Background: an optimization exercise with open tools, aiming at small area. Do not read the settings as production practice. In this exercise RTL edits were held to simulation tests only and were not proved equivalent to the original. Not every run is shown, and edits may drop behaviour that the tests do not exercise. Power figures rest on the tool's default switching activity, not on a simulated workload.

## design/flow/run.sh

```bash
#!/bin/bash
# synth_recipe.tcl (not shown) runs the flow's synth.tcl, then flattens the netlist and writes it again
# the make line also repeats each setting of config.mk as NAME=value (left out here)
make -C /OpenROAD-flow-scripts/flow DESIGN_CONFIG=/design/flow/config.mk WORK_HOME=/design/flow/orfs CLKGATE_MAP_FILE= SYNTH_SCRIPT=/design/flow/synth_recipe.tcl finish
```

## design/flow/config.mk

```make
export PLATFORM = sky130hd
export DESIGN_NAME = tlb
export DESIGN_NICKNAME = tlb
export VERILOG_FILES = /design/flow/design.v
export SDC_FILE = /design/flow/constraint.sdc
export NUM_CORES = 4
export LEC_CHECK = 0
export CAP_MARGIN = 20
export CORE_MARGIN = 2
export CORE_UTILIZATION = 40
export SETUP_SLACK_MARGIN = 0.3
export SLEW_MARGIN = 20
```

## design/flow/constraint.sdc

```tcl
create_clock -name core_clock -period 10.0 [get_ports {clk}]
set_input_delay 2.0000 -clock core_clock [delete_from_list [all_inputs] [get_ports {clk}]]
set_output_delay 2.0000 -clock core_clock [all_outputs]
set_load 0.01 [all_outputs]
```

## design/flow/design.v

```verilog
module tlb
(
    input  wire                      clk,
    input  wire [               18:0] s0_vppn    ,
    input  wire                       s0_va_bit12,
    input  wire [                9:0] s0_asid    ,
    output wire                       s0_found   ,
    output wire [$clog2(16)-1:0] s0_index   ,  
    output wire [               19:0] s0_ppn     ,
    output wire [                5:0] s0_ps      ,
    output wire [                1:0] s0_plv     ,
    output wire [                1:0] s0_mat     ,
    output wire                       s0_d       ,
    output wire                       s0_v       ,
    input  wire [               18:0] s1_vppn    ,
    input  wire                       s1_va_bit12,
    input  wire [                9:0] s1_asid    ,
    output wire                       s1_found   ,
    output wire [$clog2(16)-1:0] s1_index   ,
    output wire [               19:0] s1_ppn     ,
    output wire [                5:0] s1_ps      ,
    output wire [                1:0] s1_plv     ,
    output wire [                1:0] s1_mat     ,
    output wire                       s1_d       ,
    output wire                       s1_v       ,
    input  wire                      invtlb_valid,
    input  wire [               4:0] invtlb_op   ,
    input  wire                       we     ,
    input  wire [$clog2(16)-1:0] w_index,
    input  wire                       w_e    ,
    input  wire [               18:0] w_vppn ,
    input  wire [                5:0] w_ps   ,
    input  wire [                9:0] w_asid ,
    input  wire                       w_g    ,
    input  wire [               19:0] w_ppn0 ,
    input  wire [                1:0] w_plv0 ,
    input  wire [                1:0] w_mat0 ,
    input  wire                       w_d0   ,
    input  wire                       w_v0   ,
    input  wire [               19:0] w_ppn1 ,
    input  wire [                1:0] w_plv1 ,
    input  wire [                1:0] w_mat1 ,
    input  wire                       w_d1   ,
    input  wire                       w_v1   ,
    input  wire [$clog2(16)-1:0] r_index,
    output wire                       r_e    ,
    output wire [               18:0] r_vppn ,
    output wire [                5:0] r_ps   ,
    output wire [                9:0] r_asid ,
    output wire                       r_g    ,
    output wire [               19:0] r_ppn0 ,
    output wire [                1:0] r_plv0 ,
    output wire [                1:0] r_mat0 ,
    output wire                       r_d0   ,
    output wire                       r_v0   ,
    output wire [               19:0] r_ppn1 ,
    output wire [                1:0] r_plv1 ,
    output wire [                1:0] r_mat1 ,
    output wire                       r_d1   ,
    output wire                       r_v1
);
reg  [16-1:0] tlb_e                     ;
reg  [16-1:0] tlb_ps2MB                 ;  
reg  [        5:0] tlb_ps       [16-1:0];
reg  [       18:0] tlb_vppn     [16-1:0];
reg  [        9:0] tlb_asid     [16-1:0];
reg                tlb_g        [16-1:0];
reg  [       19:0] tlb_ppn0     [16-1:0];
reg  [        1:0] tlb_plv0     [16-1:0];
reg  [        1:0] tlb_mat0     [16-1:0];
reg                tlb_d0       [16-1:0];
reg                tlb_v0       [16-1:0];
reg  [       19:0] tlb_ppn1     [16-1:0];
reg  [        1:0] tlb_plv1     [16-1:0];
reg  [        1:0] tlb_mat1     [16-1:0];
reg                tlb_d1       [16-1:0];
reg                tlb_v1       [16-1:0];
wire [       15:0] match0                    ;
wire [       15:0] match1                    ;
assign match0[ 0] = (s0_vppn[18:9]==tlb_vppn[ 0][18:9])
                 && (tlb_ps2MB[ 0] || s0_vppn[8:0]==tlb_vppn[ 0][8:0])
                 && ((s0_asid==tlb_asid[ 0]) || tlb_g[ 0])
                 && tlb_e[0];
assign match0[ 1] = (s0_vppn[18:9]==tlb_vppn[ 1][18:9])
                 && (tlb_ps2MB[ 1] || s0_vppn[8:0]==tlb_vppn[ 1][8:0])
                 && ((s0_asid==tlb_asid[ 1]) || tlb_g[ 1])
                 && tlb_e[1];
assign match0[ 2] = (s0_vppn[18:9]==tlb_vppn[ 2][18:9])
                 && (tlb_ps2MB[ 2] || s0_vppn[8:0]==tlb_vppn[ 2][8:0])
                 && ((s0_asid==tlb_asid[ 2]) || tlb_g[ 2])
                 && tlb_e[2];
assign match0[ 3] = (s0_vppn[18:9]==tlb_vppn[ 3][18:9])
                 && (tlb_ps2MB[ 3] || s0_vppn[8:0]==tlb_vppn[ 3][8:0])
                 && ((s0_asid==tlb_asid[ 3]) || tlb_g[ 3])
                 && tlb_e[3];
assign match0[ 4] = (s0_vppn[18:9]==tlb_vppn[ 4][18:9])
                 && (tlb_ps2MB[ 4] || s0_vppn[8:0]==tlb_vppn[ 4][8:0])
                 && ((s0_asid==tlb_asid[ 4]) || tlb_g[ 4])
                 && tlb_e[4];
assign match0[ 5] = (s0_vppn[18:9]==tlb_vppn[ 5][18:9])
                 && (tlb_ps2MB[ 5] || s0_vppn[8:0]==tlb_vppn[ 5][8:0])
                 && ((s0_asid==tlb_asid[ 5]) || tlb_g[ 5])
                 && tlb_e[5];
assign match0[ 6] = (s0_vppn[18:9]==tlb_vppn[ 6][18:9])
                 && (tlb_ps2MB[ 6] || s0_vppn[8:0]==tlb_vppn[ 6][8:0])
                 && ((s0_asid==tlb_asid[ 6]) || tlb_g[ 6])
                 && tlb_e[6];
assign match0[ 7] = (s0_vppn[18:9]==tlb_vppn[ 7][18:9])
                 && (tlb_ps2MB[ 7] || s0_vppn[8:0]==tlb_vppn[ 7][8:0])
                 && ((s0_asid==tlb_asid[ 7]) || tlb_g[ 7])
                 && tlb_e[7];
assign match0[ 8] = (s0_vppn[18:9]==tlb_vppn[ 8][18:9])
                 && (tlb_ps2MB[ 8] || s0_vppn[8:0]==tlb_vppn[ 8][8:0])
                 && ((s0_asid==tlb_asid[ 8]) || tlb_g[ 8])
                 && tlb_e[8];
assign match0[ 9] = (s0_vppn[18:9]==tlb_vppn[ 9][18:9])
                 && (tlb_ps2MB[ 9] || s0_vppn[8:0]==tlb_vppn[ 9][8:0])
                 && ((s0_asid==tlb_asid[ 9]) || tlb_g[ 9])
                 && tlb_e[9];
assign match0[10] = (s0_vppn[18:9]==tlb_vppn[10][18:9])
                 && (tlb_ps2MB[10] || s0_vppn[8:0]==tlb_vppn[10][8:0])
                 && ((s0_asid==tlb_asid[10]) || tlb_g[10])
                 && tlb_e[10];
assign match0[11] = (s0_vppn[18:9]==tlb_vppn[11][18:9])
                 && (tlb_ps2MB[11] || s0_vppn[8:0]==tlb_vppn[11][8:0])
                 && ((s0_asid==tlb_asid[11]) || tlb_g[11])
                 && tlb_e[11];
assign match0[12] = (s0_vppn[18:9]==tlb_vppn[12][18:9])
                 && (tlb_ps2MB[12] || s0_vppn[8:0]==tlb_vppn[12][8:0])
                 && ((s0_asid==tlb_asid[12]) || tlb_g[12])
                 && tlb_e[12];
assign match0[13] = (s0_vppn[18:9]==tlb_vppn[13][18:9])
                 && (tlb_ps2MB[13] || s0_vppn[8:0]==tlb_vppn[13][8:0])
                 && ((s0_asid==tlb_asid[13]) || tlb_g[13])
                 && tlb_e[13];
assign match0[14] = (s0_vppn[18:9]==tlb_vppn[14][18:9])
                 && (tlb_ps2MB[14] || s0_vppn[8:0]==tlb_vppn[14][8:0])
                 && ((s0_asid==tlb_asid[14]) || tlb_g[14])
                 && tlb_e[14];
assign match0[15] = (s0_vppn[18:9]==tlb_vppn[15][18:9])
                 && (tlb_ps2MB[15] || s0_vppn[8:0]==tlb_vppn[15][8:0])
                 && ((s0_asid==tlb_asid[15]) || tlb_g[15])
                 && tlb_e[15];
assign match1[ 0] = (s1_vppn[18:9]==tlb_vppn[ 0][18:9])
                 && (tlb_ps2MB[ 0] || s1_vppn[8:0]==tlb_vppn[ 0][8:0])
                 && ((s1_asid==tlb_asid[ 0]) || tlb_g[ 0])
                 && tlb_e[0];
assign match1[ 1] = (s1_vppn[18:9]==tlb_vppn[ 1][18:9])
                 && (tlb_ps2MB[ 1] || s1_vppn[8:0]==tlb_vppn[ 1][8:0])
                 && ((s1_asid==tlb_asid[ 1]) || tlb_g[ 1])
                 && tlb_e[1];
assign match1[ 2] = (s1_vppn[18:9]==tlb_vppn[ 2][18:9])
                 && (tlb_ps2MB[ 2] || s1_vppn[8:0]==tlb_vppn[ 2][8:0])
                 && ((s1_asid==tlb_asid[ 2]) || tlb_g[ 2])
                 && tlb_e[2];
assign match1[ 3] = (s1_vppn[18:9]==tlb_vppn[ 3][18:9])
                 && (tlb_ps2MB[ 3] || s1_vppn[8:0]==tlb_vppn[ 3][8:0])
                 && ((s1_asid==tlb_asid[ 3]) || tlb_g[ 3])
                 && tlb_e[3];
assign match1[ 4] = (s1_vppn[18:9]==tlb_vppn[ 4][18:9])
                 && (tlb_ps2MB[ 4] || s1_vppn[8:0]==tlb_vppn[ 4][8:0])
                 && ((s1_asid==tlb_asid[ 4]) || tlb_g[ 4])
                 && tlb_e[4];
assign match1[ 5] = (s1_vppn[18:9]==tlb_vppn[ 5][18:9])
                 && (tlb_ps2MB[ 5] || s1_vppn[8:0]==tlb_vppn[ 5][8:0])
                 && ((s1_asid==tlb_asid[ 5]) || tlb_g[ 5])
                 && tlb_e[5];
assign match1[ 6] = (s1_vppn[18:9]==tlb_vppn[ 6][18:9])
                 && (tlb_ps2MB[ 6] || s1_vppn[8:0]==tlb_vppn[ 6][8:0])
                 && ((s1_asid==tlb_asid[ 6]) || tlb_g[ 6])
                 && tlb_e[6];
assign match1[ 7] = (s1_vppn[18:9]==tlb_vppn[ 7][18:9])
                 && (tlb_ps2MB[ 7] || s1_vppn[8:0]==tlb_vppn[ 7][8:0])
                 && ((s1_asid==tlb_asid[ 7]) || tlb_g[ 7])
                 && tlb_e[7];
assign match1[ 8] = (s1_vppn[18:9]==tlb_vppn[ 8][18:9])
                 && (tlb_ps2MB[ 8] || s1_vppn[8:0]==tlb_vppn[ 8][8:0])
                 && ((s1_asid==tlb_asid[ 8]) || tlb_g[ 8])
                 && tlb_e[8];
assign match1[ 9] = (s1_vppn[18:9]==tlb_vppn[ 9][18:9])
                 && (tlb_ps2MB[ 9] || s1_vppn[8:0]==tlb_vppn[ 9][8:0])
                 && ((s1_asid==tlb_asid[ 9]) || tlb_g[ 9])
                 && tlb_e[9];
assign match1[10] = (s1_vppn[18:9]==tlb_vppn[10][18:9])
                 && (tlb_ps2MB[10] || s1_vppn[8:0]==tlb_vppn[10][8:0])
                 && ((s1_asid==tlb_asid[10]) || tlb_g[10])
                 && tlb_e[10];
assign match1[11] = (s1_vppn[18:9]==tlb_vppn[11][18:9])
                 && (tlb_ps2MB[11] || s1_vppn[8:0]==tlb_vppn[11][8:0])
                 && ((s1_asid==tlb_asid[11]) || tlb_g[11])
                 && tlb_e[11];
assign match1[12] = (s1_vppn[18:9]==tlb_vppn[12][18:9])
                 && (tlb_ps2MB[12] || s1_vppn[8:0]==tlb_vppn[12][8:0])
                 && ((s1_asid==tlb_asid[12]) || tlb_g[12])
                 && tlb_e[12];
assign match1[13] = (s1_vppn[18:9]==tlb_vppn[13][18:9])
                 && (tlb_ps2MB[13] || s1_vppn[8:0]==tlb_vppn[13][8:0])
                 && ((s1_asid==tlb_asid[13]) || tlb_g[13])
                 && tlb_e[13];
assign match1[14] = (s1_vppn[18:9]==tlb_vppn[14][18:9])
                 && (tlb_ps2MB[14] || s1_vppn[8:0]==tlb_vppn[14][8:0])
                 && ((s1_asid==tlb_asid[14]) || tlb_g[14])
                 && tlb_e[14];
assign match1[15] = (s1_vppn[18:9]==tlb_vppn[15][18:9])
                 && (tlb_ps2MB[15] || s1_vppn[8:0]==tlb_vppn[15][8:0])
                 && ((s1_asid==tlb_asid[15]) || tlb_g[15])
                 && tlb_e[15];
assign s0_found     = match0[ 0] | match0[ 1] | match0[ 2] | match0[ 3]
                    | match0[ 4] | match0[ 5] | match0[ 6] | match0[ 7]
                    | match0[ 8] | match0[ 9] | match0[10] | match0[11]
                    | match0[12] | match0[13] | match0[14] | match0[15];
assign s0_index     = s0_found ? (match0[ 0] ? 4'h0 : (match0[ 1] ? 4'h1 : (
                                  match0[ 2] ? 4'h2 : (match0[ 3] ? 4'h3 : (
                                  match0[ 4] ? 4'h4 : (match0[ 5] ? 4'h5 : (
                                  match0[ 6] ? 4'h6 : (match0[ 7] ? 4'h7 : (
                                  match0[ 8] ? 4'h8 : (match0[ 9] ? 4'h9 : (
                                  match0[10] ? 4'ha : (match0[11] ? 4'hb : (
                                  match0[12] ? 4'hc : (match0[13] ? 4'hd : (
                                  match0[14] ? 4'he : (match0[15] ? 4'hf : 4'hx
                                  )))))))))))))))) : 4'hx;
wire even_or_odd0 = tlb_ps2MB[s0_index] ? s0_vppn[8] : s0_va_bit12;
assign s0_ppn		= s0_found ? (even_or_odd0 ? tlb_ppn1[s0_index] : tlb_ppn0[s0_index])
 :
								 20'hxxx;
assign s0_ps        =   tlb_ps[s0_index]  ;
assign s0_plv       =   even_or_odd0 ? tlb_plv1[s0_index] : tlb_plv0[s0_index];
assign s0_mat       =   even_or_odd0 ? tlb_mat1[s0_index] : tlb_mat0[s0_index];
assign s0_d         =   even_or_odd0 ? tlb_d1[s0_index] : tlb_d0[s0_index];
assign s0_v         =   even_or_odd0 ? tlb_v1[s0_index] : tlb_v0[s0_index];
assign s1_found     = match1[ 0] | match1[ 1] | match1[ 2] | match1[ 3]
                    | match1[ 4] | match1[ 5] | match1[ 6] | match1[ 7]
                    | match1[ 8] | match1[ 9] | match1[10] | match1[11]
                    | match1[12] | match1[13] | match1[14] | match1[15];
assign s1_index     = s1_found ? (match1[ 0] ? 4'h0 : (match1[ 1] ? 4'h1 : (
                                  match1[ 2] ? 4'h2 : (match1[ 3] ? 4'h3 : (
                                  match1[ 4] ? 4'h4 : (match1[ 5] ? 4'h5 : (
                                  match1[ 6] ? 4'h6 : (match1[ 7] ? 4'h7 : (
                                  match1[ 8] ? 4'h8 : (match1[ 9] ? 4'h9 : (
                                  match1[10] ? 4'ha : (match1[11] ? 4'hb : (
                                  match1[12] ? 4'hc : (match1[13] ? 4'hd : (
                                  match1[14] ? 4'he : (match1[15] ? 4'hf : 4'hx
                                  )))))))))))))))) : 4'hx;
wire even_or_odd1 = tlb_ps2MB[s1_index] ? s1_vppn[8] : s1_va_bit12;
assign s1_ppn		= s1_found ? (even_or_odd1 ? tlb_ppn1[s1_index] : tlb_ppn0[s1_index])
 :
								 20'hxxx;
assign s1_ps        =   tlb_ps[s1_index]  ;
assign s1_plv       =   even_or_odd1 ? tlb_plv1[s1_index] : tlb_plv0[s1_index];
assign s1_mat       =   even_or_odd1 ? tlb_mat1[s1_index] : tlb_mat0[s1_index];
assign s1_d         =   even_or_odd1 ? tlb_d1[s1_index] : tlb_d0[s1_index];
assign s1_v         =   even_or_odd1 ? tlb_v1[s1_index] : tlb_v0[s1_index];
integer i;
always @(posedge clk) begin
    if(invtlb_valid) begin
        if(invtlb_op == 5'b00000||invtlb_op == 5'b00001) begin
            for(i = 0; i < 16; i = i+1) begin
                tlb_e[i] <= 1'b0;
            end
        end
        else if(invtlb_op == 5'b00010) begin
            for(i = 0; i < 16; i = i+1) begin
                if(tlb_g[i] == 1'b1) begin
                    tlb_e[i] <= 1'b0;
                end
            end
        end
        else if(invtlb_op == 5'b00011) begin
            for(i = 0; i < 16; i = i+1) begin
                if(tlb_g[i]==1'b0) begin
                    tlb_e[i] <= 1'b0;
                end
            end
        end
        else if(invtlb_op == 5'b00100) begin
            for(i = 0; i < 16; i = i+1) begin
                if(tlb_g[i]==1'b0 && tlb_asid[i]==s1_asid) begin
                    tlb_e[i] <= 1'b0;
                end
            end
        end
        else if(invtlb_op == 5'b00101) begin
            for(i = 0; i < 16; i = i+1) begin
                if(tlb_g[i]==1'b0 && tlb_asid[i]==s1_asid && tlb_vppn[i][18:9]==s1_vppn[18:9] && (tlb_ps2MB[i] || s1_vppn[8:0] == tlb_vppn[i][8:0])) begin
                    tlb_e[i] <= 1'b0;
                end
            end
        end
        else if(invtlb_op == 5'b00110) begin
            for(i = 0; i < 16; i = i+1) begin
                if((tlb_g[i]==1'b1 || tlb_asid[i]==s1_asid) && tlb_vppn[i][18:9]==s1_vppn[18:9] && (tlb_ps2MB[i] || s1_vppn[8:0] == tlb_vppn[i][8:0])) begin
                    tlb_e[i] <= 1'b0;
                end
            end
        end
    end
    if(we) begin
        tlb_e[w_index]       <= w_e                    ;
        tlb_ps[w_index]      <= w_ps                   ;
        tlb_ps2MB[w_index]   <= (w_ps == 6'h15) ? 1 : 0; 
        tlb_vppn[w_index]    <= w_vppn                 ;
        tlb_asid[w_index]    <= w_asid                 ;
        tlb_g[w_index]       <= w_g                    ;
        tlb_ppn0[w_index]    <= w_ppn0                 ;
        tlb_plv0[w_index]    <= w_plv0                 ;
        tlb_mat0[w_index]    <= w_mat0                 ;
        tlb_d0[w_index]      <= w_d0                   ;
        tlb_v0[w_index]      <= w_v0                   ;
        tlb_ppn1[w_index]    <= w_ppn1                 ;
        tlb_plv1[w_index]    <= w_plv1                 ;
        tlb_mat1[w_index]    <= w_mat1                 ;
        tlb_d1[w_index]      <= w_d1                   ;
        tlb_v1[w_index]      <= w_v1                   ;
    end
end
assign r_e      = tlb_e[r_index]   ;
assign r_vppn   = tlb_vppn[r_index];
assign r_ps     = tlb_ps[r_index]  ;
assign r_asid   = tlb_asid[r_index];
assign r_g      = tlb_g[r_index]   ;
assign r_ppn0   = tlb_ppn0[r_index];
assign r_plv0   = tlb_plv0[r_index];
assign r_mat0   = tlb_mat0[r_index];
assign r_d0     = tlb_d0[r_index]  ;
assign r_v0     = tlb_v0[r_index]  ;
assign r_ppn1   = tlb_ppn1[r_index];
assign r_plv1   = tlb_plv1[r_index];
assign r_mat1   = tlb_mat1[r_index];
assign r_d1     = tlb_d1[r_index]  ;
assign r_v1     = tlb_v1[r_index]  ;
endmodule
```

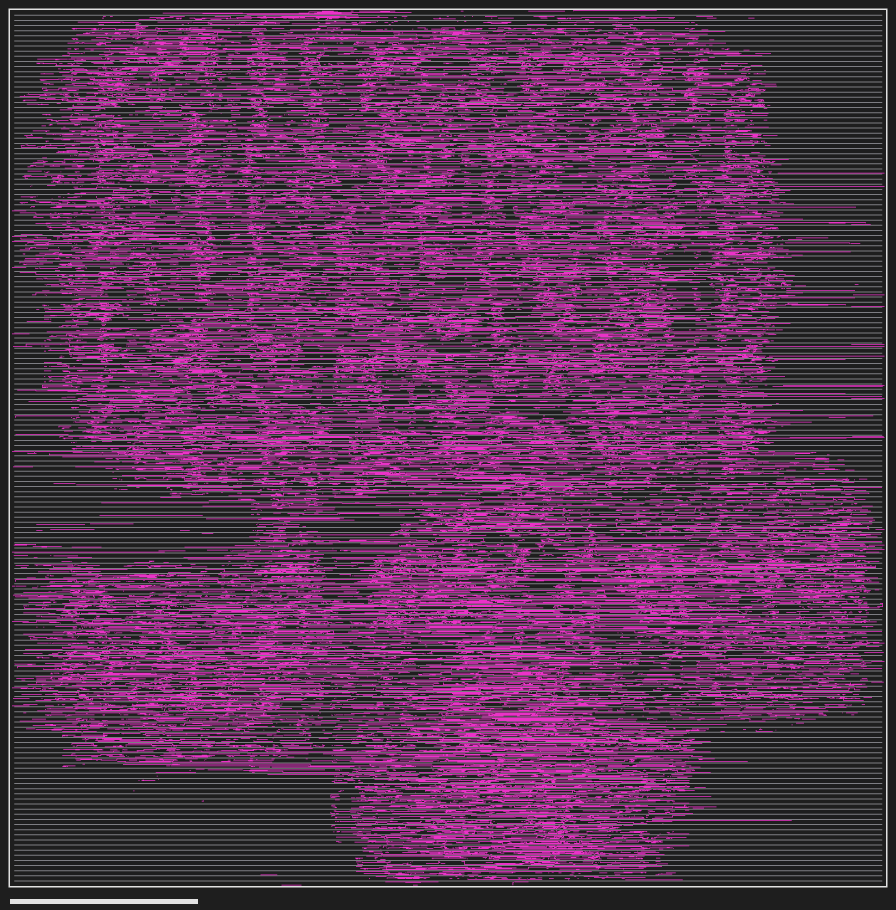
Figure 1: run 1, met1 routing.
The bar under the picture is 100 um long. Supply wires on this layer in gray.
The layer carries 137 mm of wire. The layer holds 41% of the routed length.
routed vias: 62400
final wirelength: 334 mm
met1 capacity usage during global routing: 0.419

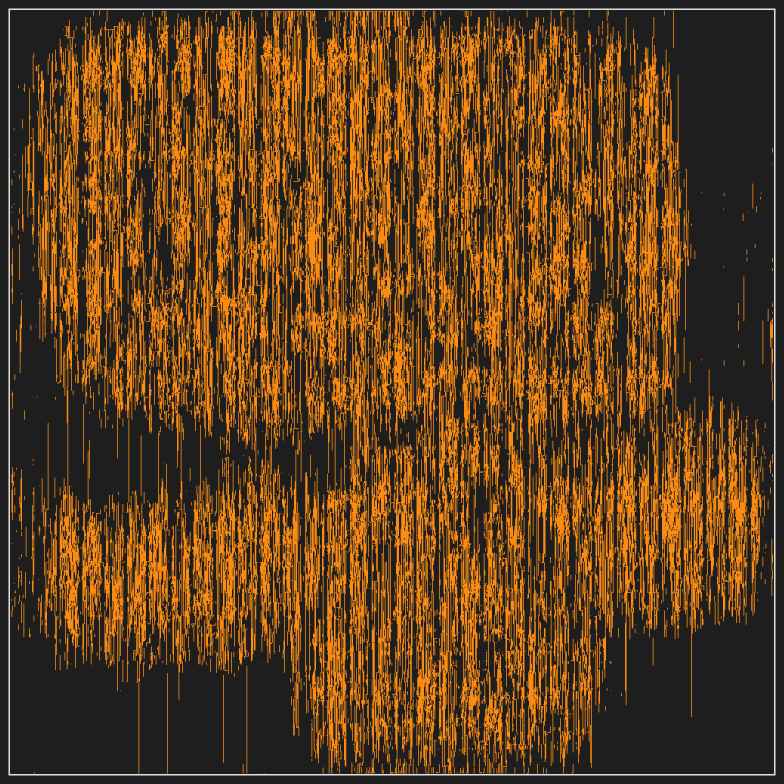
Figure 2: run 1, signal wires on met2.
The longest straight run is 147 um. The layer carries 148 mm of wire. 6051 nets have wire on it. The layer holds 44% of the routed length. The wires run mostly vertical.
met2 global-route usage: 0.451

==> flow_summary.yaml, run 1 <==
finish:
  fin_util: 0.475
  final-seq-area_sq_mm: 0.0431
  design_area_sq_mm: 0.101
  multi_input_comb_area_sq_mm: 0.0405
sta:
  report.final.slew_viol_count: 0
  hold_violations_final: 0
  post-route-period-util: 0.973
  rsz0062_at_grt: "true"
  timing_worst_slew_pin_value_ns: 1.17
  setup_violations: 0
drt:
  drcViolationCount: 0
  drt_pass1_iterations: 6
  routedWlPerCell_um: 34.1
  route.detailed.vias_per_inst: 6.36
worst_setup_path:
  cell_with_the_largest_stage_delay_on_the_worst_path: "sky130_fd_sc_hd__nor4_1"
  worst-r2r-cell-count: 9
  crit_path_frequent_cell: "sky130_fd_sc_hd__buf_12"
  arrival_ns: 7.73
  crit_path_max_fanout: 35
  crit-reg2reg-capture: "tlb_e[15]"
  ff2ff_setup_slack_ns: 6.73
  worstSetupPathType: "in -> out"
floorplanning:
  fp.dieH_um: 465
  core-area_sq_mm: 0.212
  initial_utilization: 0.402
synthesis:
  avgSynthCellArea_sq_um: 13.3
  synth.most_common_cell: "sky130_fd_sc_hd__edfxtp_1"
  synthCells: 6385
  async_flop_share: 0
global_routing:
  track_usage: 0.301
  wire_length_of_the_first_global_routing_pass_mm: 465
clocking:
  clock_sink_count: 1440
  cts.htree.levels: 4
  cts_tree: "done"
hold_path:
  hold_wc_path_type: "reg -> reg"
  worstHoldEndpoint: "tlb_e[6]"
status:
  status: "complete, no violations"
pwr:
  max_vdd_drop_v: 0.000188
placement:
  dpl.hpwl_mm: 220
  gpl_wtd_cong: 1.03
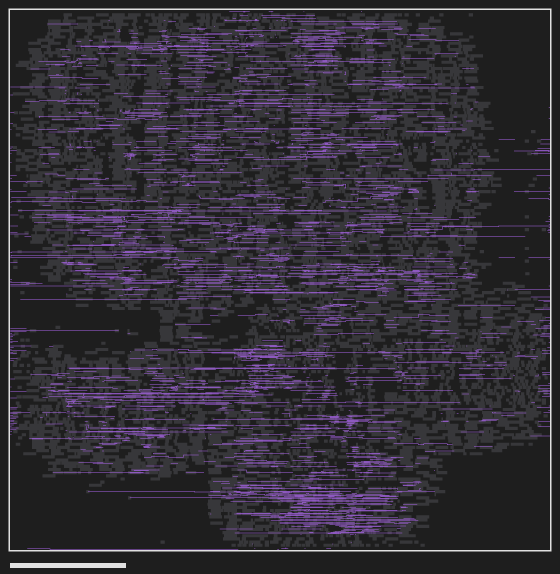
Figure 3: run 1, metal 3.
The bar under the picture is 100 um long.
1120 nets have wire on it. The wires run mostly horizontal. The layer holds 10% of the routed length. The layer carries 33.9 mm of wire. The longest straight run is 265 um.
met3 Usage GRT: 0.0654

[run 1: what timing repair did]
item,in CTS,in global routing
resized for setup,50,66
setup buffers,6,10
pin swaps,5,10
endpoints found under the setup margin,49,49
gates cloned,0,1
[run 1: sequential cells by signal, summed over array words and instances, names as in the netlist, 32 cells and up]
signal,count
tlb_plv0,32
tlb_vppn,304
tlb_plv1,32
tlb_ppn1,320
tlb_mat0,32
tlb_asid,160
tlb_ppn0,320
tlb_ps,96
tlb_mat1,32
[run 1: routing by layer]
layer,GRT usage,routed length [um],vias to the layer above
met3,0.0654,33900,644
met2,0.451,148000,3782
met1,0.419,137000,32300
met5,0,112,-
met4,0.133,15500,18
li1,-,-,25700
[run 1: layout make-up]
| class | instances | share of cell area |
|---|---|---|
| clock buffers | 193 | 0.0421 |
| diodes | 20 | 0.000497 |
| well taps | 2821 | 0.0351 |
| repair buffers | 775 | 0.0780 |
| multi-input cells | 4427 | 0.402 |
| flip-flops and latches | 1440 | 0.428 |
| clock inverters | 114 | 0.0133 |
| inverters | 25 | 0.00103 |
[run 1: cell usage in the layout (no fill, tap or decap), drive strengths merged, types with 117 or more instances in the layout]
master,instances
nor2,123
xor2,590
xnor2,340
mux2i,925
nand2,552
nor4,153
clkdlybuf4s50,306
o21ai,307
edfxtp,1424
buf,454
mux4,445
clkbuf,194
a211oi,117
[run 1: power by group]
group	internal [W]	leakage, nW	total [W]	switching, W
clock	0.00361	2.70	0.00629	0.00267
combinational	0.000651	21.0	0.00151	0.000860
sequential	0.00678	13.0	0.00691	0.000134
[run 1: critical path, delay by kind of cell]
kind | cells | cell delay, ns
buffers and inverters | 7 | 2.36
AND/OR/NAND/NOR | 3 | 1.40
AO/OA/AOI/OAI | 5 | 1.27
multiplexers | 2 | 0.46
XOR/XNOR | 1 | 0.13
[run 1: how the worst max path moves through the flow]
stage | endpoint | slack [ns]
floorplan | tlb_asid[0][0] | 0.41
global placement | s1_ppn[14] | -0.44
detailed placement | s1_ppn[14] | -0.37
CTS | s0_ppn[12] | 0.29
global route | s0_mat[1] | 0.25
finish | s1_ppn[7] | 0.27
[run 1: cell families after synthesis]
logic type | synth area share
adder cells (fa/ha/maj) | 0.000588
AO/OA/AOI/OAI | 0.0570
XOR/XNOR | 0.0957
multiplexers | 0.240
AND/OR/NAND/NOR | 0.0725
flip-flops | 0.506
buffers and inverters | 0.0276
[run 1: through the flow]
stage	hold slack (ns)	cells
floorplan	0.459	6385
global placement	0.491	9470
detailed placement	0.506	9470
CTS	0.518	9783
global route	0.546	9807
finish	0.537	9815
Figure 4. The worst timing path (run 1).
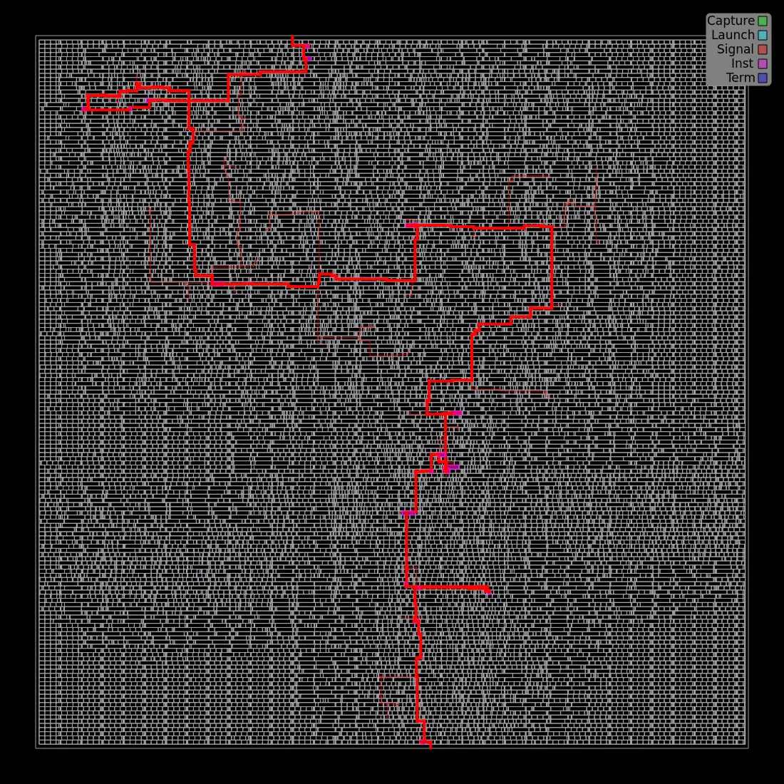

## Run 2: files that changed since run 1, shown whole
==> design/flow/design.v <==
module tlb
(
    input  wire                      clk,
    input  wire [               18:0] s0_vppn    ,
    input  wire                       s0_va_bit12,
    input  wire [                9:0] s0_asid    ,
    output wire                       s0_found   ,
    output wire [$clog2(16)-1:0] s0_index   ,
    output wire [               19:0] s0_ppn     ,
    output wire [                5:0] s0_ps      ,
    output wire [                1:0] s0_plv     ,
    output wire [                1:0] s0_mat     ,
    output wire                       s0_d       ,
    output wire                       s0_v       ,
    input  wire [               18:0] s1_vppn    ,
    input  wire                       s1_va_bit12,
    input  wire [                9:0] s1_asid    ,
    output wire                       s1_found   ,
    output wire [$clog2(16)-1:0] s1_index   ,
    output wire [               19:0] s1_ppn     ,
    output wire [                5:0] s1_ps      ,
    output wire [                1:0] s1_plv     ,
    output wire [                1:0] s1_mat     ,
    output wire                       s1_d       ,
    output wire                       s1_v       ,
    input  wire                      invtlb_valid,
    input  wire [               4:0] invtlb_op   ,
    input  wire                       we     ,
    input  wire [$clog2(16)-1:0] w_index,
    input  wire                       w_e    ,
    input  wire [               18:0] w_vppn ,
    input  wire [                5:0] w_ps   ,
    input  wire [                9:0] w_asid ,
    input  wire                       w_g    ,
    input  wire [               19:0] w_ppn0 ,
    input  wire [                1:0] w_plv0 ,
    input  wire [                1:0] w_mat0 ,
    input  wire                       w_d0   ,
    input  wire                       w_v0   ,
    input  wire [               19:0] w_ppn1 ,
    input  wire [                1:0] w_plv1 ,
    input  wire [                1:0] w_mat1 ,
    input  wire                       w_d1   ,
    input  wire                       w_v1   ,
    input  wire [$clog2(16)-1:0] r_index,
    output wire                       r_e    ,
    output wire [               18:0] r_vppn ,
    output wire [                5:0] r_ps   ,
    output wire [                9:0] r_asid ,
    output wire                       r_g    ,
    output wire [               19:0] r_ppn0 ,
    output wire [                1:0] r_plv0 ,
    output wire [                1:0] r_mat0 ,
    output wire                       r_d0   ,
    output wire                       r_v0   ,
    output wire [               19:0] r_ppn1 ,
    output wire [                1:0] r_plv1 ,
    output wire [                1:0] r_mat1 ,
    output wire                       r_d1   ,
    output wire                       r_v1
);
localparam PD = 26;
localparam W  = 19 + 6 + 10 + 1 + 2*PD;  
reg  [15:0]  tlb_e;
reg  [W-1:0] ent [0:15];
wire [W-1:0] w_word = {w_vppn, w_ps, w_asid, w_g,
                       w_ppn0, w_plv0, w_mat0, w_d0, w_v0,
                       w_ppn1, w_plv1, w_mat1, w_d1, w_v1};
wire [18:0] e_vppn [0:15];
wire [ 5:0] e_ps   [0:15];
wire [ 9:0] e_asid [0:15];
wire [15:0] e_g;
wire [15:0] e_huge;
wire [PD-1:0] e_pd0 [0:15];
wire [PD-1:0] e_pd1 [0:15];
genvar gi;
generate
for (gi = 0; gi < 16; gi = gi + 1) begin : fld
    assign e_vppn[gi] = ent[gi][W-1 -: 19];
    assign e_ps[gi]   = ent[gi][W-20 -: 6];
    assign e_asid[gi] = ent[gi][W-26 -: 10];
    assign e_g[gi]    = ent[gi][2*PD];
    assign e_pd0[gi]  = ent[gi][2*PD-1 -: PD];
    assign e_pd1[gi]  = ent[gi][PD-1:0];
    assign e_huge[gi] = (e_ps[gi] == 6'd21);
end
endgenerate
wire [15:0] va0, va1, as0, as1;
generate
for (gi = 0; gi < 16; gi = gi + 1) begin : cmp
    assign va0[gi] = (s0_vppn[18:9] == e_vppn[gi][18:9])
                  && (e_huge[gi] || s0_vppn[8:0] == e_vppn[gi][8:0]);
    assign va1[gi] = (s1_vppn[18:9] == e_vppn[gi][18:9])
                  && (e_huge[gi] || s1_vppn[8:0] == e_vppn[gi][8:0]);
    assign as0[gi] = (s0_asid == e_asid[gi]);
    assign as1[gi] = (s1_asid == e_asid[gi]);
end
endgenerate
wire [15:0] m0 = tlb_e & va0 & (e_g | as0);
wire [15:0] m1 = tlb_e & va1 & (e_g | as1);
wire [15:0] f0 = m0 & ~(m0 - 16'd1) ;
wire [15:0] f1 = m1 & ~(m1 - 16'd1) ;
assign s0_found = |m0;
assign s1_found = |m1;
reg [3:0]    s0_idx_r, s1_idx_r;
reg [5:0]    s0_ps_r, s1_ps_r;
reg [PD-1:0] s0_pd0, s0_pd1, s1_pd0, s1_pd1;
integer k;
always @(*) begin
    s0_idx_r = 4'd0; s1_idx_r = 4'd0;
    s0_ps_r = 6'd0; s1_ps_r = 6'd0;
    s0_pd0 = {PD{1'b0}}; s0_pd1 = {PD{1'b0}};
    s1_pd0 = {PD{1'b0}}; s1_pd1 = {PD{1'b0}};
    for (k = 0; k < 16; k = k + 1) begin
        s0_idx_r = s0_idx_r | ({4{f0[k]}} & k[3:0]);
        s1_idx_r = s1_idx_r | ({4{f1[k]}} & k[3:0]);
        s0_ps_r  = s0_ps_r  | ({6{f0[k]}} & e_ps[k]);
        s1_ps_r  = s1_ps_r  | ({6{f1[k]}} & e_ps[k]);
        s0_pd0   = s0_pd0   | ({PD{f0[k]}} & e_pd0[k]);
        s0_pd1   = s0_pd1   | ({PD{f0[k]}} & e_pd1[k]);
        s1_pd0   = s1_pd0   | ({PD{f1[k]}} & e_pd0[k]);
        s1_pd1   = s1_pd1   | ({PD{f1[k]}} & e_pd1[k]);
    end
end
wire odd0 = (s0_ps_r == 6'd21) ? s0_vppn[8] : s0_va_bit12;
wire odd1 = (s1_ps_r == 6'd21) ? s1_vppn[8] : s1_va_bit12;
wire [PD-1:0] s0_pd = odd0 ? s0_pd1 : s0_pd0;
wire [PD-1:0] s1_pd = odd1 ? s1_pd1 : s1_pd0;
assign s0_index = s0_idx_r;
assign s0_ps    = s0_ps_r;
assign {s0_ppn, s0_plv, s0_mat, s0_d, s0_v} = s0_pd;
assign s1_index = s1_idx_r;
assign s1_ps    = s1_ps_r;
assign {s1_ppn, s1_plv, s1_mat, s1_d, s1_v} = s1_pd;
wire [W-1:0] r_word = ent[r_index];
wire r_e_r = tlb_e[r_index];
assign r_e = r_e_r;
assign {r_vppn, r_ps, r_asid, r_g,
        r_ppn0, r_plv0, r_mat0, r_d0, r_v0,
        r_ppn1, r_plv1, r_mat1, r_d1, r_v1} = r_word;
wire [15:0] inv_sel =
      (invtlb_op == 5'd0 || invtlb_op == 5'd1) ? 16'hffff
    : (invtlb_op == 5'd2) ? e_g
    : (invtlb_op == 5'd3) ? ~e_g
    : (invtlb_op == 5'd4) ? (~e_g & as1)
    : (invtlb_op == 5'd5) ? (~e_g & as1 & va1)
    : (invtlb_op == 5'd6) ? ((e_g | as1) & va1)
    : 16'h0000;
wire [15:0] w_oh = 16'd1 << w_index;
integer j;
always @(posedge clk) begin
    for (j = 0; j < 16; j = j + 1) begin
        if (we && w_oh[j]) begin
            tlb_e[j] <= w_e;
            ent[j]   <= w_word;
        end else if (invtlb_valid && inv_sel[j]) begin
            tlb_e[j] <= 1'b0;
        end
    end
end
endmodule
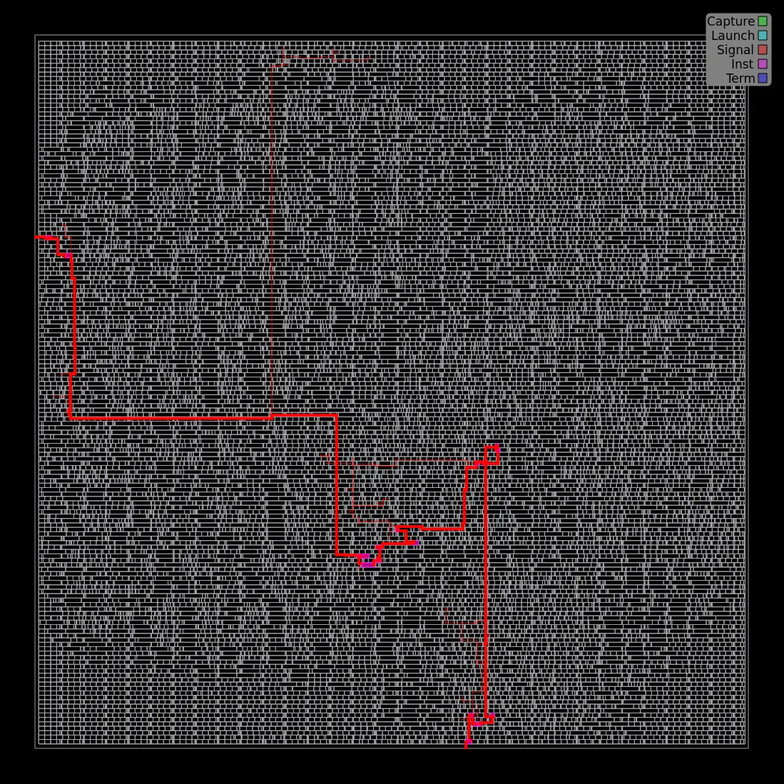
Figure 5: run 2, the worst timing path.
setup_tns: 0 ns
Cell Count, Final, Fillers Out: 9131

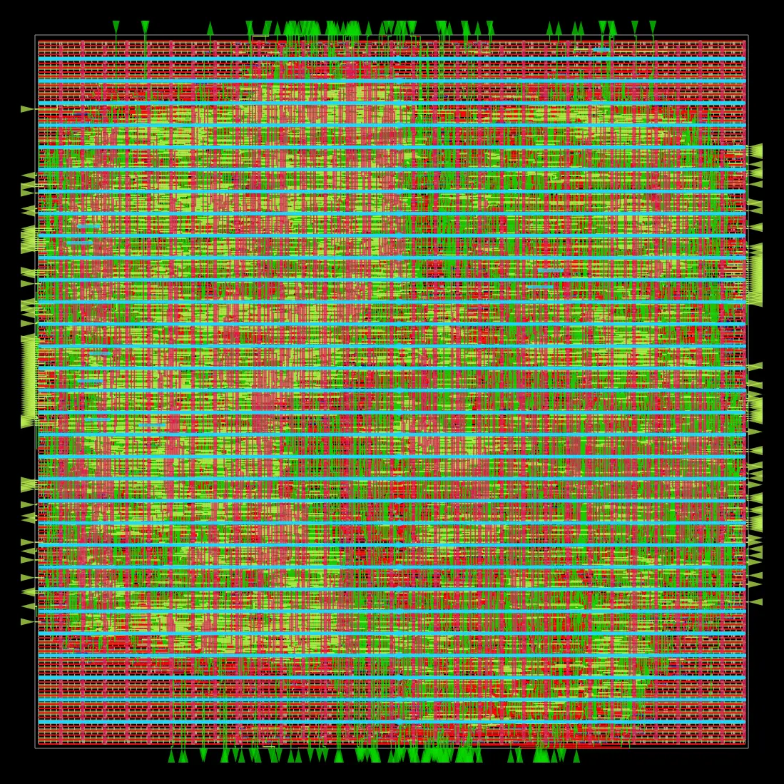
Figure 6: run 2, the whole layout, all layers.
utilization after layout: 0.477
Ports: 328
final instance area: 0.0897 sq mm

==> flow_summary.yaml, run 2 <==
synthesis:
  async_flop_share: 0
  yosys.area_share.xor_xnor: 0.107
  synth.area.mux_share: 0.0115
  yosys.area_share.simple: 0.0981
  synth-compound-area-share: 0.185
  synth.most_common_cell: "sky130_fd_sc_hd__edfxtp_1"
  combinational_family_with_the_most_area_after_synthesis: "compound AO/OA/AOI/OAI gates"
  avgSynthCellArea_sq_um: 12.3
sta:
  report.final.slew_viol_count: 0
  post-route-period-util: 0.961
  rsz0062_at_grt: "true"
  hold_ws_ns: 0.828
  hold_violations_final: 0
  timing_worst_slew_pin_value_ns: 1.29
  setup_violations: 0
worst_setup_path:
  arrival_ns: 7.61
  crit_buf_inv: 6
  worst-r2r-cell-count: 9
  crit_path_frequent_cell: "sky130_fd_sc_hd__buf_4"
  ff2ff_setup_slack_ns: 6.45
  worstSetupPathType: "in -> out"
  critPathTopFamily: "buffers and inverters"
pwr:
  power.switching_fraction: 0.249
  netsw_w: 0.00350
  max_vdd_drop_v: 0.000139
  power_frac_comb: 0.086
  internal_cell_power_w: 0.0106
  sequentialPowerShare: 0.487
  pwr-share-clk: 0.427
global_routing:
  wire_length_of_the_first_global_routing_pass_mm: 546
  track_usage: 0.409
finish:
  biggest_regs: "ent: 1408 flops, tlb_e: 16 flops"
  final_common_cell: "sky130_fd_sc_hd__edfxtp_1"
  layout_common_cells: "sky130_fd_sc_hd__edfxtp_1, sky130_fd_sc_hd__a22oi_1, sky130_fd_sc_hd__xor2_1"
  largest_reg_flops: 1408
status:
  status: "complete, no violations"
floorplanning:
  fp.dieH_um: 439
  core-area_sq_mm: 0.188
  initial_utilization: 0.403
drt:
  detail_route.wirelength.met1_mm: 141
  drt_pass1_iterations: 14
  detailroute.wirelength.met3_mm: 58.8
  met2_length_mm: 169
  drcViolationCount: 0
  routedWlPerCell_um: 44.5
hold_path:
  hold_wc_path_type: "reg -> reg"
clocking:
  cts.htree.levels: 4
  cts_tree: "done"
placement:
  gpl_wtd_cong: 1.03
  dpl.hpwl_mm: 244
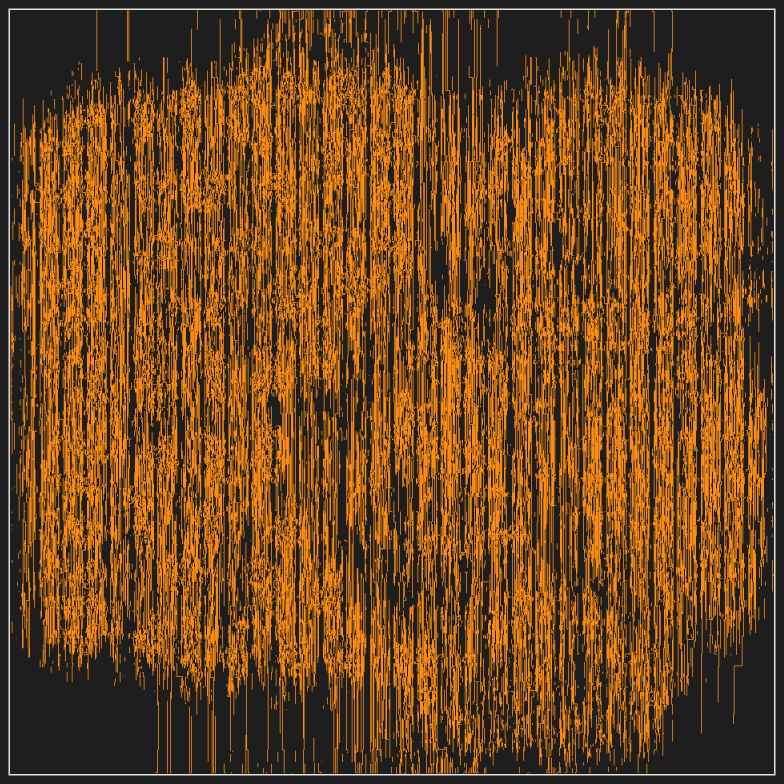
Figure 7: run 2, signal wires on met2.
The layer holds 42% of the routed length. 5732 nets have wire on it. The wires run mostly vertical.
met2 global-route usage: 0.590
final wirelength: 407 mm
routed vias: 68000

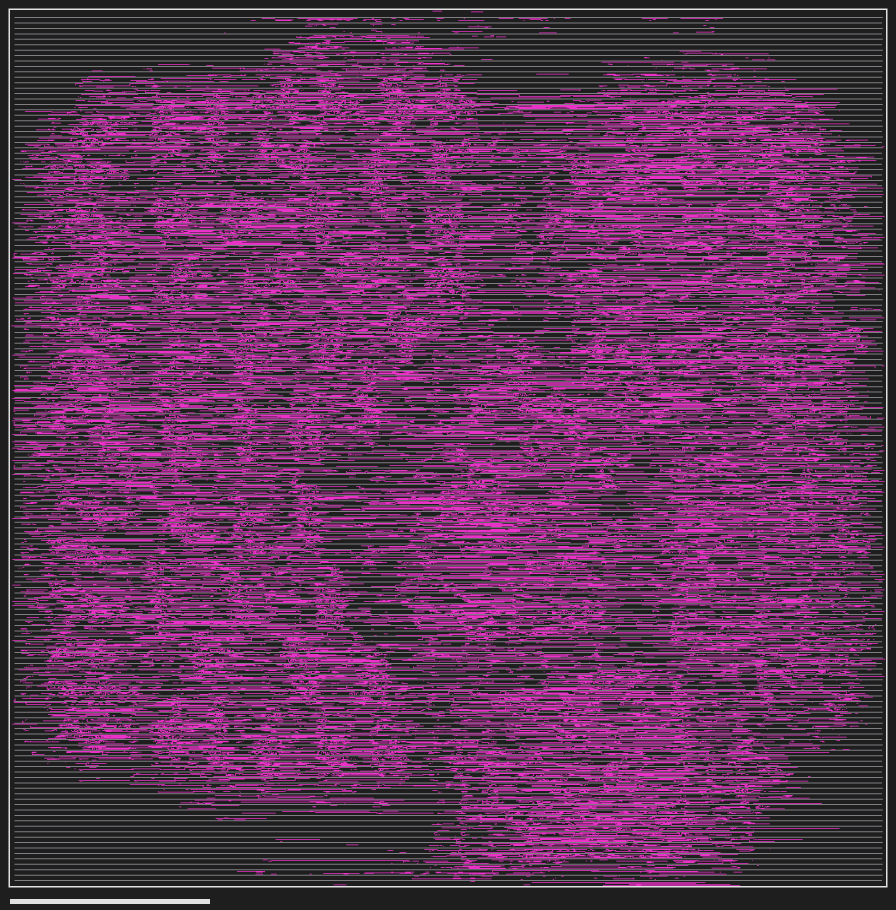
Figure 8: run 2, met1 routing.
The bar under the picture is 100 um long. Supply wires on this layer in gray.
The layer carries 141 mm of wire. The layer holds 35% of the routed length. 6199 nets have wire on it. The longest straight run is 105 um.

[run 2: cells by family after synthesis]
| family | after synthesis |
|---|---|
| simple gates | 1356 |
| xor+xnor | 928 |
| mux | 64 |
| flops | 1424 |
| buf+inv | 551 |
| compound gates | 1810 |
[run 2: area by class of cell]
cell class	count	area, sq um	area share
Clock buffer	182	4130	0.0460
Timing Repair Buffer	716	7420	0.0827
Sequential cell	1424	42800	0.477
Tap cell	2495	3120	0.0348
Multi-Input combinational cell	4158	31000	0.346
Antenna cell	24	60.1	0.000669
Inverter	32	120	0.00134
Clock inverter	100	1070	0.0119
[run 2: per-stage QoR]
stage | instance area [sq um] | instances | utilization | worst slack [ns]
after floorplan | 75700 | 6133 | - | 0.675
after global placement | 84300 | 8820 | 0.448 | 0.305
after detailed placement | 84300 | 8820 | 0.448 | 0.229
after CTS | 89500 | 9102 | 0.476 | 0.312
after global routing | 89700 | 9118 | 0.477 | 0.304
final | 89700 | 9131 | 0.477 | 0.391
[run 2: tightest hold or removal path: stages (launching register included)]
cell and delay (ns):
sky130_fd_sc_hd__edfxtp_1 0.42, sky130_fd_sc_hd__o22ai_1 0.09, sky130_fd_sc_hd__nand3_1 0.08, sky130_fd_sc_hd__a21o_1 0.12
[run 2: timing repair]
item | CTS | global route
pin swaps | 0 | 4
gates resized for setup | 2 | 26
buffers inserted | 0 | 5
hold buffers | 0 | 0
endpoints found under the hold margin | 0 | 0
endpoints found under the setup margin | 40 | 52
[run 2: per-layer routing]
metal	vias up	GRT usage
li1	25700	-
met1	33100	0.510
met4	18	0.303
met2	7209	0.590
met3	1989	0.134
met5	-	0.000744
[run 2: power groups by stage]
stage | Sequential (W) | Combinational, W | Clock, W
floorplan | 0.00691 | 0.000563 | 0
global placement | 0.00696 | 0.00116 | 0
detailed placement | 0.00696 | 0.00116 | 0
CTS | 0.00684 | 0.00117 | 0.00601
global route | 0.00685 | 0.00124 | 0.00624
finish | 0.00685 | 0.00121 | 0.00601
[run 2: path summary, 6_finish.rpt]
kind               endpoint
setup / recovery  s0_ppn[7]
setup reg to reg   tlb_e[2]
hold / removal     tlb_e[1]
hold reg to reg    tlb_e[1]
Figure 9. Metal 3 (run 2).
The bar under the picture is 100 um long.
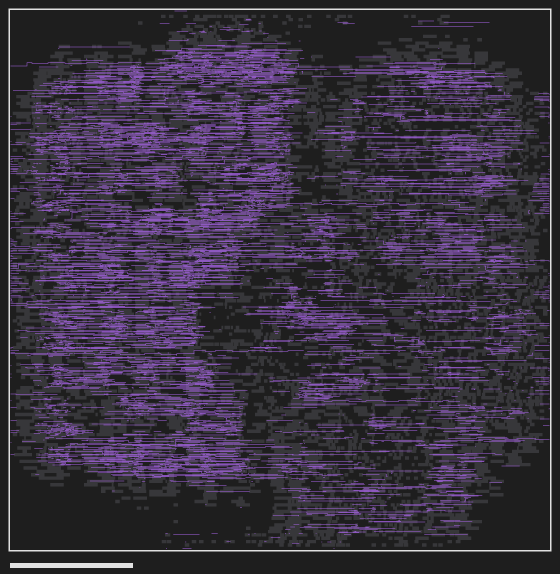

--- run 3 (changed files replaced; the others as in run 2) ---
==> design/flow/design.v <==
module tlb
(
    input  wire                      clk,
    input  wire [               18:0] s0_vppn    ,
    input  wire                       s0_va_bit12,
    input  wire [                9:0] s0_asid    ,
    output wire                       s0_found   ,
    output wire [$clog2(16)-1:0] s0_index   ,
    output wire [               19:0] s0_ppn     ,
    output wire [                5:0] s0_ps      ,
    output wire [                1:0] s0_plv     ,
    output wire [                1:0] s0_mat     ,
    output wire                       s0_d       ,
    output wire                       s0_v       ,
    input  wire [               18:0] s1_vppn    ,
    input  wire                       s1_va_bit12,
    input  wire [                9:0] s1_asid    ,
    output wire                       s1_found   ,
    output wire [$clog2(16)-1:0] s1_index   ,
    output wire [               19:0] s1_ppn     ,
    output wire [                5:0] s1_ps      ,
    output wire [                1:0] s1_plv     ,
    output wire [                1:0] s1_mat     ,
    output wire                       s1_d       ,
    output wire                       s1_v       ,
    input  wire                      invtlb_valid,
    input  wire [               4:0] invtlb_op   ,
    input  wire                       we     ,
    input  wire [$clog2(16)-1:0] w_index,
    input  wire                       w_e    ,
    input  wire [               18:0] w_vppn ,
    input  wire [                5:0] w_ps   ,
    input  wire [                9:0] w_asid ,
    input  wire                       w_g    ,
    input  wire [               19:0] w_ppn0 ,
    input  wire [                1:0] w_plv0 ,
    input  wire [                1:0] w_mat0 ,
    input  wire                       w_d0   ,
    input  wire                       w_v0   ,
    input  wire [               19:0] w_ppn1 ,
    input  wire [                1:0] w_plv1 ,
    input  wire [                1:0] w_mat1 ,
    input  wire                       w_d1   ,
    input  wire                       w_v1   ,
    input  wire [$clog2(16)-1:0] r_index,
    output wire                       r_e    ,
    output wire [               18:0] r_vppn ,
    output wire [                5:0] r_ps   ,
    output wire [                9:0] r_asid ,
    output wire                       r_g    ,
    output wire [               19:0] r_ppn0 ,
    output wire [                1:0] r_plv0 ,
    output wire [                1:0] r_mat0 ,
    output wire                       r_d0   ,
    output wire                       r_v0   ,
    output wire [               19:0] r_ppn1 ,
    output wire [                1:0] r_plv1 ,
    output wire [                1:0] r_mat1 ,
    output wire                       r_d1   ,
    output wire                       r_v1
);
localparam PD = 26;
localparam W  = 88;
reg  [15:0]     tlb_e;
reg  [16*W-1:0] ent;
wire [W-1:0] w_word = {w_vppn, w_ps, w_asid, w_g,
                       w_ppn0, w_plv0, w_mat0, w_d0, w_v0,
                       w_ppn1, w_plv1, w_mat1, w_d1, w_v1};
wire [15:0] e_g, e_huge, va0, va1, as0, as1, m0, m1;
genvar gi, gb;
generate
for (gi = 0; gi < 16; gi = gi + 1) begin : cmp
    wire [W-1:0] q = ent[gi*W +: W];
    assign e_g[gi]    = q[2*PD];
    assign e_huge[gi] = (q[68:63] == 6'd21);
    tlb_cmp c0 (.sv(s0_vppn), .sa(s0_asid), .ev(q[87:69]), .ea(q[62:53]),
                .huge(e_huge[gi]), .g(e_g[gi]), .e(tlb_e[gi]),
                .match(m0[gi]), .va(va0[gi]), .as(as0[gi]));
    tlb_cmp c1 (.sv(s1_vppn), .sa(s1_asid), .ev(q[87:69]), .ea(q[62:53]),
                .huge(e_huge[gi]), .g(e_g[gi]), .e(tlb_e[gi]),
                .match(m1[gi]), .va(va1[gi]), .as(as1[gi]));
end
endgenerate
wire [15:0] f0, f1, g00, g01, g10, g11;
wire [31:0] sel0, sel1;  
genvar gk;
generate
for (gk = 0; gk < 16; gk = gk + 1) begin : il
    assign sel0[2*gk] = g00[gk]; assign sel0[2*gk+1] = g01[gk];
    assign sel1[2*gk] = g10[gk]; assign sel1[2*gk+1] = g11[gk];
end
endgenerate
tlb_prio p0 (.m(m0), .huge(e_huge), .v8(s0_vppn[8]), .b12(s0_va_bit12),
             .f(f0), .g0(g00), .g1(g01), .found(s0_found), .index(s0_index));
tlb_prio p1 (.m(m1), .huge(e_huge), .v8(s1_vppn[8]), .b12(s1_va_bit12),
             .f(f1), .g0(g10), .g1(g11), .found(s1_found), .index(s1_index));
wire [PD-1:0] s0_pd, s1_pd;
generate
for (gb = 0; gb < PD; gb = gb + 1) begin : spd
    wire [31:0] col;
    for (gi = 0; gi < 16; gi = gi + 1) begin : c
        assign col[2*gi]   = ent[gi*W + PD + gb];  
        assign col[2*gi+1] = ent[gi*W + gb];       
    end
    tlb_mux32 u0 (.s(sel0), .d(col), .y(s0_pd[gb]));
    tlb_mux32 u1 (.s(sel1), .d(col), .y(s1_pd[gb]));
end
for (gb = 0; gb < 6; gb = gb + 1) begin : sps
    wire [15:0] col;
    for (gi = 0; gi < 16; gi = gi + 1) begin : c
        assign col[gi] = ent[gi*W + 63 + gb];
    end
    tlb_mux16 u0 (.s(f0), .d(col), .y(s0_ps[gb]));
    tlb_mux16 u1 (.s(f1), .d(col), .y(s1_ps[gb]));
end
endgenerate
assign {s0_ppn, s0_plv, s0_mat, s0_d, s0_v} = s0_pd;
assign {s1_ppn, s1_plv, s1_mat, s1_d, s1_v} = s1_pd;
wire [15:0] r_oh = 16'd1 << r_index;
wire [W-1:0] r_word;
generate
for (gb = 0; gb < W; gb = gb + 1) begin : rd
    wire [15:0] col;
    for (gi = 0; gi < 16; gi = gi + 1) begin : c
        assign col[gi] = ent[gi*W + gb];
    end
    tlb_mux16 u (.s(r_oh), .d(col), .y(r_word[gb]));
end
endgenerate
tlb_mux16 u_re (.s(r_oh), .d(tlb_e), .y(r_e));
assign {r_vppn, r_ps, r_asid, r_g,
        r_ppn0, r_plv0, r_mat0, r_d0, r_v0,
        r_ppn1, r_plv1, r_mat1, r_d1, r_v1} = r_word;
wire [15:0] inv_sel =
      (invtlb_op == 5'd0 || invtlb_op == 5'd1) ? 16'hffff
    : (invtlb_op == 5'd2) ? e_g
    : (invtlb_op == 5'd3) ? ~e_g
    : (invtlb_op == 5'd4) ? (~e_g & as1)
    : (invtlb_op == 5'd5) ? (~e_g & as1 & va1)
    : (invtlb_op == 5'd6) ? ((e_g | as1) & va1)
    : 16'h0000;
integer j;
always @(posedge clk) begin
    for (j = 0; j < 16; j = j + 1) begin
        if (we && w_index == j) begin
            tlb_e[j]       <= w_e;
            ent[j*W +: W]  <= w_word;
        end else if (invtlb_valid && inv_sel[j]) begin
            tlb_e[j] <= 1'b0;
        end
    end
end
endmodule
module tlb_cmp (
    input  wire [18:0] sv,
    input  wire [ 9:0] sa,
    input  wire [18:0] ev,
    input  wire [ 9:0] ea,
    input  wire        huge,
    input  wire        g,
    input  wire        e,
    output wire        match,
    output wire        va,
    output wire        as
);
    assign va    = (sv[18:9] == ev[18:9]) && (huge || sv[8:0] == ev[8:0]);
    assign as    = (sa == ea);
    assign match = e && va && (g || as);
endmodule
module tlb_prio (
    input  wire [15:0] m,
    input  wire [15:0] huge,
    input  wire        v8,
    input  wire        b12,
    output wire [15:0] f,
    output wire [15:0] g0,
    output wire [15:0] g1,
    output wire        found,
    output reg  [ 3:0] index
);
    assign f = m & ~(m - 16'd1);
    wire [15:0] odd = (huge & {16{v8}}) | (~huge & {16{b12}});
    assign g1 = f & odd;
    assign g0 = f & ~odd;
    assign found = |m;
    integer k;
    always @(*) begin
        index = 4'd0;
        for (k = 0; k < 16; k = k + 1)
            index = index | ({4{f[k]}} & k[3:0]);
    end
endmodule
module tlb_mux16 (
    input  wire [15:0] s,
    input  wire [15:0] d,
    output wire        y
);
    wire [5:0] n;
    genvar i;
    generate
    for (i = 0; i < 5; i = i + 1) begin : a
        tlb_aoi222 u (.a1(s[3*i]), .a2(d[3*i]), .b1(s[3*i+1]), .b2(d[3*i+1]),
                      .c1(s[3*i+2]), .c2(d[3*i+2]), .y(n[i]));
    end
    endgenerate
    tlb_nand2 u5 (.a(s[15]), .b(d[15]), .y(n[5]));
    wire p0, p1;
    tlb_nand3 u6 (.a(n[0]), .b(n[1]), .c(n[2]), .y(p0));
    tlb_nand3 u7 (.a(n[3]), .b(n[4]), .c(n[5]), .y(p1));
    tlb_or2   u8 (.a(p0), .b(p1), .y(y));
endmodule
module tlb_mux32 (
    input  wire [31:0] s,
    input  wire [31:0] d,
    output wire        y
);
    wire [11:0] n;
    genvar i;
    generate
    for (i = 0; i < 10; i = i + 1) begin : a
        tlb_aoi222 u (.a1(s[3*i]), .a2(d[3*i]), .b1(s[3*i+1]), .b2(d[3*i+1]),
                      .c1(s[3*i+2]), .c2(d[3*i+2]), .y(n[i]));
    end
    endgenerate
    tlb_nand2 u10 (.a(s[30]), .b(d[30]), .y(n[10]));
    tlb_nand2 u11 (.a(s[31]), .b(d[31]), .y(n[11]));
    wire p0, p1, p2;
    tlb_nand4 u12 (.a(n[0]), .b(n[1]), .c(n[2]),  .d(n[3]),  .y(p0));
    tlb_nand4 u13 (.a(n[4]), .b(n[5]), .c(n[6]),  .d(n[7]),  .y(p1));
    tlb_nand4 u14 (.a(n[8]), .b(n[9]), .c(n[10]), .d(n[11]), .y(p2));
    tlb_or3   u15 (.a(p0), .b(p1), .c(p2), .y(y));
endmodule
module tlb_aoi222 (input wire a1, a2, b1, b2, c1, c2, output wire y);
    assign y = ~((a1 & a2) | (b1 & b2) | (c1 & c2));
endmodule
module tlb_nand2 (input wire a, b, output wire y);
    assign y = ~(a & b);
endmodule
module tlb_nand3 (input wire a, b, c, output wire y);
    assign y = ~(a & b & c);
endmodule
module tlb_nand4 (input wire a, b, c, d, output wire y);
    assign y = ~(a & b & c & d);
endmodule
module tlb_or2 (input wire a, b, output wire y);
    assign y = a | b;
endmodule
module tlb_or3 (input wire a, b, c, output wire y);
    assign y = a | b | c;
endmodule
==> design/flow/config.mk <==
export PLATFORM = sky130hd
export DESIGN_NAME = tlb
export DESIGN_NICKNAME = tlb
export VERILOG_FILES = /design/flow/design.v
export SDC_FILE = /design/flow/constraint.sdc
export NUM_CORES = 4
export LEC_CHECK = 0
export CAP_MARGIN = 20
export CORE_MARGIN = 2
export CORE_UTILIZATION = 40
export SETUP_SLACK_MARGIN = 0.3
export SLEW_MARGIN = 20
export SYNTH_HIERARCHICAL = 1
export SYNTH_MINIMUM_KEEP_SIZE = 0
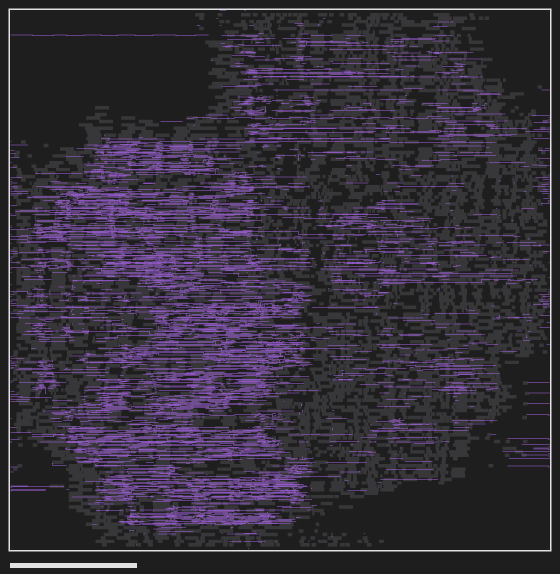
Figure 10: run 3, metal 3.
The bar under the picture is 100 um long.
The wires run mostly horizontal. The layer holds 14% of the routed length.
routed vias: 60400
final wirelength: 316 mm
met3 Usage GRT: 0.105

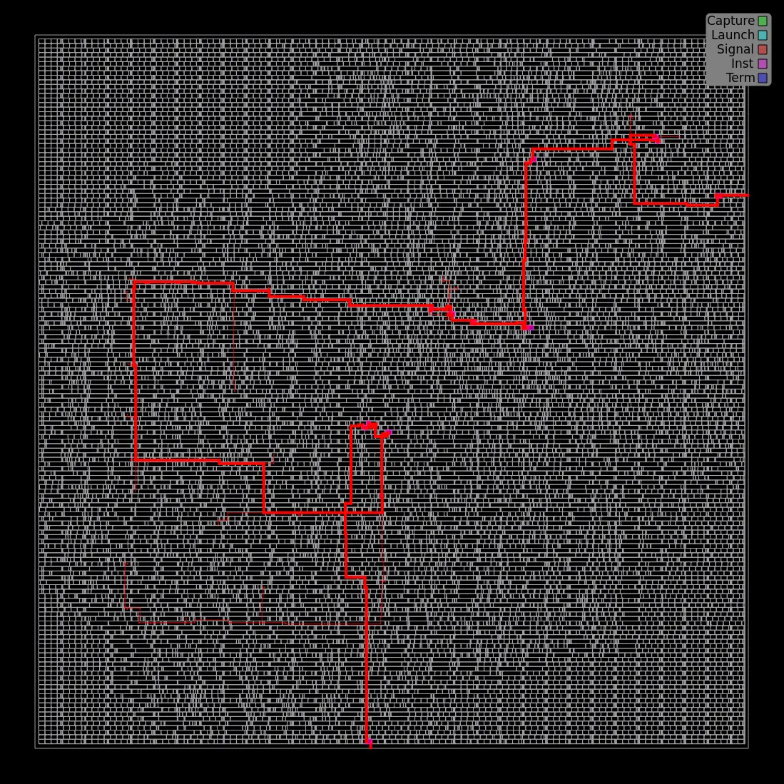
Figure 11: run 3, the worst timing path.
utilization after layout: 0.484
setup ws final: 0.252 ns

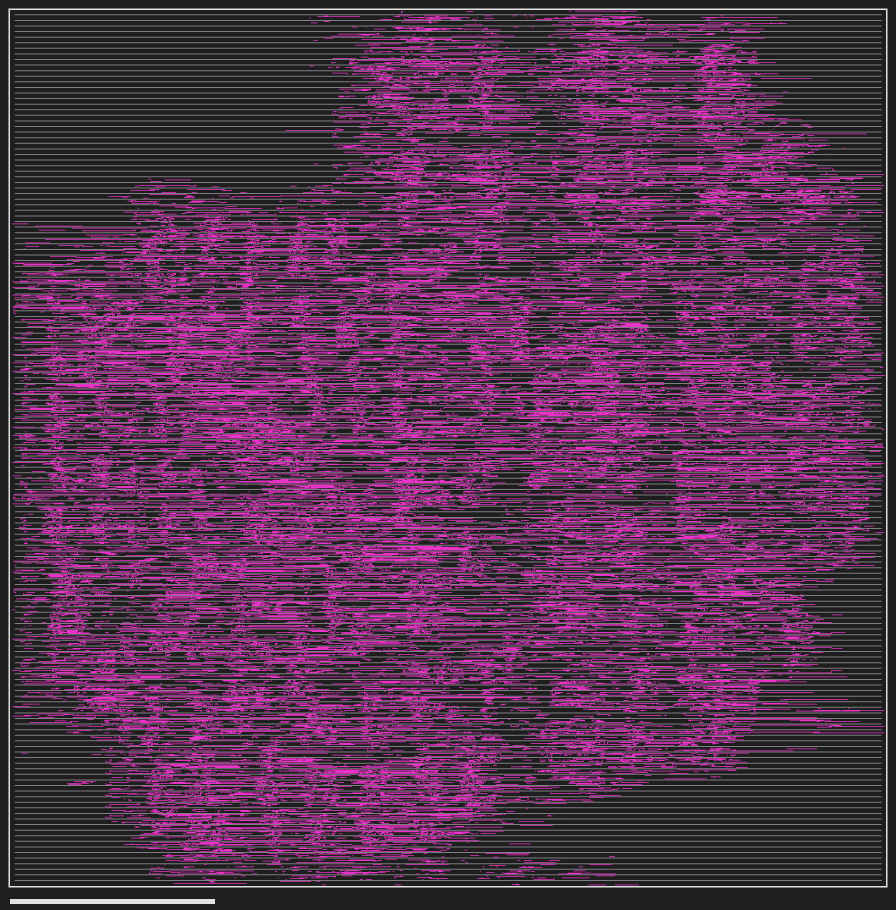
Figure 12: run 3, met1 routing.
The bar under the picture is 100 um long. Supply wires on this layer in gray.
The layer holds 34% of the routed length. 5627 nets have wire on it.
met1 capacity usage during global routing: 0.409

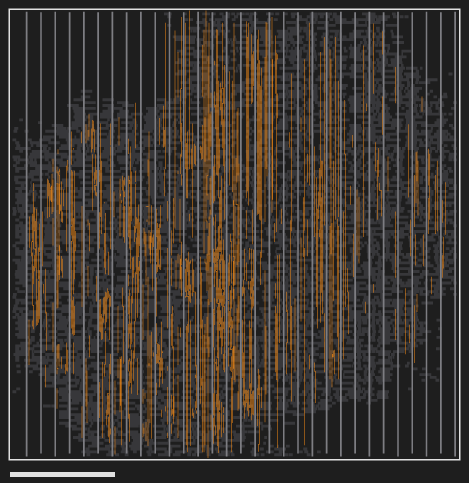
Figure 13: run 3, metal 4.
The bar under the picture is 100 um long. Supply wires on this layer in gray.
The wires run mostly vertical. The layer carries 25.8 mm of wire. The layer holds 8.2% of the routed length. 353 nets have wire on it.

==> flow_summary.yaml, run 3 <==
finish:
  largest_reg_flops: 1408
  registers.top_by_ff_count: "ent"
  multi_input_comb_area_sq_mm: 0.0288
  biggest_regs: "ent: 1408 flops, tlb_e: 16 flops"
worst_setup_path:
  crit_path_frequent_cell: "sky130_fd_sc_hd__clkdlybuf4s50_1"
  critPathTopFamily: "simple AND/OR/NAND/NOR gates"
  critical_path_cell_count: 13
  worstSetupPathType: "in -> out"
  cell_with_the_largest_stage_delay_on_the_worst_path: "sky130_fd_sc_hd__nor4_1"
  arrival_ns: 7.75
placement:
  placed_area_sq_mm: 0.0807
  dp_cells: 7947
  dpl.hpwl_mm: 202
  gpl_wtd_cong: 1.03
global_routing:
  wire_length_of_the_first_global_routing_pass_mm: 433
  track_usage: 0.334
clocking:
  holdBufCountCts: 0
  cts.htree.levels: 4
sta:
  fin_setup_tns_ns: 0
  post-route-period-util: 0.975
  hold_violations_final: 0
  timing_worst_slew_pin_value_ns: 1.31
floorplanning:
  top_level_ports: 328
  initial_utilization: 0.401
  fp.dieH_um: 427
drt:
  drcViolationCount: 0
  drt_pass1_iterations: 19
status:
  status: "complete, no violations"
pwr:
  max_vdd_drop_v: 0.000202
-- run 3: path summary, 6_finish.rpt --
kind	startpoint	to	slack, ns
setup / recovery	s0_vppn[7]	s0_ppn[12]	0.25
hold reg to reg	ent[404]	tlb_e[4]	0.91
setup reg to reg	ent[1036]	tlb_e[11]	6.74
hold / removal	ent[404]	tlb_e[4]	0.91
-- run 3: report_power, final --
part | total [W] | leakage (nW) | switching, W | internal [W]
Clock | 0.00593 | 2.52 | 0.00258 | 0.00335
Combinational | 0.00108 | 12.6 | 0.000674 | 0.000407
Sequential | 0.00681 | 12.9 | 0.000104 | 0.00670
Total | 0.0138 | 28.0 | 0.00336 | 0.0105
-- run 3: final cells by class --
type,instances,share of cell area
repair buffers,609,0.0686
inverters,127,0.00553
clock buffers,193,0.0486
clock inverters,97,0.0120
multi-input cells,3438,0.334
diodes,17,0.000494
well taps,2355,0.0342
flip-flops and latches,1424,0.496
-- run 3: stage by stage --
step	hold WS, ns	total power [W]
final	0.913	0.0138
after global routing	0.971	0.0141
after CTS	0.906	0.0138
after detailed placement	0.887	0.00798
after global placement	0.873	0.00797
after floorplan	0.817	0.00737
-- run 3: worst reg2reg max path, stage by stage, from the launching register on --
cell and delay [ns]:
sky130_fd_sc_hd__edfxtp_1 0.44, sky130_fd_sc_hd__nand4bb_1 0.26, sky130_fd_sc_hd__nor3b_2 0.98, sky130_fd_sc_hd__a41oi_1 0.42
sky130_fd_sc_hd__nor2_1 0.36, sky130_fd_sc_hd__inv_1 0.07, sky130_fd_sc_hd__a21oi_1 0.14, sky130_fd_sc_hd__a221o_1 0.17
sky130_fd_sc_hd__a311o_1 0.17
-- run 3: timing repair --
item	4_1_cts	5_1_grt
resized for setup	0	7
setup endpoints to repair	0	23
buffers inserted	0	5
-- run 3: per-layer routing --
metal	GRT usage	wire (um)
met5	0	43
met2	0.504	138000
met3	0.105	44300
met1	0.409	108000
met4	0.228	25800
Figure 14. The whole layout, all layers (run 3).
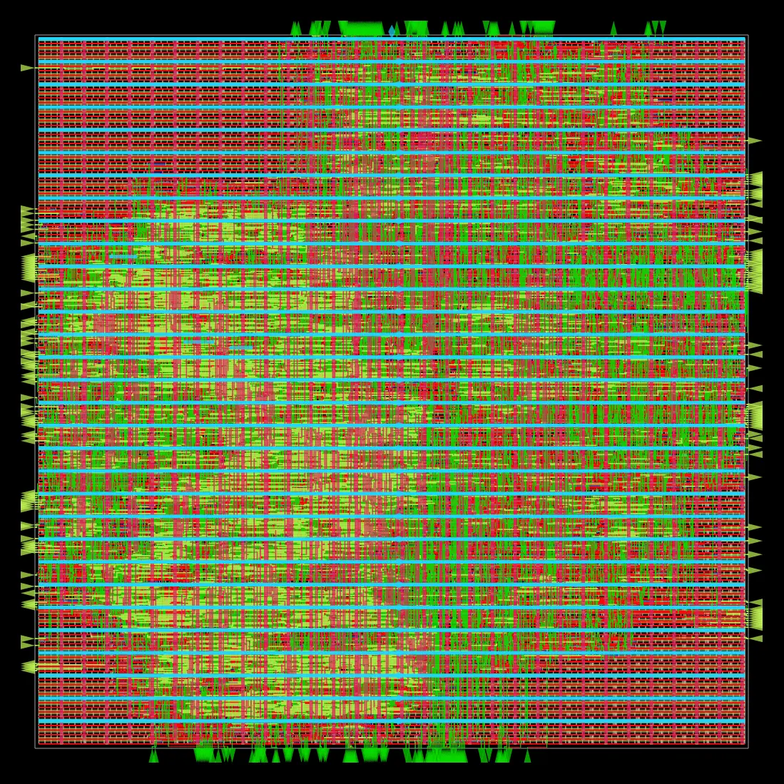

## Run 4: what changed since run 3
--- a/design/flow/design.v
+++ b/design/flow/design.v
@@ -67,19 +67,23 @@
                        w_ppn0, w_plv0, w_mat0, w_d0, w_v0,
                        w_ppn1, w_plv1, w_mat1, w_d1, w_v1};
-wire [15:0] e_g, e_huge, va0, va1, as0, as1, m0, m1;
+wire [15:0] e_g, e_huge, m0, m1, lo_ok1, hi_ne1, as_ne1;
 genvar gi, gb;
 generate
 for (gi = 0; gi < 16; gi = gi + 1) begin : cmp
     wire [W-1:0] q = ent[gi*W +: W];
+    wire huge_n = ~(q[68:63] == 6'd21);
+    wire g_n    = ~q[2*PD];
     assign e_g[gi]    = q[2*PD];
-    assign e_huge[gi] = (q[68:63] == 6'd21);
+    assign e_huge[gi] = ~huge_n;
     tlb_cmp c0 (.sv(s0_vppn), .sa(s0_asid), .ev(q[87:69]), .ea(q[62:53]),
-                .huge(e_huge[gi]), .g(e_g[gi]), .e(tlb_e[gi]),
-                .match(m0[gi]), .va(va0[gi]), .as(as0[gi]));
+                .huge_n(huge_n), .g_n(g_n), .e(tlb_e[gi]),
+                .match(m0[gi]), .lo_ok(), .hi_ne(), .as_ne());
     tlb_cmp c1 (.sv(s1_vppn), .sa(s1_asid), .ev(q[87:69]), .ea(q[62:53]),
-                .huge(e_huge[gi]), .g(e_g[gi]), .e(tlb_e[gi]),
-                .match(m1[gi]), .va(va1[gi]), .as(as1[gi]));
-end
-endgenerate
+                .huge_n(huge_n), .g_n(g_n), .e(tlb_e[gi]),
+                .match(m1[gi]), .lo_ok(lo_ok1[gi]), .hi_ne(hi_ne1[gi]), .as_ne(as_ne1[gi]));
+end
+endgenerate
+wire [15:0] va1 = lo_ok1 & ~hi_ne1;
+wire [15:0] as1 = ~as_ne1;
 wire [15:0] f0, f1, g00, g01, g10, g11;
 wire [31:0] sel0, sel1;  
@@ -157,14 +161,41 @@
     input  wire [18:0] ev,
     input  wire [ 9:0] ea,
-    input  wire        huge,
-    input  wire        g,
+    input  wire        huge_n,
+    input  wire        g_n,
     input  wire        e,
     output wire        match,
-    output wire        va,
-    output wire        as
-);
-    assign va    = (sv[18:9] == ev[18:9]) && (huge || sv[8:0] == ev[8:0]);
-    assign as    = (sa == ea);
-    assign match = e && va && (g || as);
+    output wire        lo_ok,    
+    output wire        hi_ne,    
+    output wire        as_ne     
+);
+    wire [18:0] qv;
+    wire [ 9:0] qa;
+    genvar i;
+    generate
+    for (i = 0; i < 19; i = i + 1) begin : xv
+        tlb_xnor2 u (.a(sv[i]), .b(ev[i]), .y(qv[i]));
+    end
+    for (i = 0; i < 10; i = i + 1) begin : xa
+        tlb_xnor2 u (.a(sa[i]), .b(ea[i]), .y(qa[i]));
+    end
+    endgenerate
+    wire h1, h2, h3, l1, l2, l3, a1, a2, a3, lo_ne, z;
+    tlb_nand4 uh1 (.a(qv[18]), .b(qv[17]), .c(qv[16]), .d(qv[15]), .y(h1));
+    tlb_nand4 uh2 (.a(qv[14]), .b(qv[13]), .c(qv[12]), .d(qv[11]), .y(h2));
+    tlb_nand2 uh3 (.a(qv[10]), .b(qv[9]), .y(h3));
+    tlb_nand3 ul1 (.a(qv[8]), .b(qv[7]), .c(qv[6]), .y(l1));
+    tlb_nand3 ul2 (.a(qv[5]), .b(qv[4]), .c(qv[3]), .y(l2));
+    tlb_nand3 ul3 (.a(qv[2]), .b(qv[1]), .c(qv[0]), .y(l3));
+    tlb_nand4 ua1 (.a(qa[9]), .b(qa[8]), .c(qa[7]), .d(qa[6]), .y(a1));
+    tlb_nand4 ua2 (.a(qa[5]), .b(qa[4]), .c(qa[3]), .d(qa[2]), .y(a2));
+    tlb_nand2 ua3 (.a(qa[1]), .b(qa[0]), .y(a3));
+    tlb_or3   uhn (.a(h1), .b(h2), .c(h3), .y(hi_ne));
+    tlb_or3   uln (.a(l1), .b(l2), .c(l3), .y(lo_ne));
+    tlb_or3   uan (.a(a1), .b(a2), .c(a3), .y(as_ne));
+    wire as_ok;
+    tlb_nand2 ulo (.a(lo_ne), .b(huge_n), .y(lo_ok));
+    tlb_nand2 uao (.a(as_ne), .b(g_n), .y(as_ok));
+    tlb_nand3 uz  (.a(e), .b(lo_ok), .c(as_ok), .y(z));
+    tlb_nor2  um  (.a(z), .b(hi_ne), .y(match));
 endmodule
 module tlb_prio (
@@ -243,4 +274,10 @@
     assign y = ~(a & b & c & d);
 endmodule
+module tlb_xnor2 (input wire a, b, output wire y);
+    assign y = ~(a ^ b);
+endmodule
+module tlb_nor2 (input wire a, b, output wire y);
+    assign y = ~(a | b);
+endmodule
 module tlb_or2 (input wire a, b, output wire y);
     assign y = a | b;
==> design/flow/flow/run.sh (new file) <==
#!/bin/bash
set -euo pipefail
export POST_SYNTH_TCL=$PWD/flow/downsize.tcl
bash standard.sh \
  BUFFER_PORTS_ARGS="-buffer_cell sky130_fd_sc_hd__buf_1" \
  CTS_ARGS="-sink_clustering_enable -repair_clock_nets -dont_use_dummy_load -buf_list sky130_fd_sc_hd__clkbuf_8" \
  finish > standard.log 2>&1
==> design/flow/flow/downsize.tcl (new file) <==
# Set every combinational cell from synthesis to the smallest drive of its
# own type; timing repair later sizes up only what the paths need.
set db [ord::get_db]
set block [ord::get_db_block]
set dont_use {}
if { [info exists ::env(DONT_USE_CELLS)] } { set dont_use $::env(DONT_USE_CELLS) }
set n 0
foreach inst [$block getInsts] {
  set mname [[$inst getMaster] getName]
  if { ![regexp {^(sky130_fd_sc_hd__)(.*)_([0-9]+)$} $mname -> pre base drv] } { continue }
  if { [regexp {^(df|edf|sdf|sedf|dl|tap|fill|decap|conb|lpflow|probe)} $base] } { continue }
  foreach d {0 1 2} {
    if { $d >= $drv } { break }
    set cand "${pre}${base}_$d"
    if { [lsearch -exact $dont_use $cand] >= 0 } { continue }
    set cm [$db findMaster $cand]
    if { $cm != "NULL" } {
      $inst swapMaster $cm
      incr n
      break
    }
  }
}
puts "downsize: $n instances set to a smaller drive"
==> design/flow/standard.sh (new file) <==
#!/bin/bash
# synth_recipe.tcl (not shown) runs the flow's synth.tcl, then flattens the netlist and writes it again
# the make line also repeats each setting of config.mk as NAME=value (left out here)
make -C /OpenROAD-flow-scripts/flow DESIGN_CONFIG=/design/flow/config.mk WORK_HOME=/design/flow/orfs CLKGATE_MAP_FILE= SYNTH_SCRIPT=/design/flow/synth_recipe.tcl "${@:-finish}"
--- a/design/flow/config.mk
+++ b/design/flow/config.mk
@@ -8,6 +8,6 @@
 export CAP_MARGIN = 20
 export CORE_MARGIN = 2
-export CORE_UTILIZATION = 40
-export SETUP_SLACK_MARGIN = 0.3
+export CORE_UTILIZATION = 45
+export SETUP_SLACK_MARGIN = 0.1
 export SLEW_MARGIN = 20
 export SYNTH_HIERARCHICAL = 1
removed: design/flow/run.sh
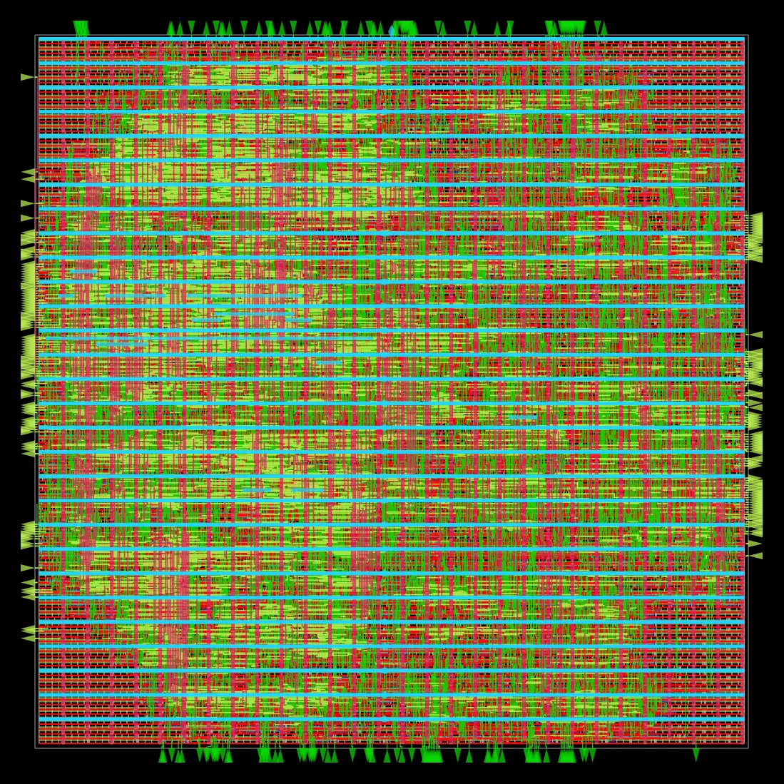
Figure 15: run 4, the whole layout, all layers.
die area: 0.159 sq mm
utilization after layout: 0.512
width of the die: 399 um
Rows: 145
Cell Count, Final, Fillers Out: 7906

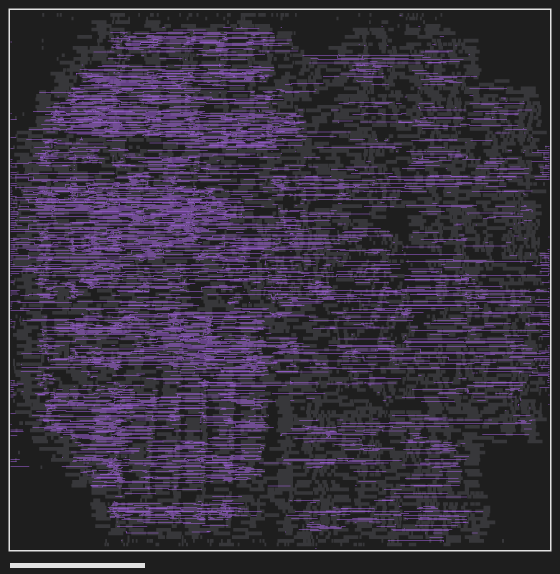
Figure 16: run 4, metal 3.
The bar under the picture is 100 um long.
The longest straight run is 189 um. The layer holds 15% of the routed length. The layer carries 48.6 mm of wire. The wires run mostly horizontal.

==> flow_summary.yaml, run 4 <==
status:
  status: "complete, no violations"
floorplanning:
  top_level_ports: 328
  core-area_sq_mm: 0.156
placement:
  dpl.hpwl_mm: 196
  gpl_wtd_cong: 1.01
global_routing:
  track_usage: 0.380
  wire_length_of_the_first_global_routing_pass_mm: 427
  met2_global_route_usage: 0.559
  global_route.usage.met1: 0.489
  grt_use_met3: 0.131
worst_setup_path:
  arrival_ns: 7.34
  cell_with_the_largest_stage_delay_on_the_worst_path: "sky130_fd_sc_hd__buf_1"
  critPathTopFamily: "simple AND/OR/NAND/NOR gates"
  worstSetupPathType: "in -> out"
  regToRegStartpoint: "ent[1386]"
  crit_buf_inv: 3
  setup.worst_path.start: "s1_asid[2]"
  crit_path_max_fanout: 26
sta:
  setup_violations: 0
  post-route-period-util: 0.934
  fin_setup_tns_ns: 0
  timing_worst_slew_pin_value_ns: 1.27
  hold_violations_final: 0
  hold_ws_ns: 0.680
finish:
  layout_common_cells: "sky130_fd_sc_hd__edfxtp_1, sky130_fd_sc_hd__a222oi_1, sky130_fd_sc_hd__xnor2_1"
  largest_reg_flops: 1408
  final_common_cell: "sky130_fd_sc_hd__edfxtp_1"
  registers.top_by_ff_count: "ent"
synthesis:
  avgSynthCellArea_sq_um: 13.9
  synth.most_common_cell: "sky130_fd_sc_hd__edfxtp_1"
  synthCells: 5075
pwr:
  internal_cell_power_w: 0.00907
  netsw_w: 0.00291
  max_vdd_drop_v: 0.000116
  sequentialPowerShare: 0.569
  pwr-share-clk: 0.350
  power.switching_fraction: 0.243
drt:
  drt_pass1_iterations: 17
  dr_total_vias: 60300
  routedWlPerCell_um: 39.8
  route.detailed.vias_per_inst: 7.62
  final_wirelength_mm: 314
  drcViolationCount: 0
clocking:
  clock_sink_count: 1424
  postCtsResizedCells: 0
  cts.repair_timing.setup_buffer_count: 0
  cts.htree.levels: 4
  holdBufCountCts: 0
  cts_tree: "done"
hold_path:
  hold_wc_path_type: "reg -> reg"
  hold_start: "ent[140]"
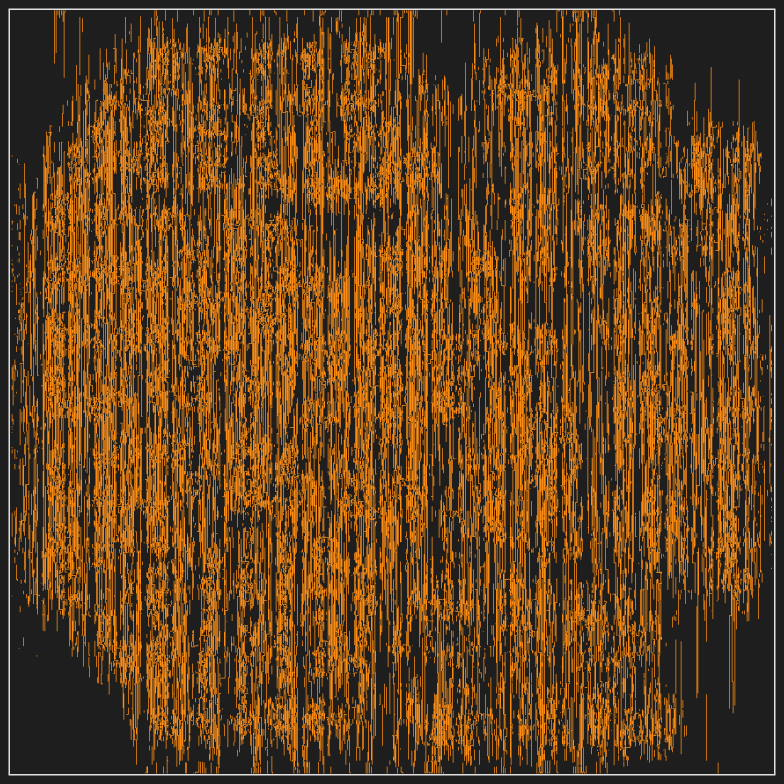
Figure 17: run 4, signal wires on met2.
The layer carries 134 mm of wire. The layer holds 43% of the routed length. 5294 nets have wire on it. The longest straight run is 163 um. The wires run mostly vertical.

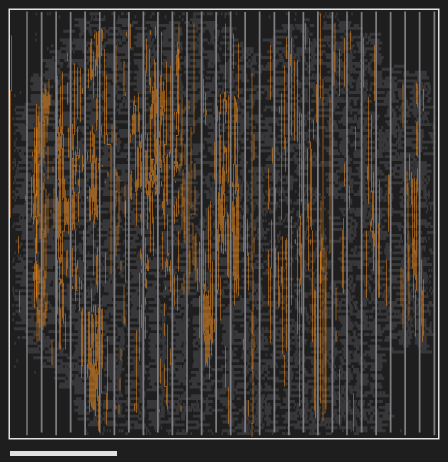
Figure 18: run 4, metal 4.
The bar under the picture is 100 um long. Supply wires on this layer in gray.
The longest straight run is 182 um. The wires run mostly vertical. The layer holds 6.6% of the routed length.

run 4: logic make-up (layout without fill, tap and decap cells):
group           Yosys count  in the layout  synth area share
mux                      32             32           0.00454
compound gates         1115           1115             0.154
simple gates           1501           1501             0.115
buf+inv                  73            819           0.00450
other cells               0             27                 0
flops                  1424           1424             0.606
xor+xnor                930            930             0.115
run 4: power groups by stage:
| stage | Clock (W) | Sequential, W | Combinational [W] |
|---|---|---|---|
| 6_report | 0.00419 | 0.00681 | 0.000972 |
| 5_1_grt | 0.00445 | 0.00682 | 0.00102 |
| 4_1_cts | 0.00422 | 0.00681 | 0.000948 |
| 3_5_place_dp | 0 | 0.00693 | 0.000945 |
| 3_3_place_gp | 0 | 0.00692 | 0.000938 |
| 2_1_floorplan | 0 | 0.00691 | 0.000477 |
run 4: per-module statistics from Yosys, one instance, submodules excluded, a selection:
module | times used | area (sq um) | flops+latches | cells
tlb | 1 | 44300 | 1424 | 1674
tlb_prio | 2 | 748 | 0 | 110
tlb_aoi222 | 1025 | 10.0 | 0 | 1
tlb_xnor2 | 928 | 8.76 | 0 | 1
tlb_nand4 | 284 | 6.26 | 0 | 1
tlb_or3 | 148 | 6.26 | 0 | 1
tlb_nand3 | 330 | 5.00 | 0 | 1
tlb_nor2 | 32 | 3.75 | 0 | 1
tlb_nand2 | 333 | 3.75 | 0 | 1
run 4: stage by stage:
step / setup slack, ns / area (sq um) / total power, W
after floorplan: 0.542 / 70300 / 0.00738
after global placement: 1.08 / 76300 / 0.00786
after detailed placement: 1.00 / 76300 / 0.00787
after CTS: 0.961 / 79500 / 0.0120
after global routing: 0.589 / 79600 / 0.0123
final: 0.664 / 79700 / 0.0120
run 4: layer usage:
| layer | vias to the layer above | share of wire |
|---|---|---|
| li1 | 23700 | - |
| met1 | 29500 | 0.35 |
| met2 | 5819 | 0.43 |
| met3 | 1234 | 0.15 |
| met4 | 26 | 0.066 |
| met5 | - | 0.0014 |
run 4: final timing paths:
check / end / depth (start not counted) / slack, ns
worst max-delay path: s1_mat[0] / 16 / 0.66
worst min-delay path: tlb_e[1] / 1 / 0.68
worst max register to register: tlb_e[15] / 7 / 7.26
worst min register to register: tlb_e[1] / 1 / 0.68
run 4: area by class of cell:
cell class	count	area (sq um)	area share
Sequential cell	1424	42800	0.537
Multi-Input combinational cell	3578	27900	0.350
Clock buffer	233	3210	0.0402
Timing Repair Buffer	533	2990	0.0375
Tap cell	2058	2570	0.0323
Inverter	53	199	0.00250
Antenna cell	27	67.6	0.000848
Figure 19. The worst timing path (run 4).
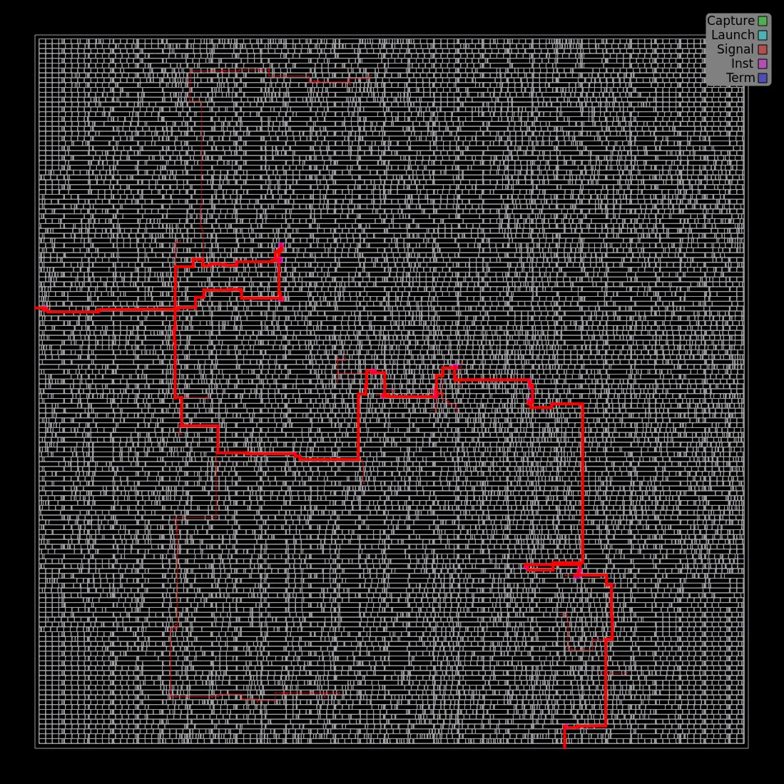

## Run 5: what changed since run 4
==> design/flow/flow/run.sh (replaced) <==
#!/bin/bash
set -euo pipefail
export POST_SYNTH_TCL=$PWD/flow/downsize.tcl
bash standard.sh \
  BUFFER_PORTS_ARGS="-buffer_cell sky130_fd_sc_hd__buf_1" \
  CTS_ARGS="-sink_clustering_enable -repair_clock_nets -dont_use_dummy_load -buf_list sky130_fd_sc_hd__clkbuf_4" \
  finish > standard.log 2>&1
--- a/design/flow/config.mk
+++ b/design/flow/config.mk
@@ -8,5 +8,6 @@
 export CAP_MARGIN = 20
 export CORE_MARGIN = 2
-export CORE_UTILIZATION = 45
+export CORE_UTILIZATION = 35
+export PLACE_DENSITY = 0.45
 export SETUP_SLACK_MARGIN = 0.1
 export SLEW_MARGIN = 20
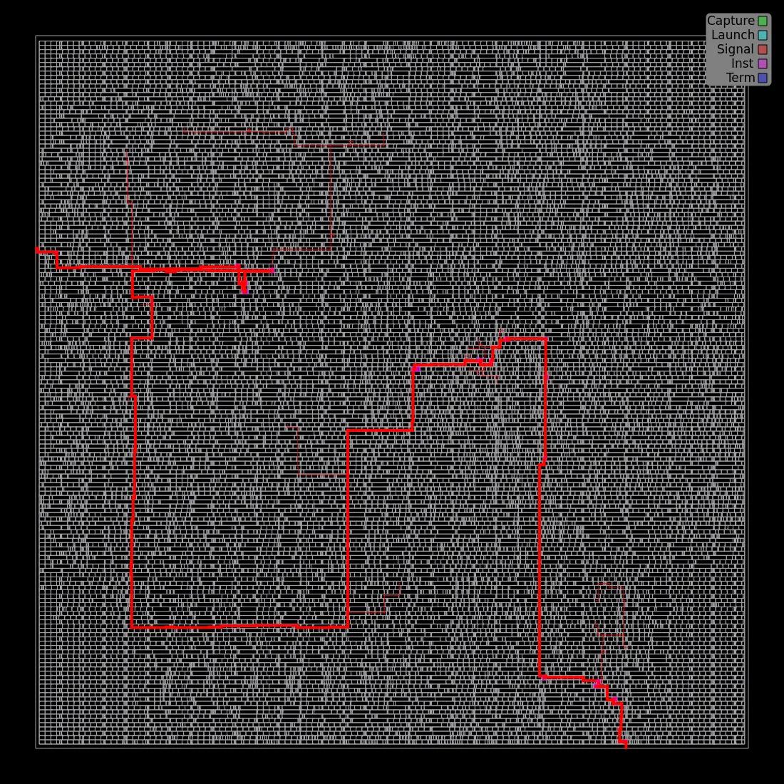
Figure 20: run 5, the worst timing path.
Cell Count, Final, Fillers Out: 8696
post-layout min period: 9.13 ns
utilization after layout: 0.403
setup ws final: 0.874 ns

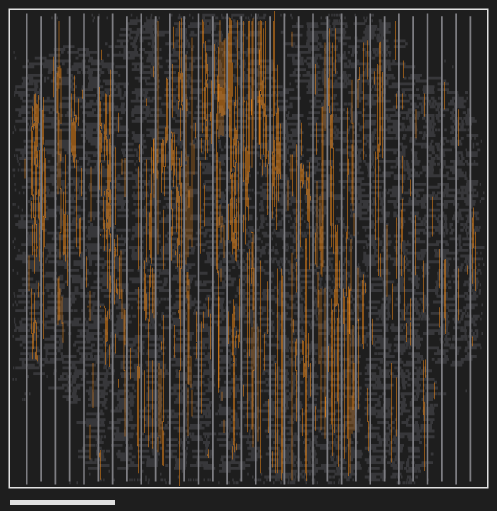
Figure 21: run 5, metal 4.
The bar under the picture is 100 um long. Supply wires on this layer in gray.
The layer holds 7.4% of the routed length. The wires run mostly vertical. The longest straight run is 230 um.
routed vias: 60100
final wirelength: 343 mm

==> flow_summary.yaml, run 5 <==
pwr:
  netsw_w: 0.00300
  power.switching_fraction: 0.253
  pwr-share-clk: 0.342
  power_frac_comb: 0.083
  max_vdd_drop_v: 0.000108
  sequentialPowerShare: 0.575
  internal_cell_power_w: 0.00884
finish:
  final_common_cell: "sky130_fd_sc_hd__edfxtp_1"
  biggest_regs: "ent: 1408 flops, tlb_e: 16 flops"
  registers.top_by_ff_count: "ent"
  layout_common_cells: "sky130_fd_sc_hd__edfxtp_1, sky130_fd_sc_hd__a222oi_1, sky130_fd_sc_hd__xnor2_1"
drt:
  detail_route.wirelength.met1_mm: 124
  met2_length_mm: 155
  routedWlPerCell_um: 39.4
  highest-signal-layer: "met5"
  drcViolationCount: 0
  route.detailed.vias_per_inst: 6.91
sta:
  report.final.slew_viol_count: 0
  post-route-period-util: 0.913
  rsz0062_at_grt: "false"
  hold_violations_final: 0
  fin_setup_tns_ns: 0
  setup_violations: 0
worst_setup_path:
  worst-r2r-cell-count: 7
  cell_with_the_largest_stage_delay_on_the_worst_path: "sky130_fd_sc_hd__nor2b_4"
  arrival_ns: 7.13
  slowest_delay_ns: 0.99
  critPathTopFamily: "simple AND/OR/NAND/NOR gates"
  crit-reg2reg-capture: "tlb_e[15]"
  ff2ff_setup_slack_ns: 6.83
  worstSetupPathType: "in -> out"
  regToRegStartpoint: "ent[1386]"
  crit_buf_inv: 4
  crit_path_max_fanout: 19
global_routing:
  wire_length_of_the_first_global_routing_pass_mm: 462
  track_usage: 0.322
  number_of_antenna_violations_at_the_first_check_in_global_routing: 30
hold_path:
  hold_start: "ent[932]"
  worst_hold_path.num_cells: 1
  hold_wc_path_type: "reg -> reg"
clocking:
  cts.htree.levels: 5
  cts.repair_timing.setup_buffer_count: 0
  clock_sink_count: 1424
  cts_tree: "done"
  postCtsResizedCells: 0
  holdBufCountCts: 0
placement:
  gpl_wtd_cong: 0.956
  dpl.hpwl_mm: 222
floorplanning:
  top_level_ports: 328
synthesis:
  synth.most_common_cell: "sky130_fd_sc_hd__edfxtp_1"
  avgSynthCellArea_sq_um: 13.9
  synthCells: 5075
status:
  status: "complete, no violations"
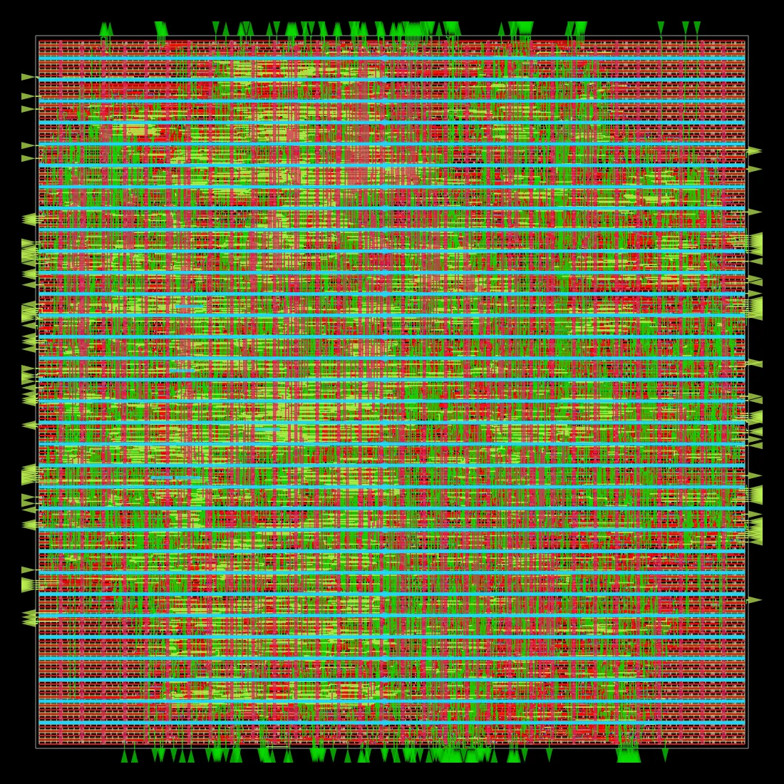
Figure 22: run 5, the whole layout, all layers.
height of the die: 452 um
Rows: 164
width of the die: 452 um
final instance area: 0.0805 sq mm

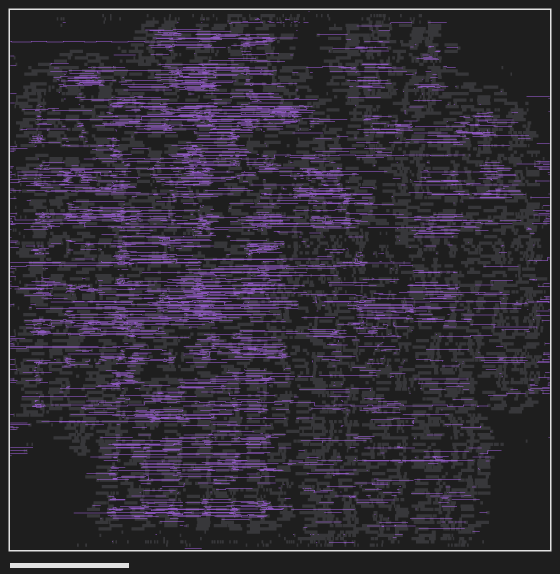
Figure 23: run 5, metal 3.
The bar under the picture is 100 um long.
met3 Usage GRT: 0.0765

==> run 5: cell counts after synthesis <==
Identical to the previous run, type by type.
==> run 5: area by class of cell <==
class                           instances  area, sq um
Antenna cell                           18         45.0
Clock buffer                          401         3010
Fill cell                           18800       119000
Inverter                               53          199
Multi-Input combinational cell       3578        27900
Sequential cell                      1424        42800
Tap cell                             2656         3320
Timing Repair Buffer                  566         3260
==> run 5: worst max path at each step <==
stage | start | end | slack [ns] | cells past startpoint
detailed placement | s0_asid[5] | s0_plv[0] | 1.11 | 17
finish | s0_asid[5] | s0_plv[0] | 0.87 | 17
floorplan | r_index[0] | r_asid[0] | 0.54 | 5
global route | s0_asid[5] | s0_ppn[18] | 0.81 | 18
CTS | s0_asid[5] | s0_plv[0] | 1.08 | 17
global placement | s0_asid[5] | s0_plv[0] | 1.13 | 17
==> run 5: stage by stage <==
step	cell area (sq um)	instances	total power [W]	setup slack, ns	hold WS, ns
2_1_floorplan	70300	5075	0.00738	0.542	0.625
3_3_place_gp	77300	8272	0.00790	1.13	0.667
3_5_place_dp	77300	8274	0.00790	1.11	0.681
4_1_cts	80400	8675	0.0120	1.08	0.695
5_1_grt	80500	8688	0.0123	0.810	0.723
6_report	80500	8696	0.0118	0.874	0.686
==> run 5: cells by family after synthesis <==
family | share of synthesized area
muxes | 0.00454
and+or+nand+nor | 0.115
AOI/OAI and AO/OA | 0.154
xor gates and xnor gates | 0.115
DFF | 0.606
buffers and inverters | 0.00450
==> run 5: power groups by stage <==
stage          clock network, W  registers (W)  logic, W
4_1_cts                 0.00418        0.00681  0.000976
3_5_place_dp                  0        0.00693  0.000973
6_report                0.00405        0.00681  0.000981
3_3_place_gp                  0        0.00693  0.000970
2_1_floorplan                 0        0.00691  0.000477
5_1_grt                 0.00443        0.00682   0.00104
==> run 5: modules after synthesis (local to each module, per instance), a selection <==
module	cells inside	copies in the design
tlb	1674	1
tlb_aoi222	1	1025
tlb_nand2	1	333
tlb_nand4	1	284
tlb_nor2	1	32
tlb_prio	110	2
tlb_xnor2	1	928
==> run 5: routing by layer <==
| metal | vias to the layer above | GRT usage |
|---|---|---|
| met3 | 1115 | 0.0765 |
| met2 | 4942 | 0.500 |
| li1 | 24200 | - |
| met4 | 10 | 0.216 |
| met1 | 29900 | 0.399 |
| met5 | - | 0 |
Figure 24. Signal wires on met2 (run 5).
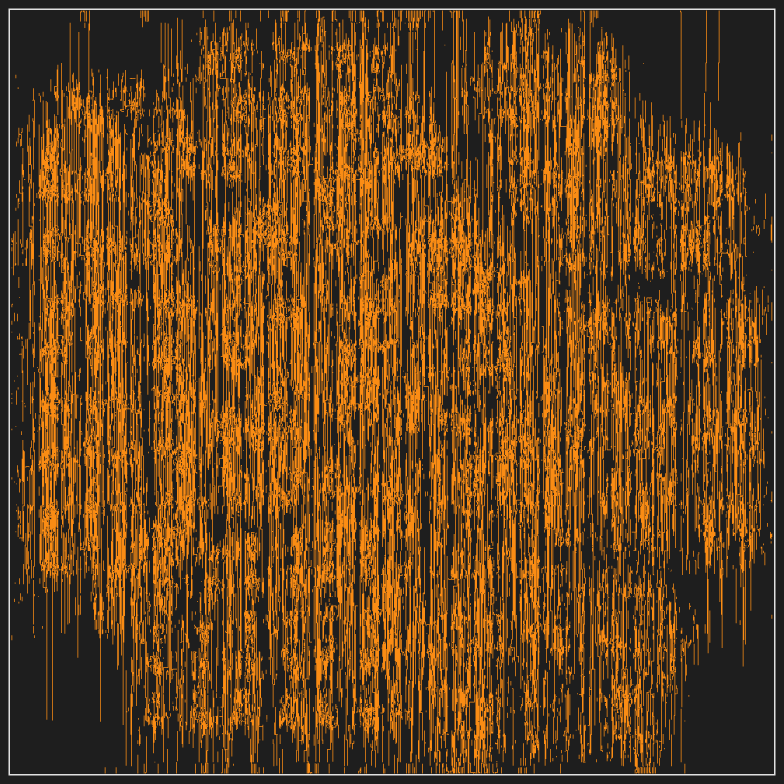

## Run 6: what changed since run 5
--- a/design/flow/design.v
+++ b/design/flow/design.v
@@ -144,10 +144,23 @@
     : (invtlb_op == 5'd6) ? ((e_g | as1) & va1)
     : 16'h0000;
+wire [16*W-1:0] ent_d;
+generate
+for (gi = 0; gi < 16; gi = gi + 1) begin : wr
+    wire en   = we & (w_index == gi);
+    wire en_n = ~en;
+    for (gb = 0; gb < W; gb = gb + 1) begin : b
+        tlb_a22o h (.a1(en), .a2(w_word[gb]), .b1(en_n), .b2(ent[gi*W + gb]),
+                    .y(ent_d[gi*W + gb]));
+    end
+end
+endgenerate
+always @(posedge clk) begin
+    ent <= ent_d;
+end
 integer j;
 always @(posedge clk) begin
     for (j = 0; j < 16; j = j + 1) begin
         if (we && w_index == j) begin
-            tlb_e[j]       <= w_e;
-            ent[j*W +: W]  <= w_word;
+            tlb_e[j] <= w_e;
         end else if (invtlb_valid && inv_sel[j]) begin
             tlb_e[j] <= 1'b0;
@@ -274,4 +287,7 @@
     assign y = ~(a & b & c & d);
 endmodule
+module tlb_a22o (input wire a1, a2, b1, b2, output wire y);
+    assign y = (a1 & a2) | (b1 & b2);
+endmodule
 module tlb_xnor2 (input wire a, b, output wire y);
     assign y = ~(a ^ b);
==> design/flow/flow/run.sh (replaced) <==
#!/bin/bash
set -euo pipefail
export POST_SYNTH_TCL=$PWD/flow/downsize.tcl
bash standard.sh \
  BUFFER_PORTS_ARGS="-buffer_cell sky130_fd_sc_hd__buf_1" \
  CTS_ARGS="-sink_clustering_enable -sink_clustering_size 22 -sink_clustering_max_diameter 100 -repair_clock_nets -dont_use_dummy_load -buf_list sky130_fd_sc_hd__clkbuf_16" \
  finish > standard.log 2>&1
--- a/design/flow/config.mk
+++ b/design/flow/config.mk
@@ -6,10 +6,10 @@
 export NUM_CORES = 4
 export LEC_CHECK = 0
-export CAP_MARGIN = 20
+export CAP_MARGIN = 5
 export CORE_MARGIN = 2
 export CORE_UTILIZATION = 35
 export PLACE_DENSITY = 0.45
 export SETUP_SLACK_MARGIN = 0.1
-export SLEW_MARGIN = 20
+export SLEW_MARGIN = 5
 export SYNTH_HIERARCHICAL = 1
 export SYNTH_MINIMUM_KEEP_SIZE = 0
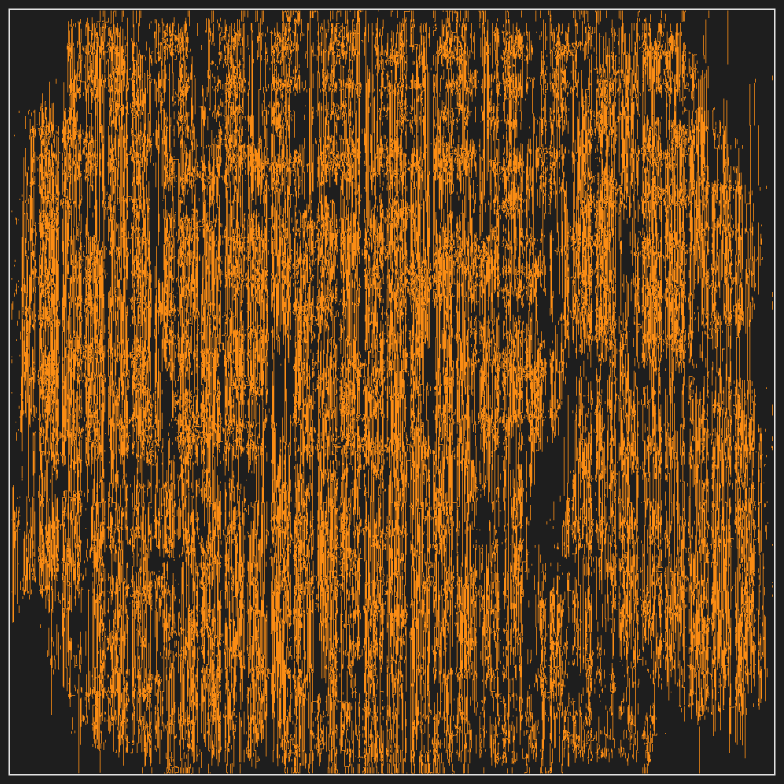
Figure 25: run 6, signal wires on met2.
The longest straight run is 125 um. 6119 nets have wire on it. The wires run mostly vertical.

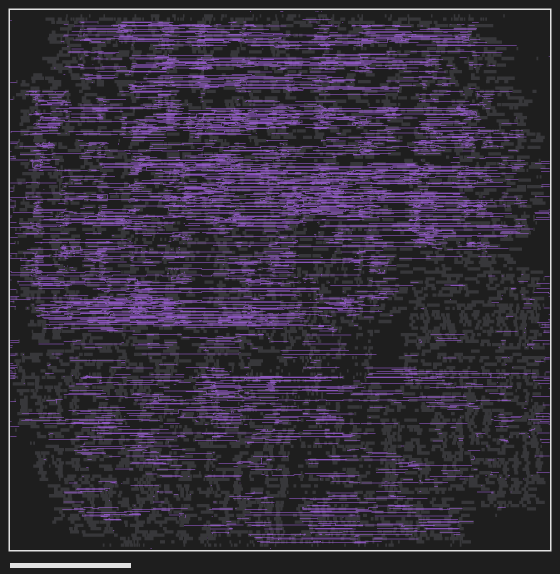
Figure 26: run 6, metal 3.
The bar under the picture is 100 um long.
met3 Usage GRT: 0.135
final wirelength: 415 mm
routed vias: 73400

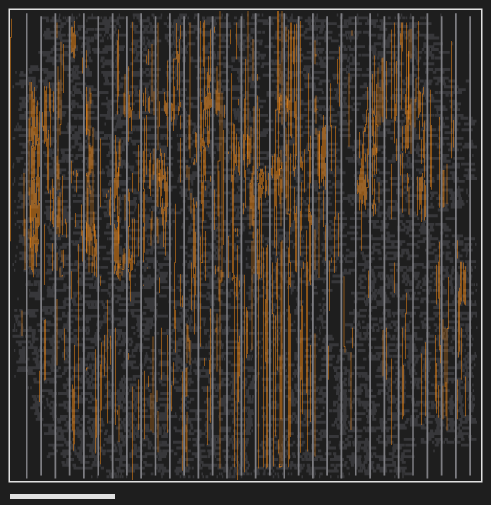
Figure 27: run 6, metal 4.
The bar under the picture is 100 um long. Supply wires on this layer in gray.

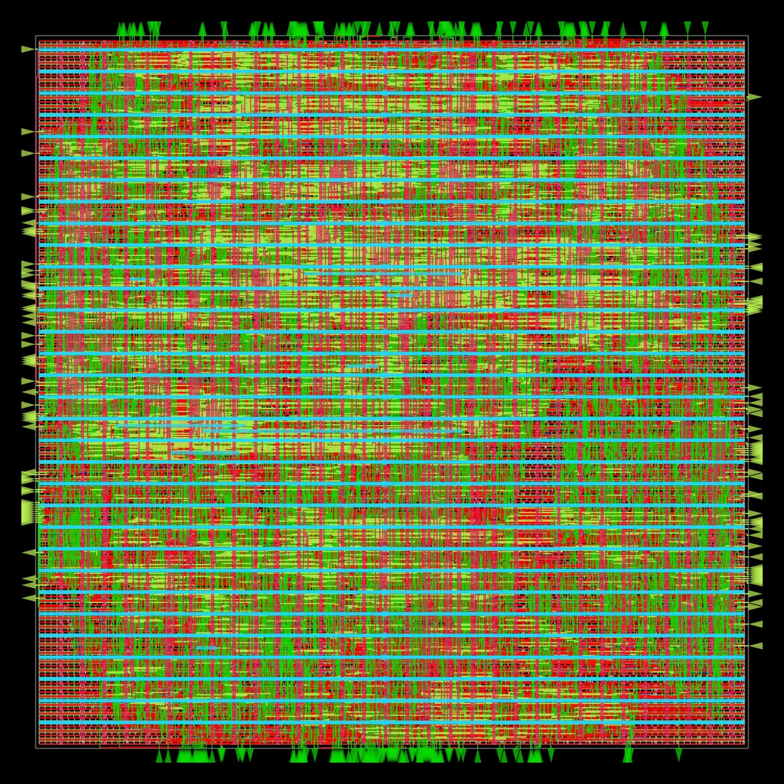
Figure 28: run 6, the whole layout, all layers.
Rows: 162
die area: 0.200 sq mm
Cell Count, Final, Fillers Out: 9801
width of the die: 447 um
final instance area: 0.0781 sq mm

==> flow_summary.yaml, run 6 <==
status:
  status: "complete, no violations"
sta:
  fin_setup_tns_ns: 0
  layout_min_cycle_time_ns: 9.22
  report.final.slew_viol_count: 0
  timing.slew.headroom: 0.0537
  rsz0062_at_grt: "false"
  setup_violations: 0
  post-route-period-util: 0.922
  hold_violations_final: 0
  timing_worst_slew_pin_value_ns: 1.42
global_routing:
  wire_length_of_the_first_global_routing_pass_mm: 561
  number_of_antenna_violations_at_the_first_check_in_global_routing: 39
  pin_count_of_the_biggest_net_entering_global_routing: 90
  track_usage: 0.394
floorplanning:
  top_level_ports: 328
  initial_utilization: 0.352
  core-area_sq_mm: 0.195
synthesis:
  avgSynthCellArea_sq_um: 10.6
  number_of_warnings_issued_by_yosys: 8
  async_flop_share: 0
  yosys-top-cells-area: "sky130_fd_sc_hd__dfxtp_1, sky130_fd_sc_hd__a22o_1, sky130_fd_sc_hd__a222oi_1"
  synthCells: 6502
  yosysTopAreaCell: "sky130_fd_sc_hd__dfxtp_1"
drt:
  drt_pass1_iterations: 19
  route.detailed.vias_per_inst: 7.49
  drcViolationCount: 0
  routedWlPerCell_um: 42.3
placement:
  dpl.hpwl_mm: 258
  io_buffer_count: 327
  gpl_wtd_cong: 1.03
  dp_cells: 9686
clocking:
  cts.repair_timing.setup_buffer_count: 0
  postCtsResizedCells: 0
  cts_tree: "done"
  holdBufCountCts: 0
  clock_sink_count: 1424
  cts.htree.levels: 3
  clock_tree.root_cell: "sky130_fd_sc_hd__clkbuf_16"
worst_setup_path:
  worstSetupPathType: "in -> out"
  cell_with_the_largest_stage_delay_on_the_worst_path: "sky130_fd_sc_hd__nor2_4"
  slowest_delay_ns: 1.06
  crit_path_max_fanout: 16
  setup.worst_path.end_class: "output pin"
  arrival_ns: 7.22
finish:
  registers.top_by_ff_count: "ent"
  biggest_regs: "ent: 1408 flops, tlb_e: 16 flops"
  largest_reg_flops: 1408
  layout_common_cells: "sky130_fd_sc_hd__a22o_1, sky130_fd_sc_hd__dfxtp_1, sky130_fd_sc_hd__a222oi_1"
pwr:
  p_leak_nw: 29.1
  max_vdd_drop_v: 0.000125
hold_path:
  hold_wc_path_type: "reg -> reg"
-- run 6: logic make-up after synthesis --
kind of cell    count (synthesis)  share of synthesized area
simple gates                 1512                      0.119
compound gates               2515                      0.337
xor+xnor                      930                      0.118
mux                            32                    0.00465
buf+inv                        89                    0.00549
flops                        1424                      0.416
-- run 6: area by class of cell --
class | instances | area, sq um
flip-flops and latches | 1424 | 28700
repair buffers | 580 | 3450
inverters | 69 | 329
fillers | 19100 | 117000
well taps | 2624 | 3280
multi-input cells | 4989 | 40200
clock buffers | 81 | 2030
diodes | 34 | 85.1
-- run 6: Yosys stat by module, one instance, submodules excluded, a selection --
module / flip-flops and latches / times used / cells inside
tlb_nand4: 0 / 284 / 1
tlb_nand3: 0 / 330 / 1
tlb_nor2: 0 / 32 / 1
tlb_a22o: 0 / 1408 / 1
tlb_aoi222: 0 / 1025 / 1
tlb_prio: 0 / 2 / 110
tlb_xnor2: 0 / 928 / 1
tlb_or2: 0 / 101 / 1
tlb_nand2: 0 / 333 / 1
tlb: 1424 / 1 / 1693
tlb_or3: 0 / 148 / 1
-- run 6: path summary, 6_finish.rpt --
kind | cells after the start | end | startpoint | slack [ns]
setup / recovery | 16 | s1_ppn[0] | s1_asid[5] | 0.78
hold / removal | 1 | ent[1361] | ent[1361] | 0.53
setup reg to reg | 7 | tlb_e[10] | ent[947] | 7.24
hold reg to reg | 1 | ent[1361] | ent[1361] | 0.53
-- run 6: per-layer routing --
layer / vias to the layer above / global-route usage / share of wire / wire, um
li1: 29300 / - / - / -
met1: 36600 / 0.514 / 0.39 / 163000
met2: 6109 / 0.564 / 0.41 / 170000
met3: 1408 / 0.135 / 0.13 / 53600
met4: 18 / 0.223 / 0.066 / 27500
met5: - / 0.0122 / 0.0010 / 425
-- run 6: power breakdown --
group	switching, W	total [W]	internal (W)
Sequential	0.00163	0.00855	0.00692
Clock	0.00209	0.00354	0.00145
Combinational	0.00141	0.00308	0.00167
Total	0.00513	0.0152	0.0100
-- run 6: critical path: cells and delay by family --
kind	cells	cell delay, ns
xor gates and xnor gates	1	0.13
and+or+nand+nor	11	3.95
buffers and inverters	3	0.97
AOI/OAI and AO/OA	1	0.13
-- run 6: stage by stage --
step | setup slack, ns | hold slack (ns) | utilization | area [sq um] | total power [W]
floorplan | 0.542 | 0.482 | - | 68600 | 0.0102
global placement | 0.963 | 0.500 | 0.390 | 76000 | 0.0116
detailed placement | 1.03 | 0.505 | 0.390 | 76000 | 0.0116
CTS | 1.02 | 0.527 | 0.400 | 78000 | 0.0151
global route | 0.687 | 0.545 | 0.401 | 78000 | 0.0157
finish | 0.777 | 0.532 | 0.401 | 78100 | 0.0152
Figure 29. The worst timing path (run 6).
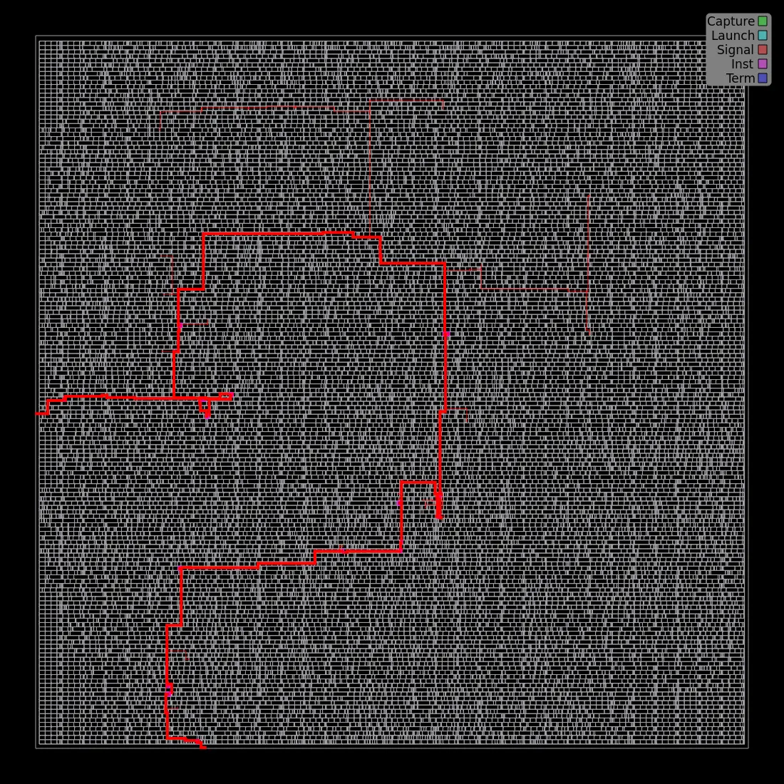

## Run 7: what changed since run 6
--- a/design/flow/config.mk
+++ b/design/flow/config.mk
@@ -7,7 +7,9 @@
 export LEC_CHECK = 0
 export CAP_MARGIN = 5
+export CELL_PAD_IN_SITES_DETAIL_PLACEMENT = 1
+export CELL_PAD_IN_SITES_GLOBAL_PLACEMENT = 1
 export CORE_MARGIN = 2
 export CORE_UTILIZATION = 35
-export PLACE_DENSITY = 0.45
+export PLACE_DENSITY = 0.5
 export SETUP_SLACK_MARGIN = 0.1
 export SLEW_MARGIN = 5
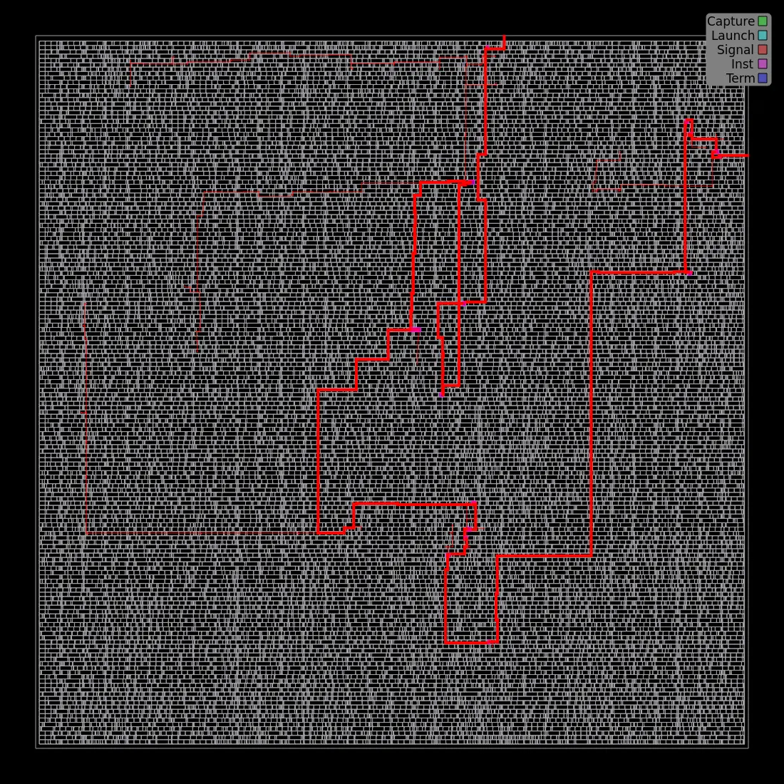
Figure 30: run 7, the worst timing path.
setup ws final: 0.00580 ns
Cell Count, Final, Fillers Out: 9817
post-layout min period: 9.99 ns
utilization after layout: 0.403

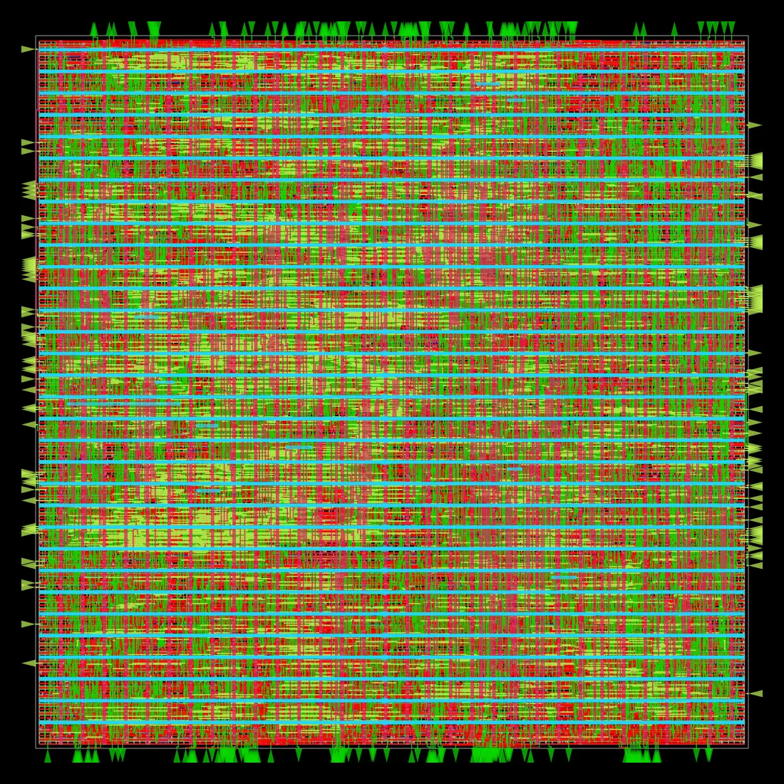
Figure 31: run 7, the whole layout, all layers.
final instance area: 0.0785 sq mm
height of the die: 447 um

==> flow_summary.yaml, run 7 <==
status:
  status: "complete, no violations"
synthesis:
  synthCells: 6502
  number_of_warnings_issued_by_yosys: 8
  yosysTopAreaCell: "sky130_fd_sc_hd__dfxtp_1"
  synthAdderAreaFrac: 0
  synth.area.mux_share: 0.00465
  combinational_family_with_the_most_area_after_synthesis: "compound AO/OA/AOI/OAI gates"
global_routing:
  pin_count_of_the_biggest_net_entering_global_routing: 90
  met2_global_route_usage: 0.606
  number_of_antenna_violations_at_the_first_check_in_global_routing: 38
  grt_use_met3: 0.110
  gr_busiest_metal: "met2"
  wire_length_of_the_first_global_routing_pass_mm: 603
drt:
  drcViolationCount: 0
  route.detailed.vias_per_inst: 7.61
  routedWlPerCell_um: 45.1
sta:
  setup_violations: 0
  post-route-period-util: 0.999
  fin_setup_tns_ns: 0
  hold_ws_ns: 0.540
  timing.slew.headroom: 0.0948
  hold_violations_final: 0
  timing_worst_slew_pin_value_ns: 1.36
floorplanning:
  rows: 162
  fp.dieW_um: 447
  core-area_sq_mm: 0.195
  initial_utilization: 0.352
  design.die.area_sq_mm: 0.200
  top_level_ports: 328
worst_setup_path:
  ff2ff_setup_slack_ns: 7.04
  worst-r2r-cell-count: 7
  worstSetupPathType: "in -> out"
pwr:
  max_vdd_drop_v: 0.000142
  p_leak_nw: 29.3
placement:
  gpl_wtd_cong: 0.987
  dpl.hpwl_mm: 279
  placed_area_sq_mm: 0.0762
finish:
  biggest_regs: "ent: 1408 flops, tlb_e: 16 flops"
  registers.top_by_ff_count: "ent"
  largest_reg_flops: 1408
clocking:
  cts.repair_timing.setup_buffer_count: 0
  clock_tree.root_cell: "sky130_fd_sc_hd__clkbuf_16"
  cts.htree.levels: 3
hold_path:
  worstHoldEndpoint: "ent[811]"
  hold_start: "ent[811]"
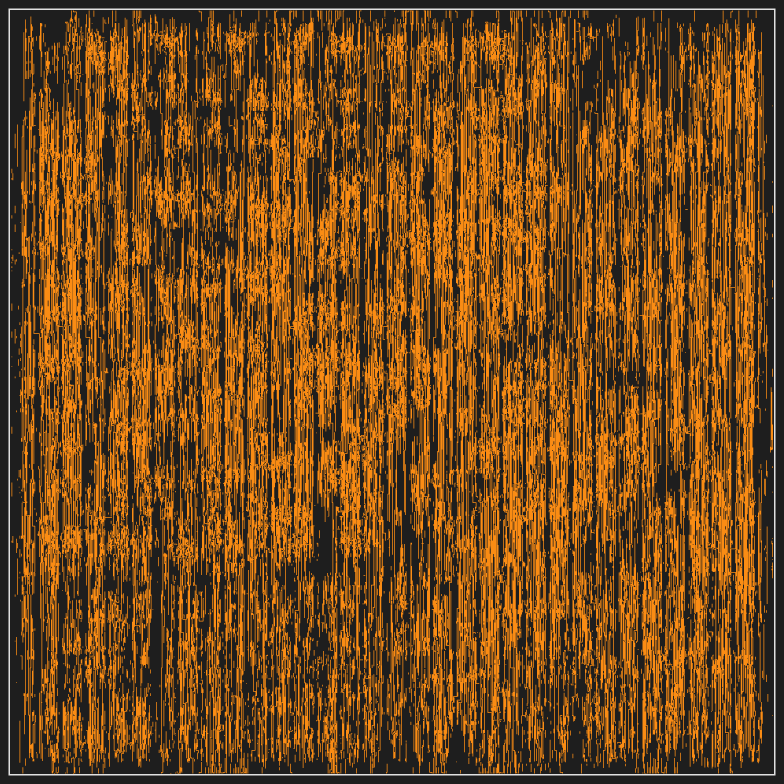
Figure 32: run 7, signal wires on met2.
final wirelength: 443 mm
routed vias: 74700

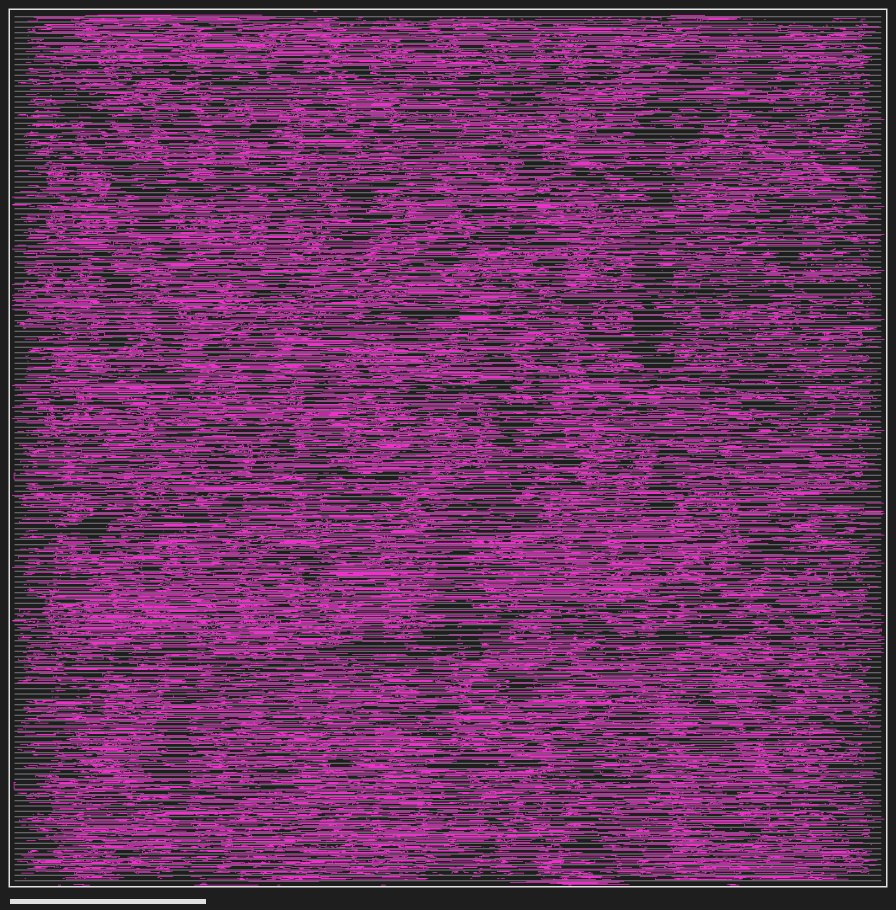
Figure 33: run 7, met1 routing.
The bar under the picture is 100 um long. Supply wires on this layer in gray.
The longest straight run is 140 um. The layer carries 176 mm of wire. 7025 nets have wire on it. The layer holds 40% of the routed length.
met1 capacity usage during global routing: 0.556

==> run 7: cell counts after synthesis <==
Identical to the previous run, type by type.
==> run 7: final cells by class <==
| class | instances | area [sq um] |
|---|---|---|
| multi-input cells | 4989 | 40200 |
| clock buffers | 86 | 2150 |
| diodes | 24 | 60.1 |
| inverters | 69 | 329 |
| repair buffers | 601 | 3740 |
| flip-flops and latches | 1424 | 28700 |
| well taps | 2624 | 3280 |
| fillers | 21600 | 116000 |
==> run 7: modules after synthesis (local to each module, per instance), a selection <==
module | area (sq um) | cells
tlb_prio | 748 | 110
tlb_nand3 | 5.00 | 1
tlb_xnor2 | 8.76 | 1
tlb_nor2 | 3.75 | 1
tlb_or2 | 6.26 | 1
tlb | 30300 | 1693
tlb_aoi222 | 10.0 | 1
tlb_nand4 | 6.26 | 1
tlb_or3 | 6.26 | 1
tlb_a22o | 8.76 | 1
tlb_nand2 | 3.75 | 1
==> run 7: worst max-delay path by stage <==
stage	endpoint	cells past startpoint	start	slack, ns
2_1_floorplan	r_asid[0]	5	r_index[0]	0.54
3_3_place_gp	s1_ppn[14]	15	s1_vppn[18]	0.29
3_5_place_dp	s1_ppn[14]	15	s1_vppn[18]	0.30
4_1_cts	s1_ppn[14]	15	s1_vppn[18]	0.29
5_1_grt	s1_ppn[14]	15	s1_vppn[18]	0.23
6_report	s1_ppn[14]	15	s1_vppn[18]	0.006
==> run 7: logic make-up (layout without fill, tap and decap cells) <==
| kind of cell | count (synthesis) | count (layout) |
|---|---|---|
| DFF | 1424 | 1424 |
| AOI/OAI and AO/OA | 2515 | 2515 |
| other | 0 | 24 |
| xor gates and xnor gates | 930 | 930 |
| muxes | 32 | 32 |
| buffers and inverters | 89 | 756 |
| and+or+nand+nor | 1512 | 1512 |
==> run 7: per-stage QoR <==
| stage | cells | util | power, W |
|---|---|---|---|
| after global routing | 9801 | 0.403 | 0.0160 |
| after global placement | 9707 | 0.391 | 0.0116 |
| after detailed placement | 9707 | 0.391 | 0.0117 |
| final | 9817 | 0.403 | 0.0155 |
| after CTS | 9793 | 0.402 | 0.0153 |
| after floorplan | 6502 | - | 0.0102 |
==> run 7: metal layers <==
layer	vias to the layer above	wire length [um]
li1	29300	-
met1	38300	176000
met2	5755	181000
met3	1362	51000
met4	20	33900
met5	-	174
==> run 7: worst max-delay path: stages <==
cell	delay (ns)
sky130_fd_sc_hd__buf_1	0.60
sky130_fd_sc_hd__buf_4	0.31
sky130_fd_sc_hd__xnor2_1	0.14
sky130_fd_sc_hd__nand4_1	0.23
sky130_fd_sc_hd__or3_1	0.73
sky130_fd_sc_hd__nor2_1	0.50
sky130_fd_sc_hd__or4_1	0.32
sky130_fd_sc_hd__nor4_1	0.09
sky130_fd_sc_hd__buf_4	0.17
sky130_fd_sc_hd__and3_2	0.47
sky130_fd_sc_hd__buf_12	0.31
sky130_fd_sc_hd__a222oi_1	0.88
sky130_fd_sc_hd__nand4_1	0.37
sky130_fd_sc_hd__or3_1	0.59
sky130_fd_sc_hd__buf_1	0.20
==> run 7: power breakdown <==
part           internal, W  leakage (nW)  switching (W)
Sequential         0.00692          11.9        0.00171
Combinational      0.00167          16.3        0.00146
Clock              0.00153          1.06        0.00216
Total               0.0101          29.3        0.00533

re-timing with driven ports:
In the flow no input, the clock included, has a driving cell. The finished layouts below were timed again as built, in two steps. Step 1, drivers: a clkbuf_16 drives clk and a buf_2 each remaining input, both assumed. Step 2 moves the port delays by t, midway between the first and last clock arrival at a register: inputs arrive t later, outputs are due t later. That takes back most of the time a late clock gives input paths. Slacks: ideal / step 1 / step 2; pairs: ideal / step 1.
run | shift t [ns] | setup slack, ns | worst setup path at the end
run 1 | 0.926 | 0.268 / 0.243 / 0.243 | input to output
run 2 | 0.915 | 0.391 / 0.369 / 0.369 | input to output
run 3 | 0.904 | 0.252 / 0.221 / 0.221 | input to output
run 4 | 1.039 | 0.664 / 0.630 / 0.630 | input to output
run 5 | 1.449 | 0.874 / 0.852 / 0.852 | input to output
run 6 | 0.825 | 0.777 / 0.748 / 0.748 | input to output
run 7 | 0.848 | 0.006 / -0.033 / -0.033 | input to output
Met with ideal ports but missed after step 2: setup timing in run 7. For run 7, which loses most, drivers alone change the setup slack by -0.039 ns; drivers and shift together by -0.039 ns.
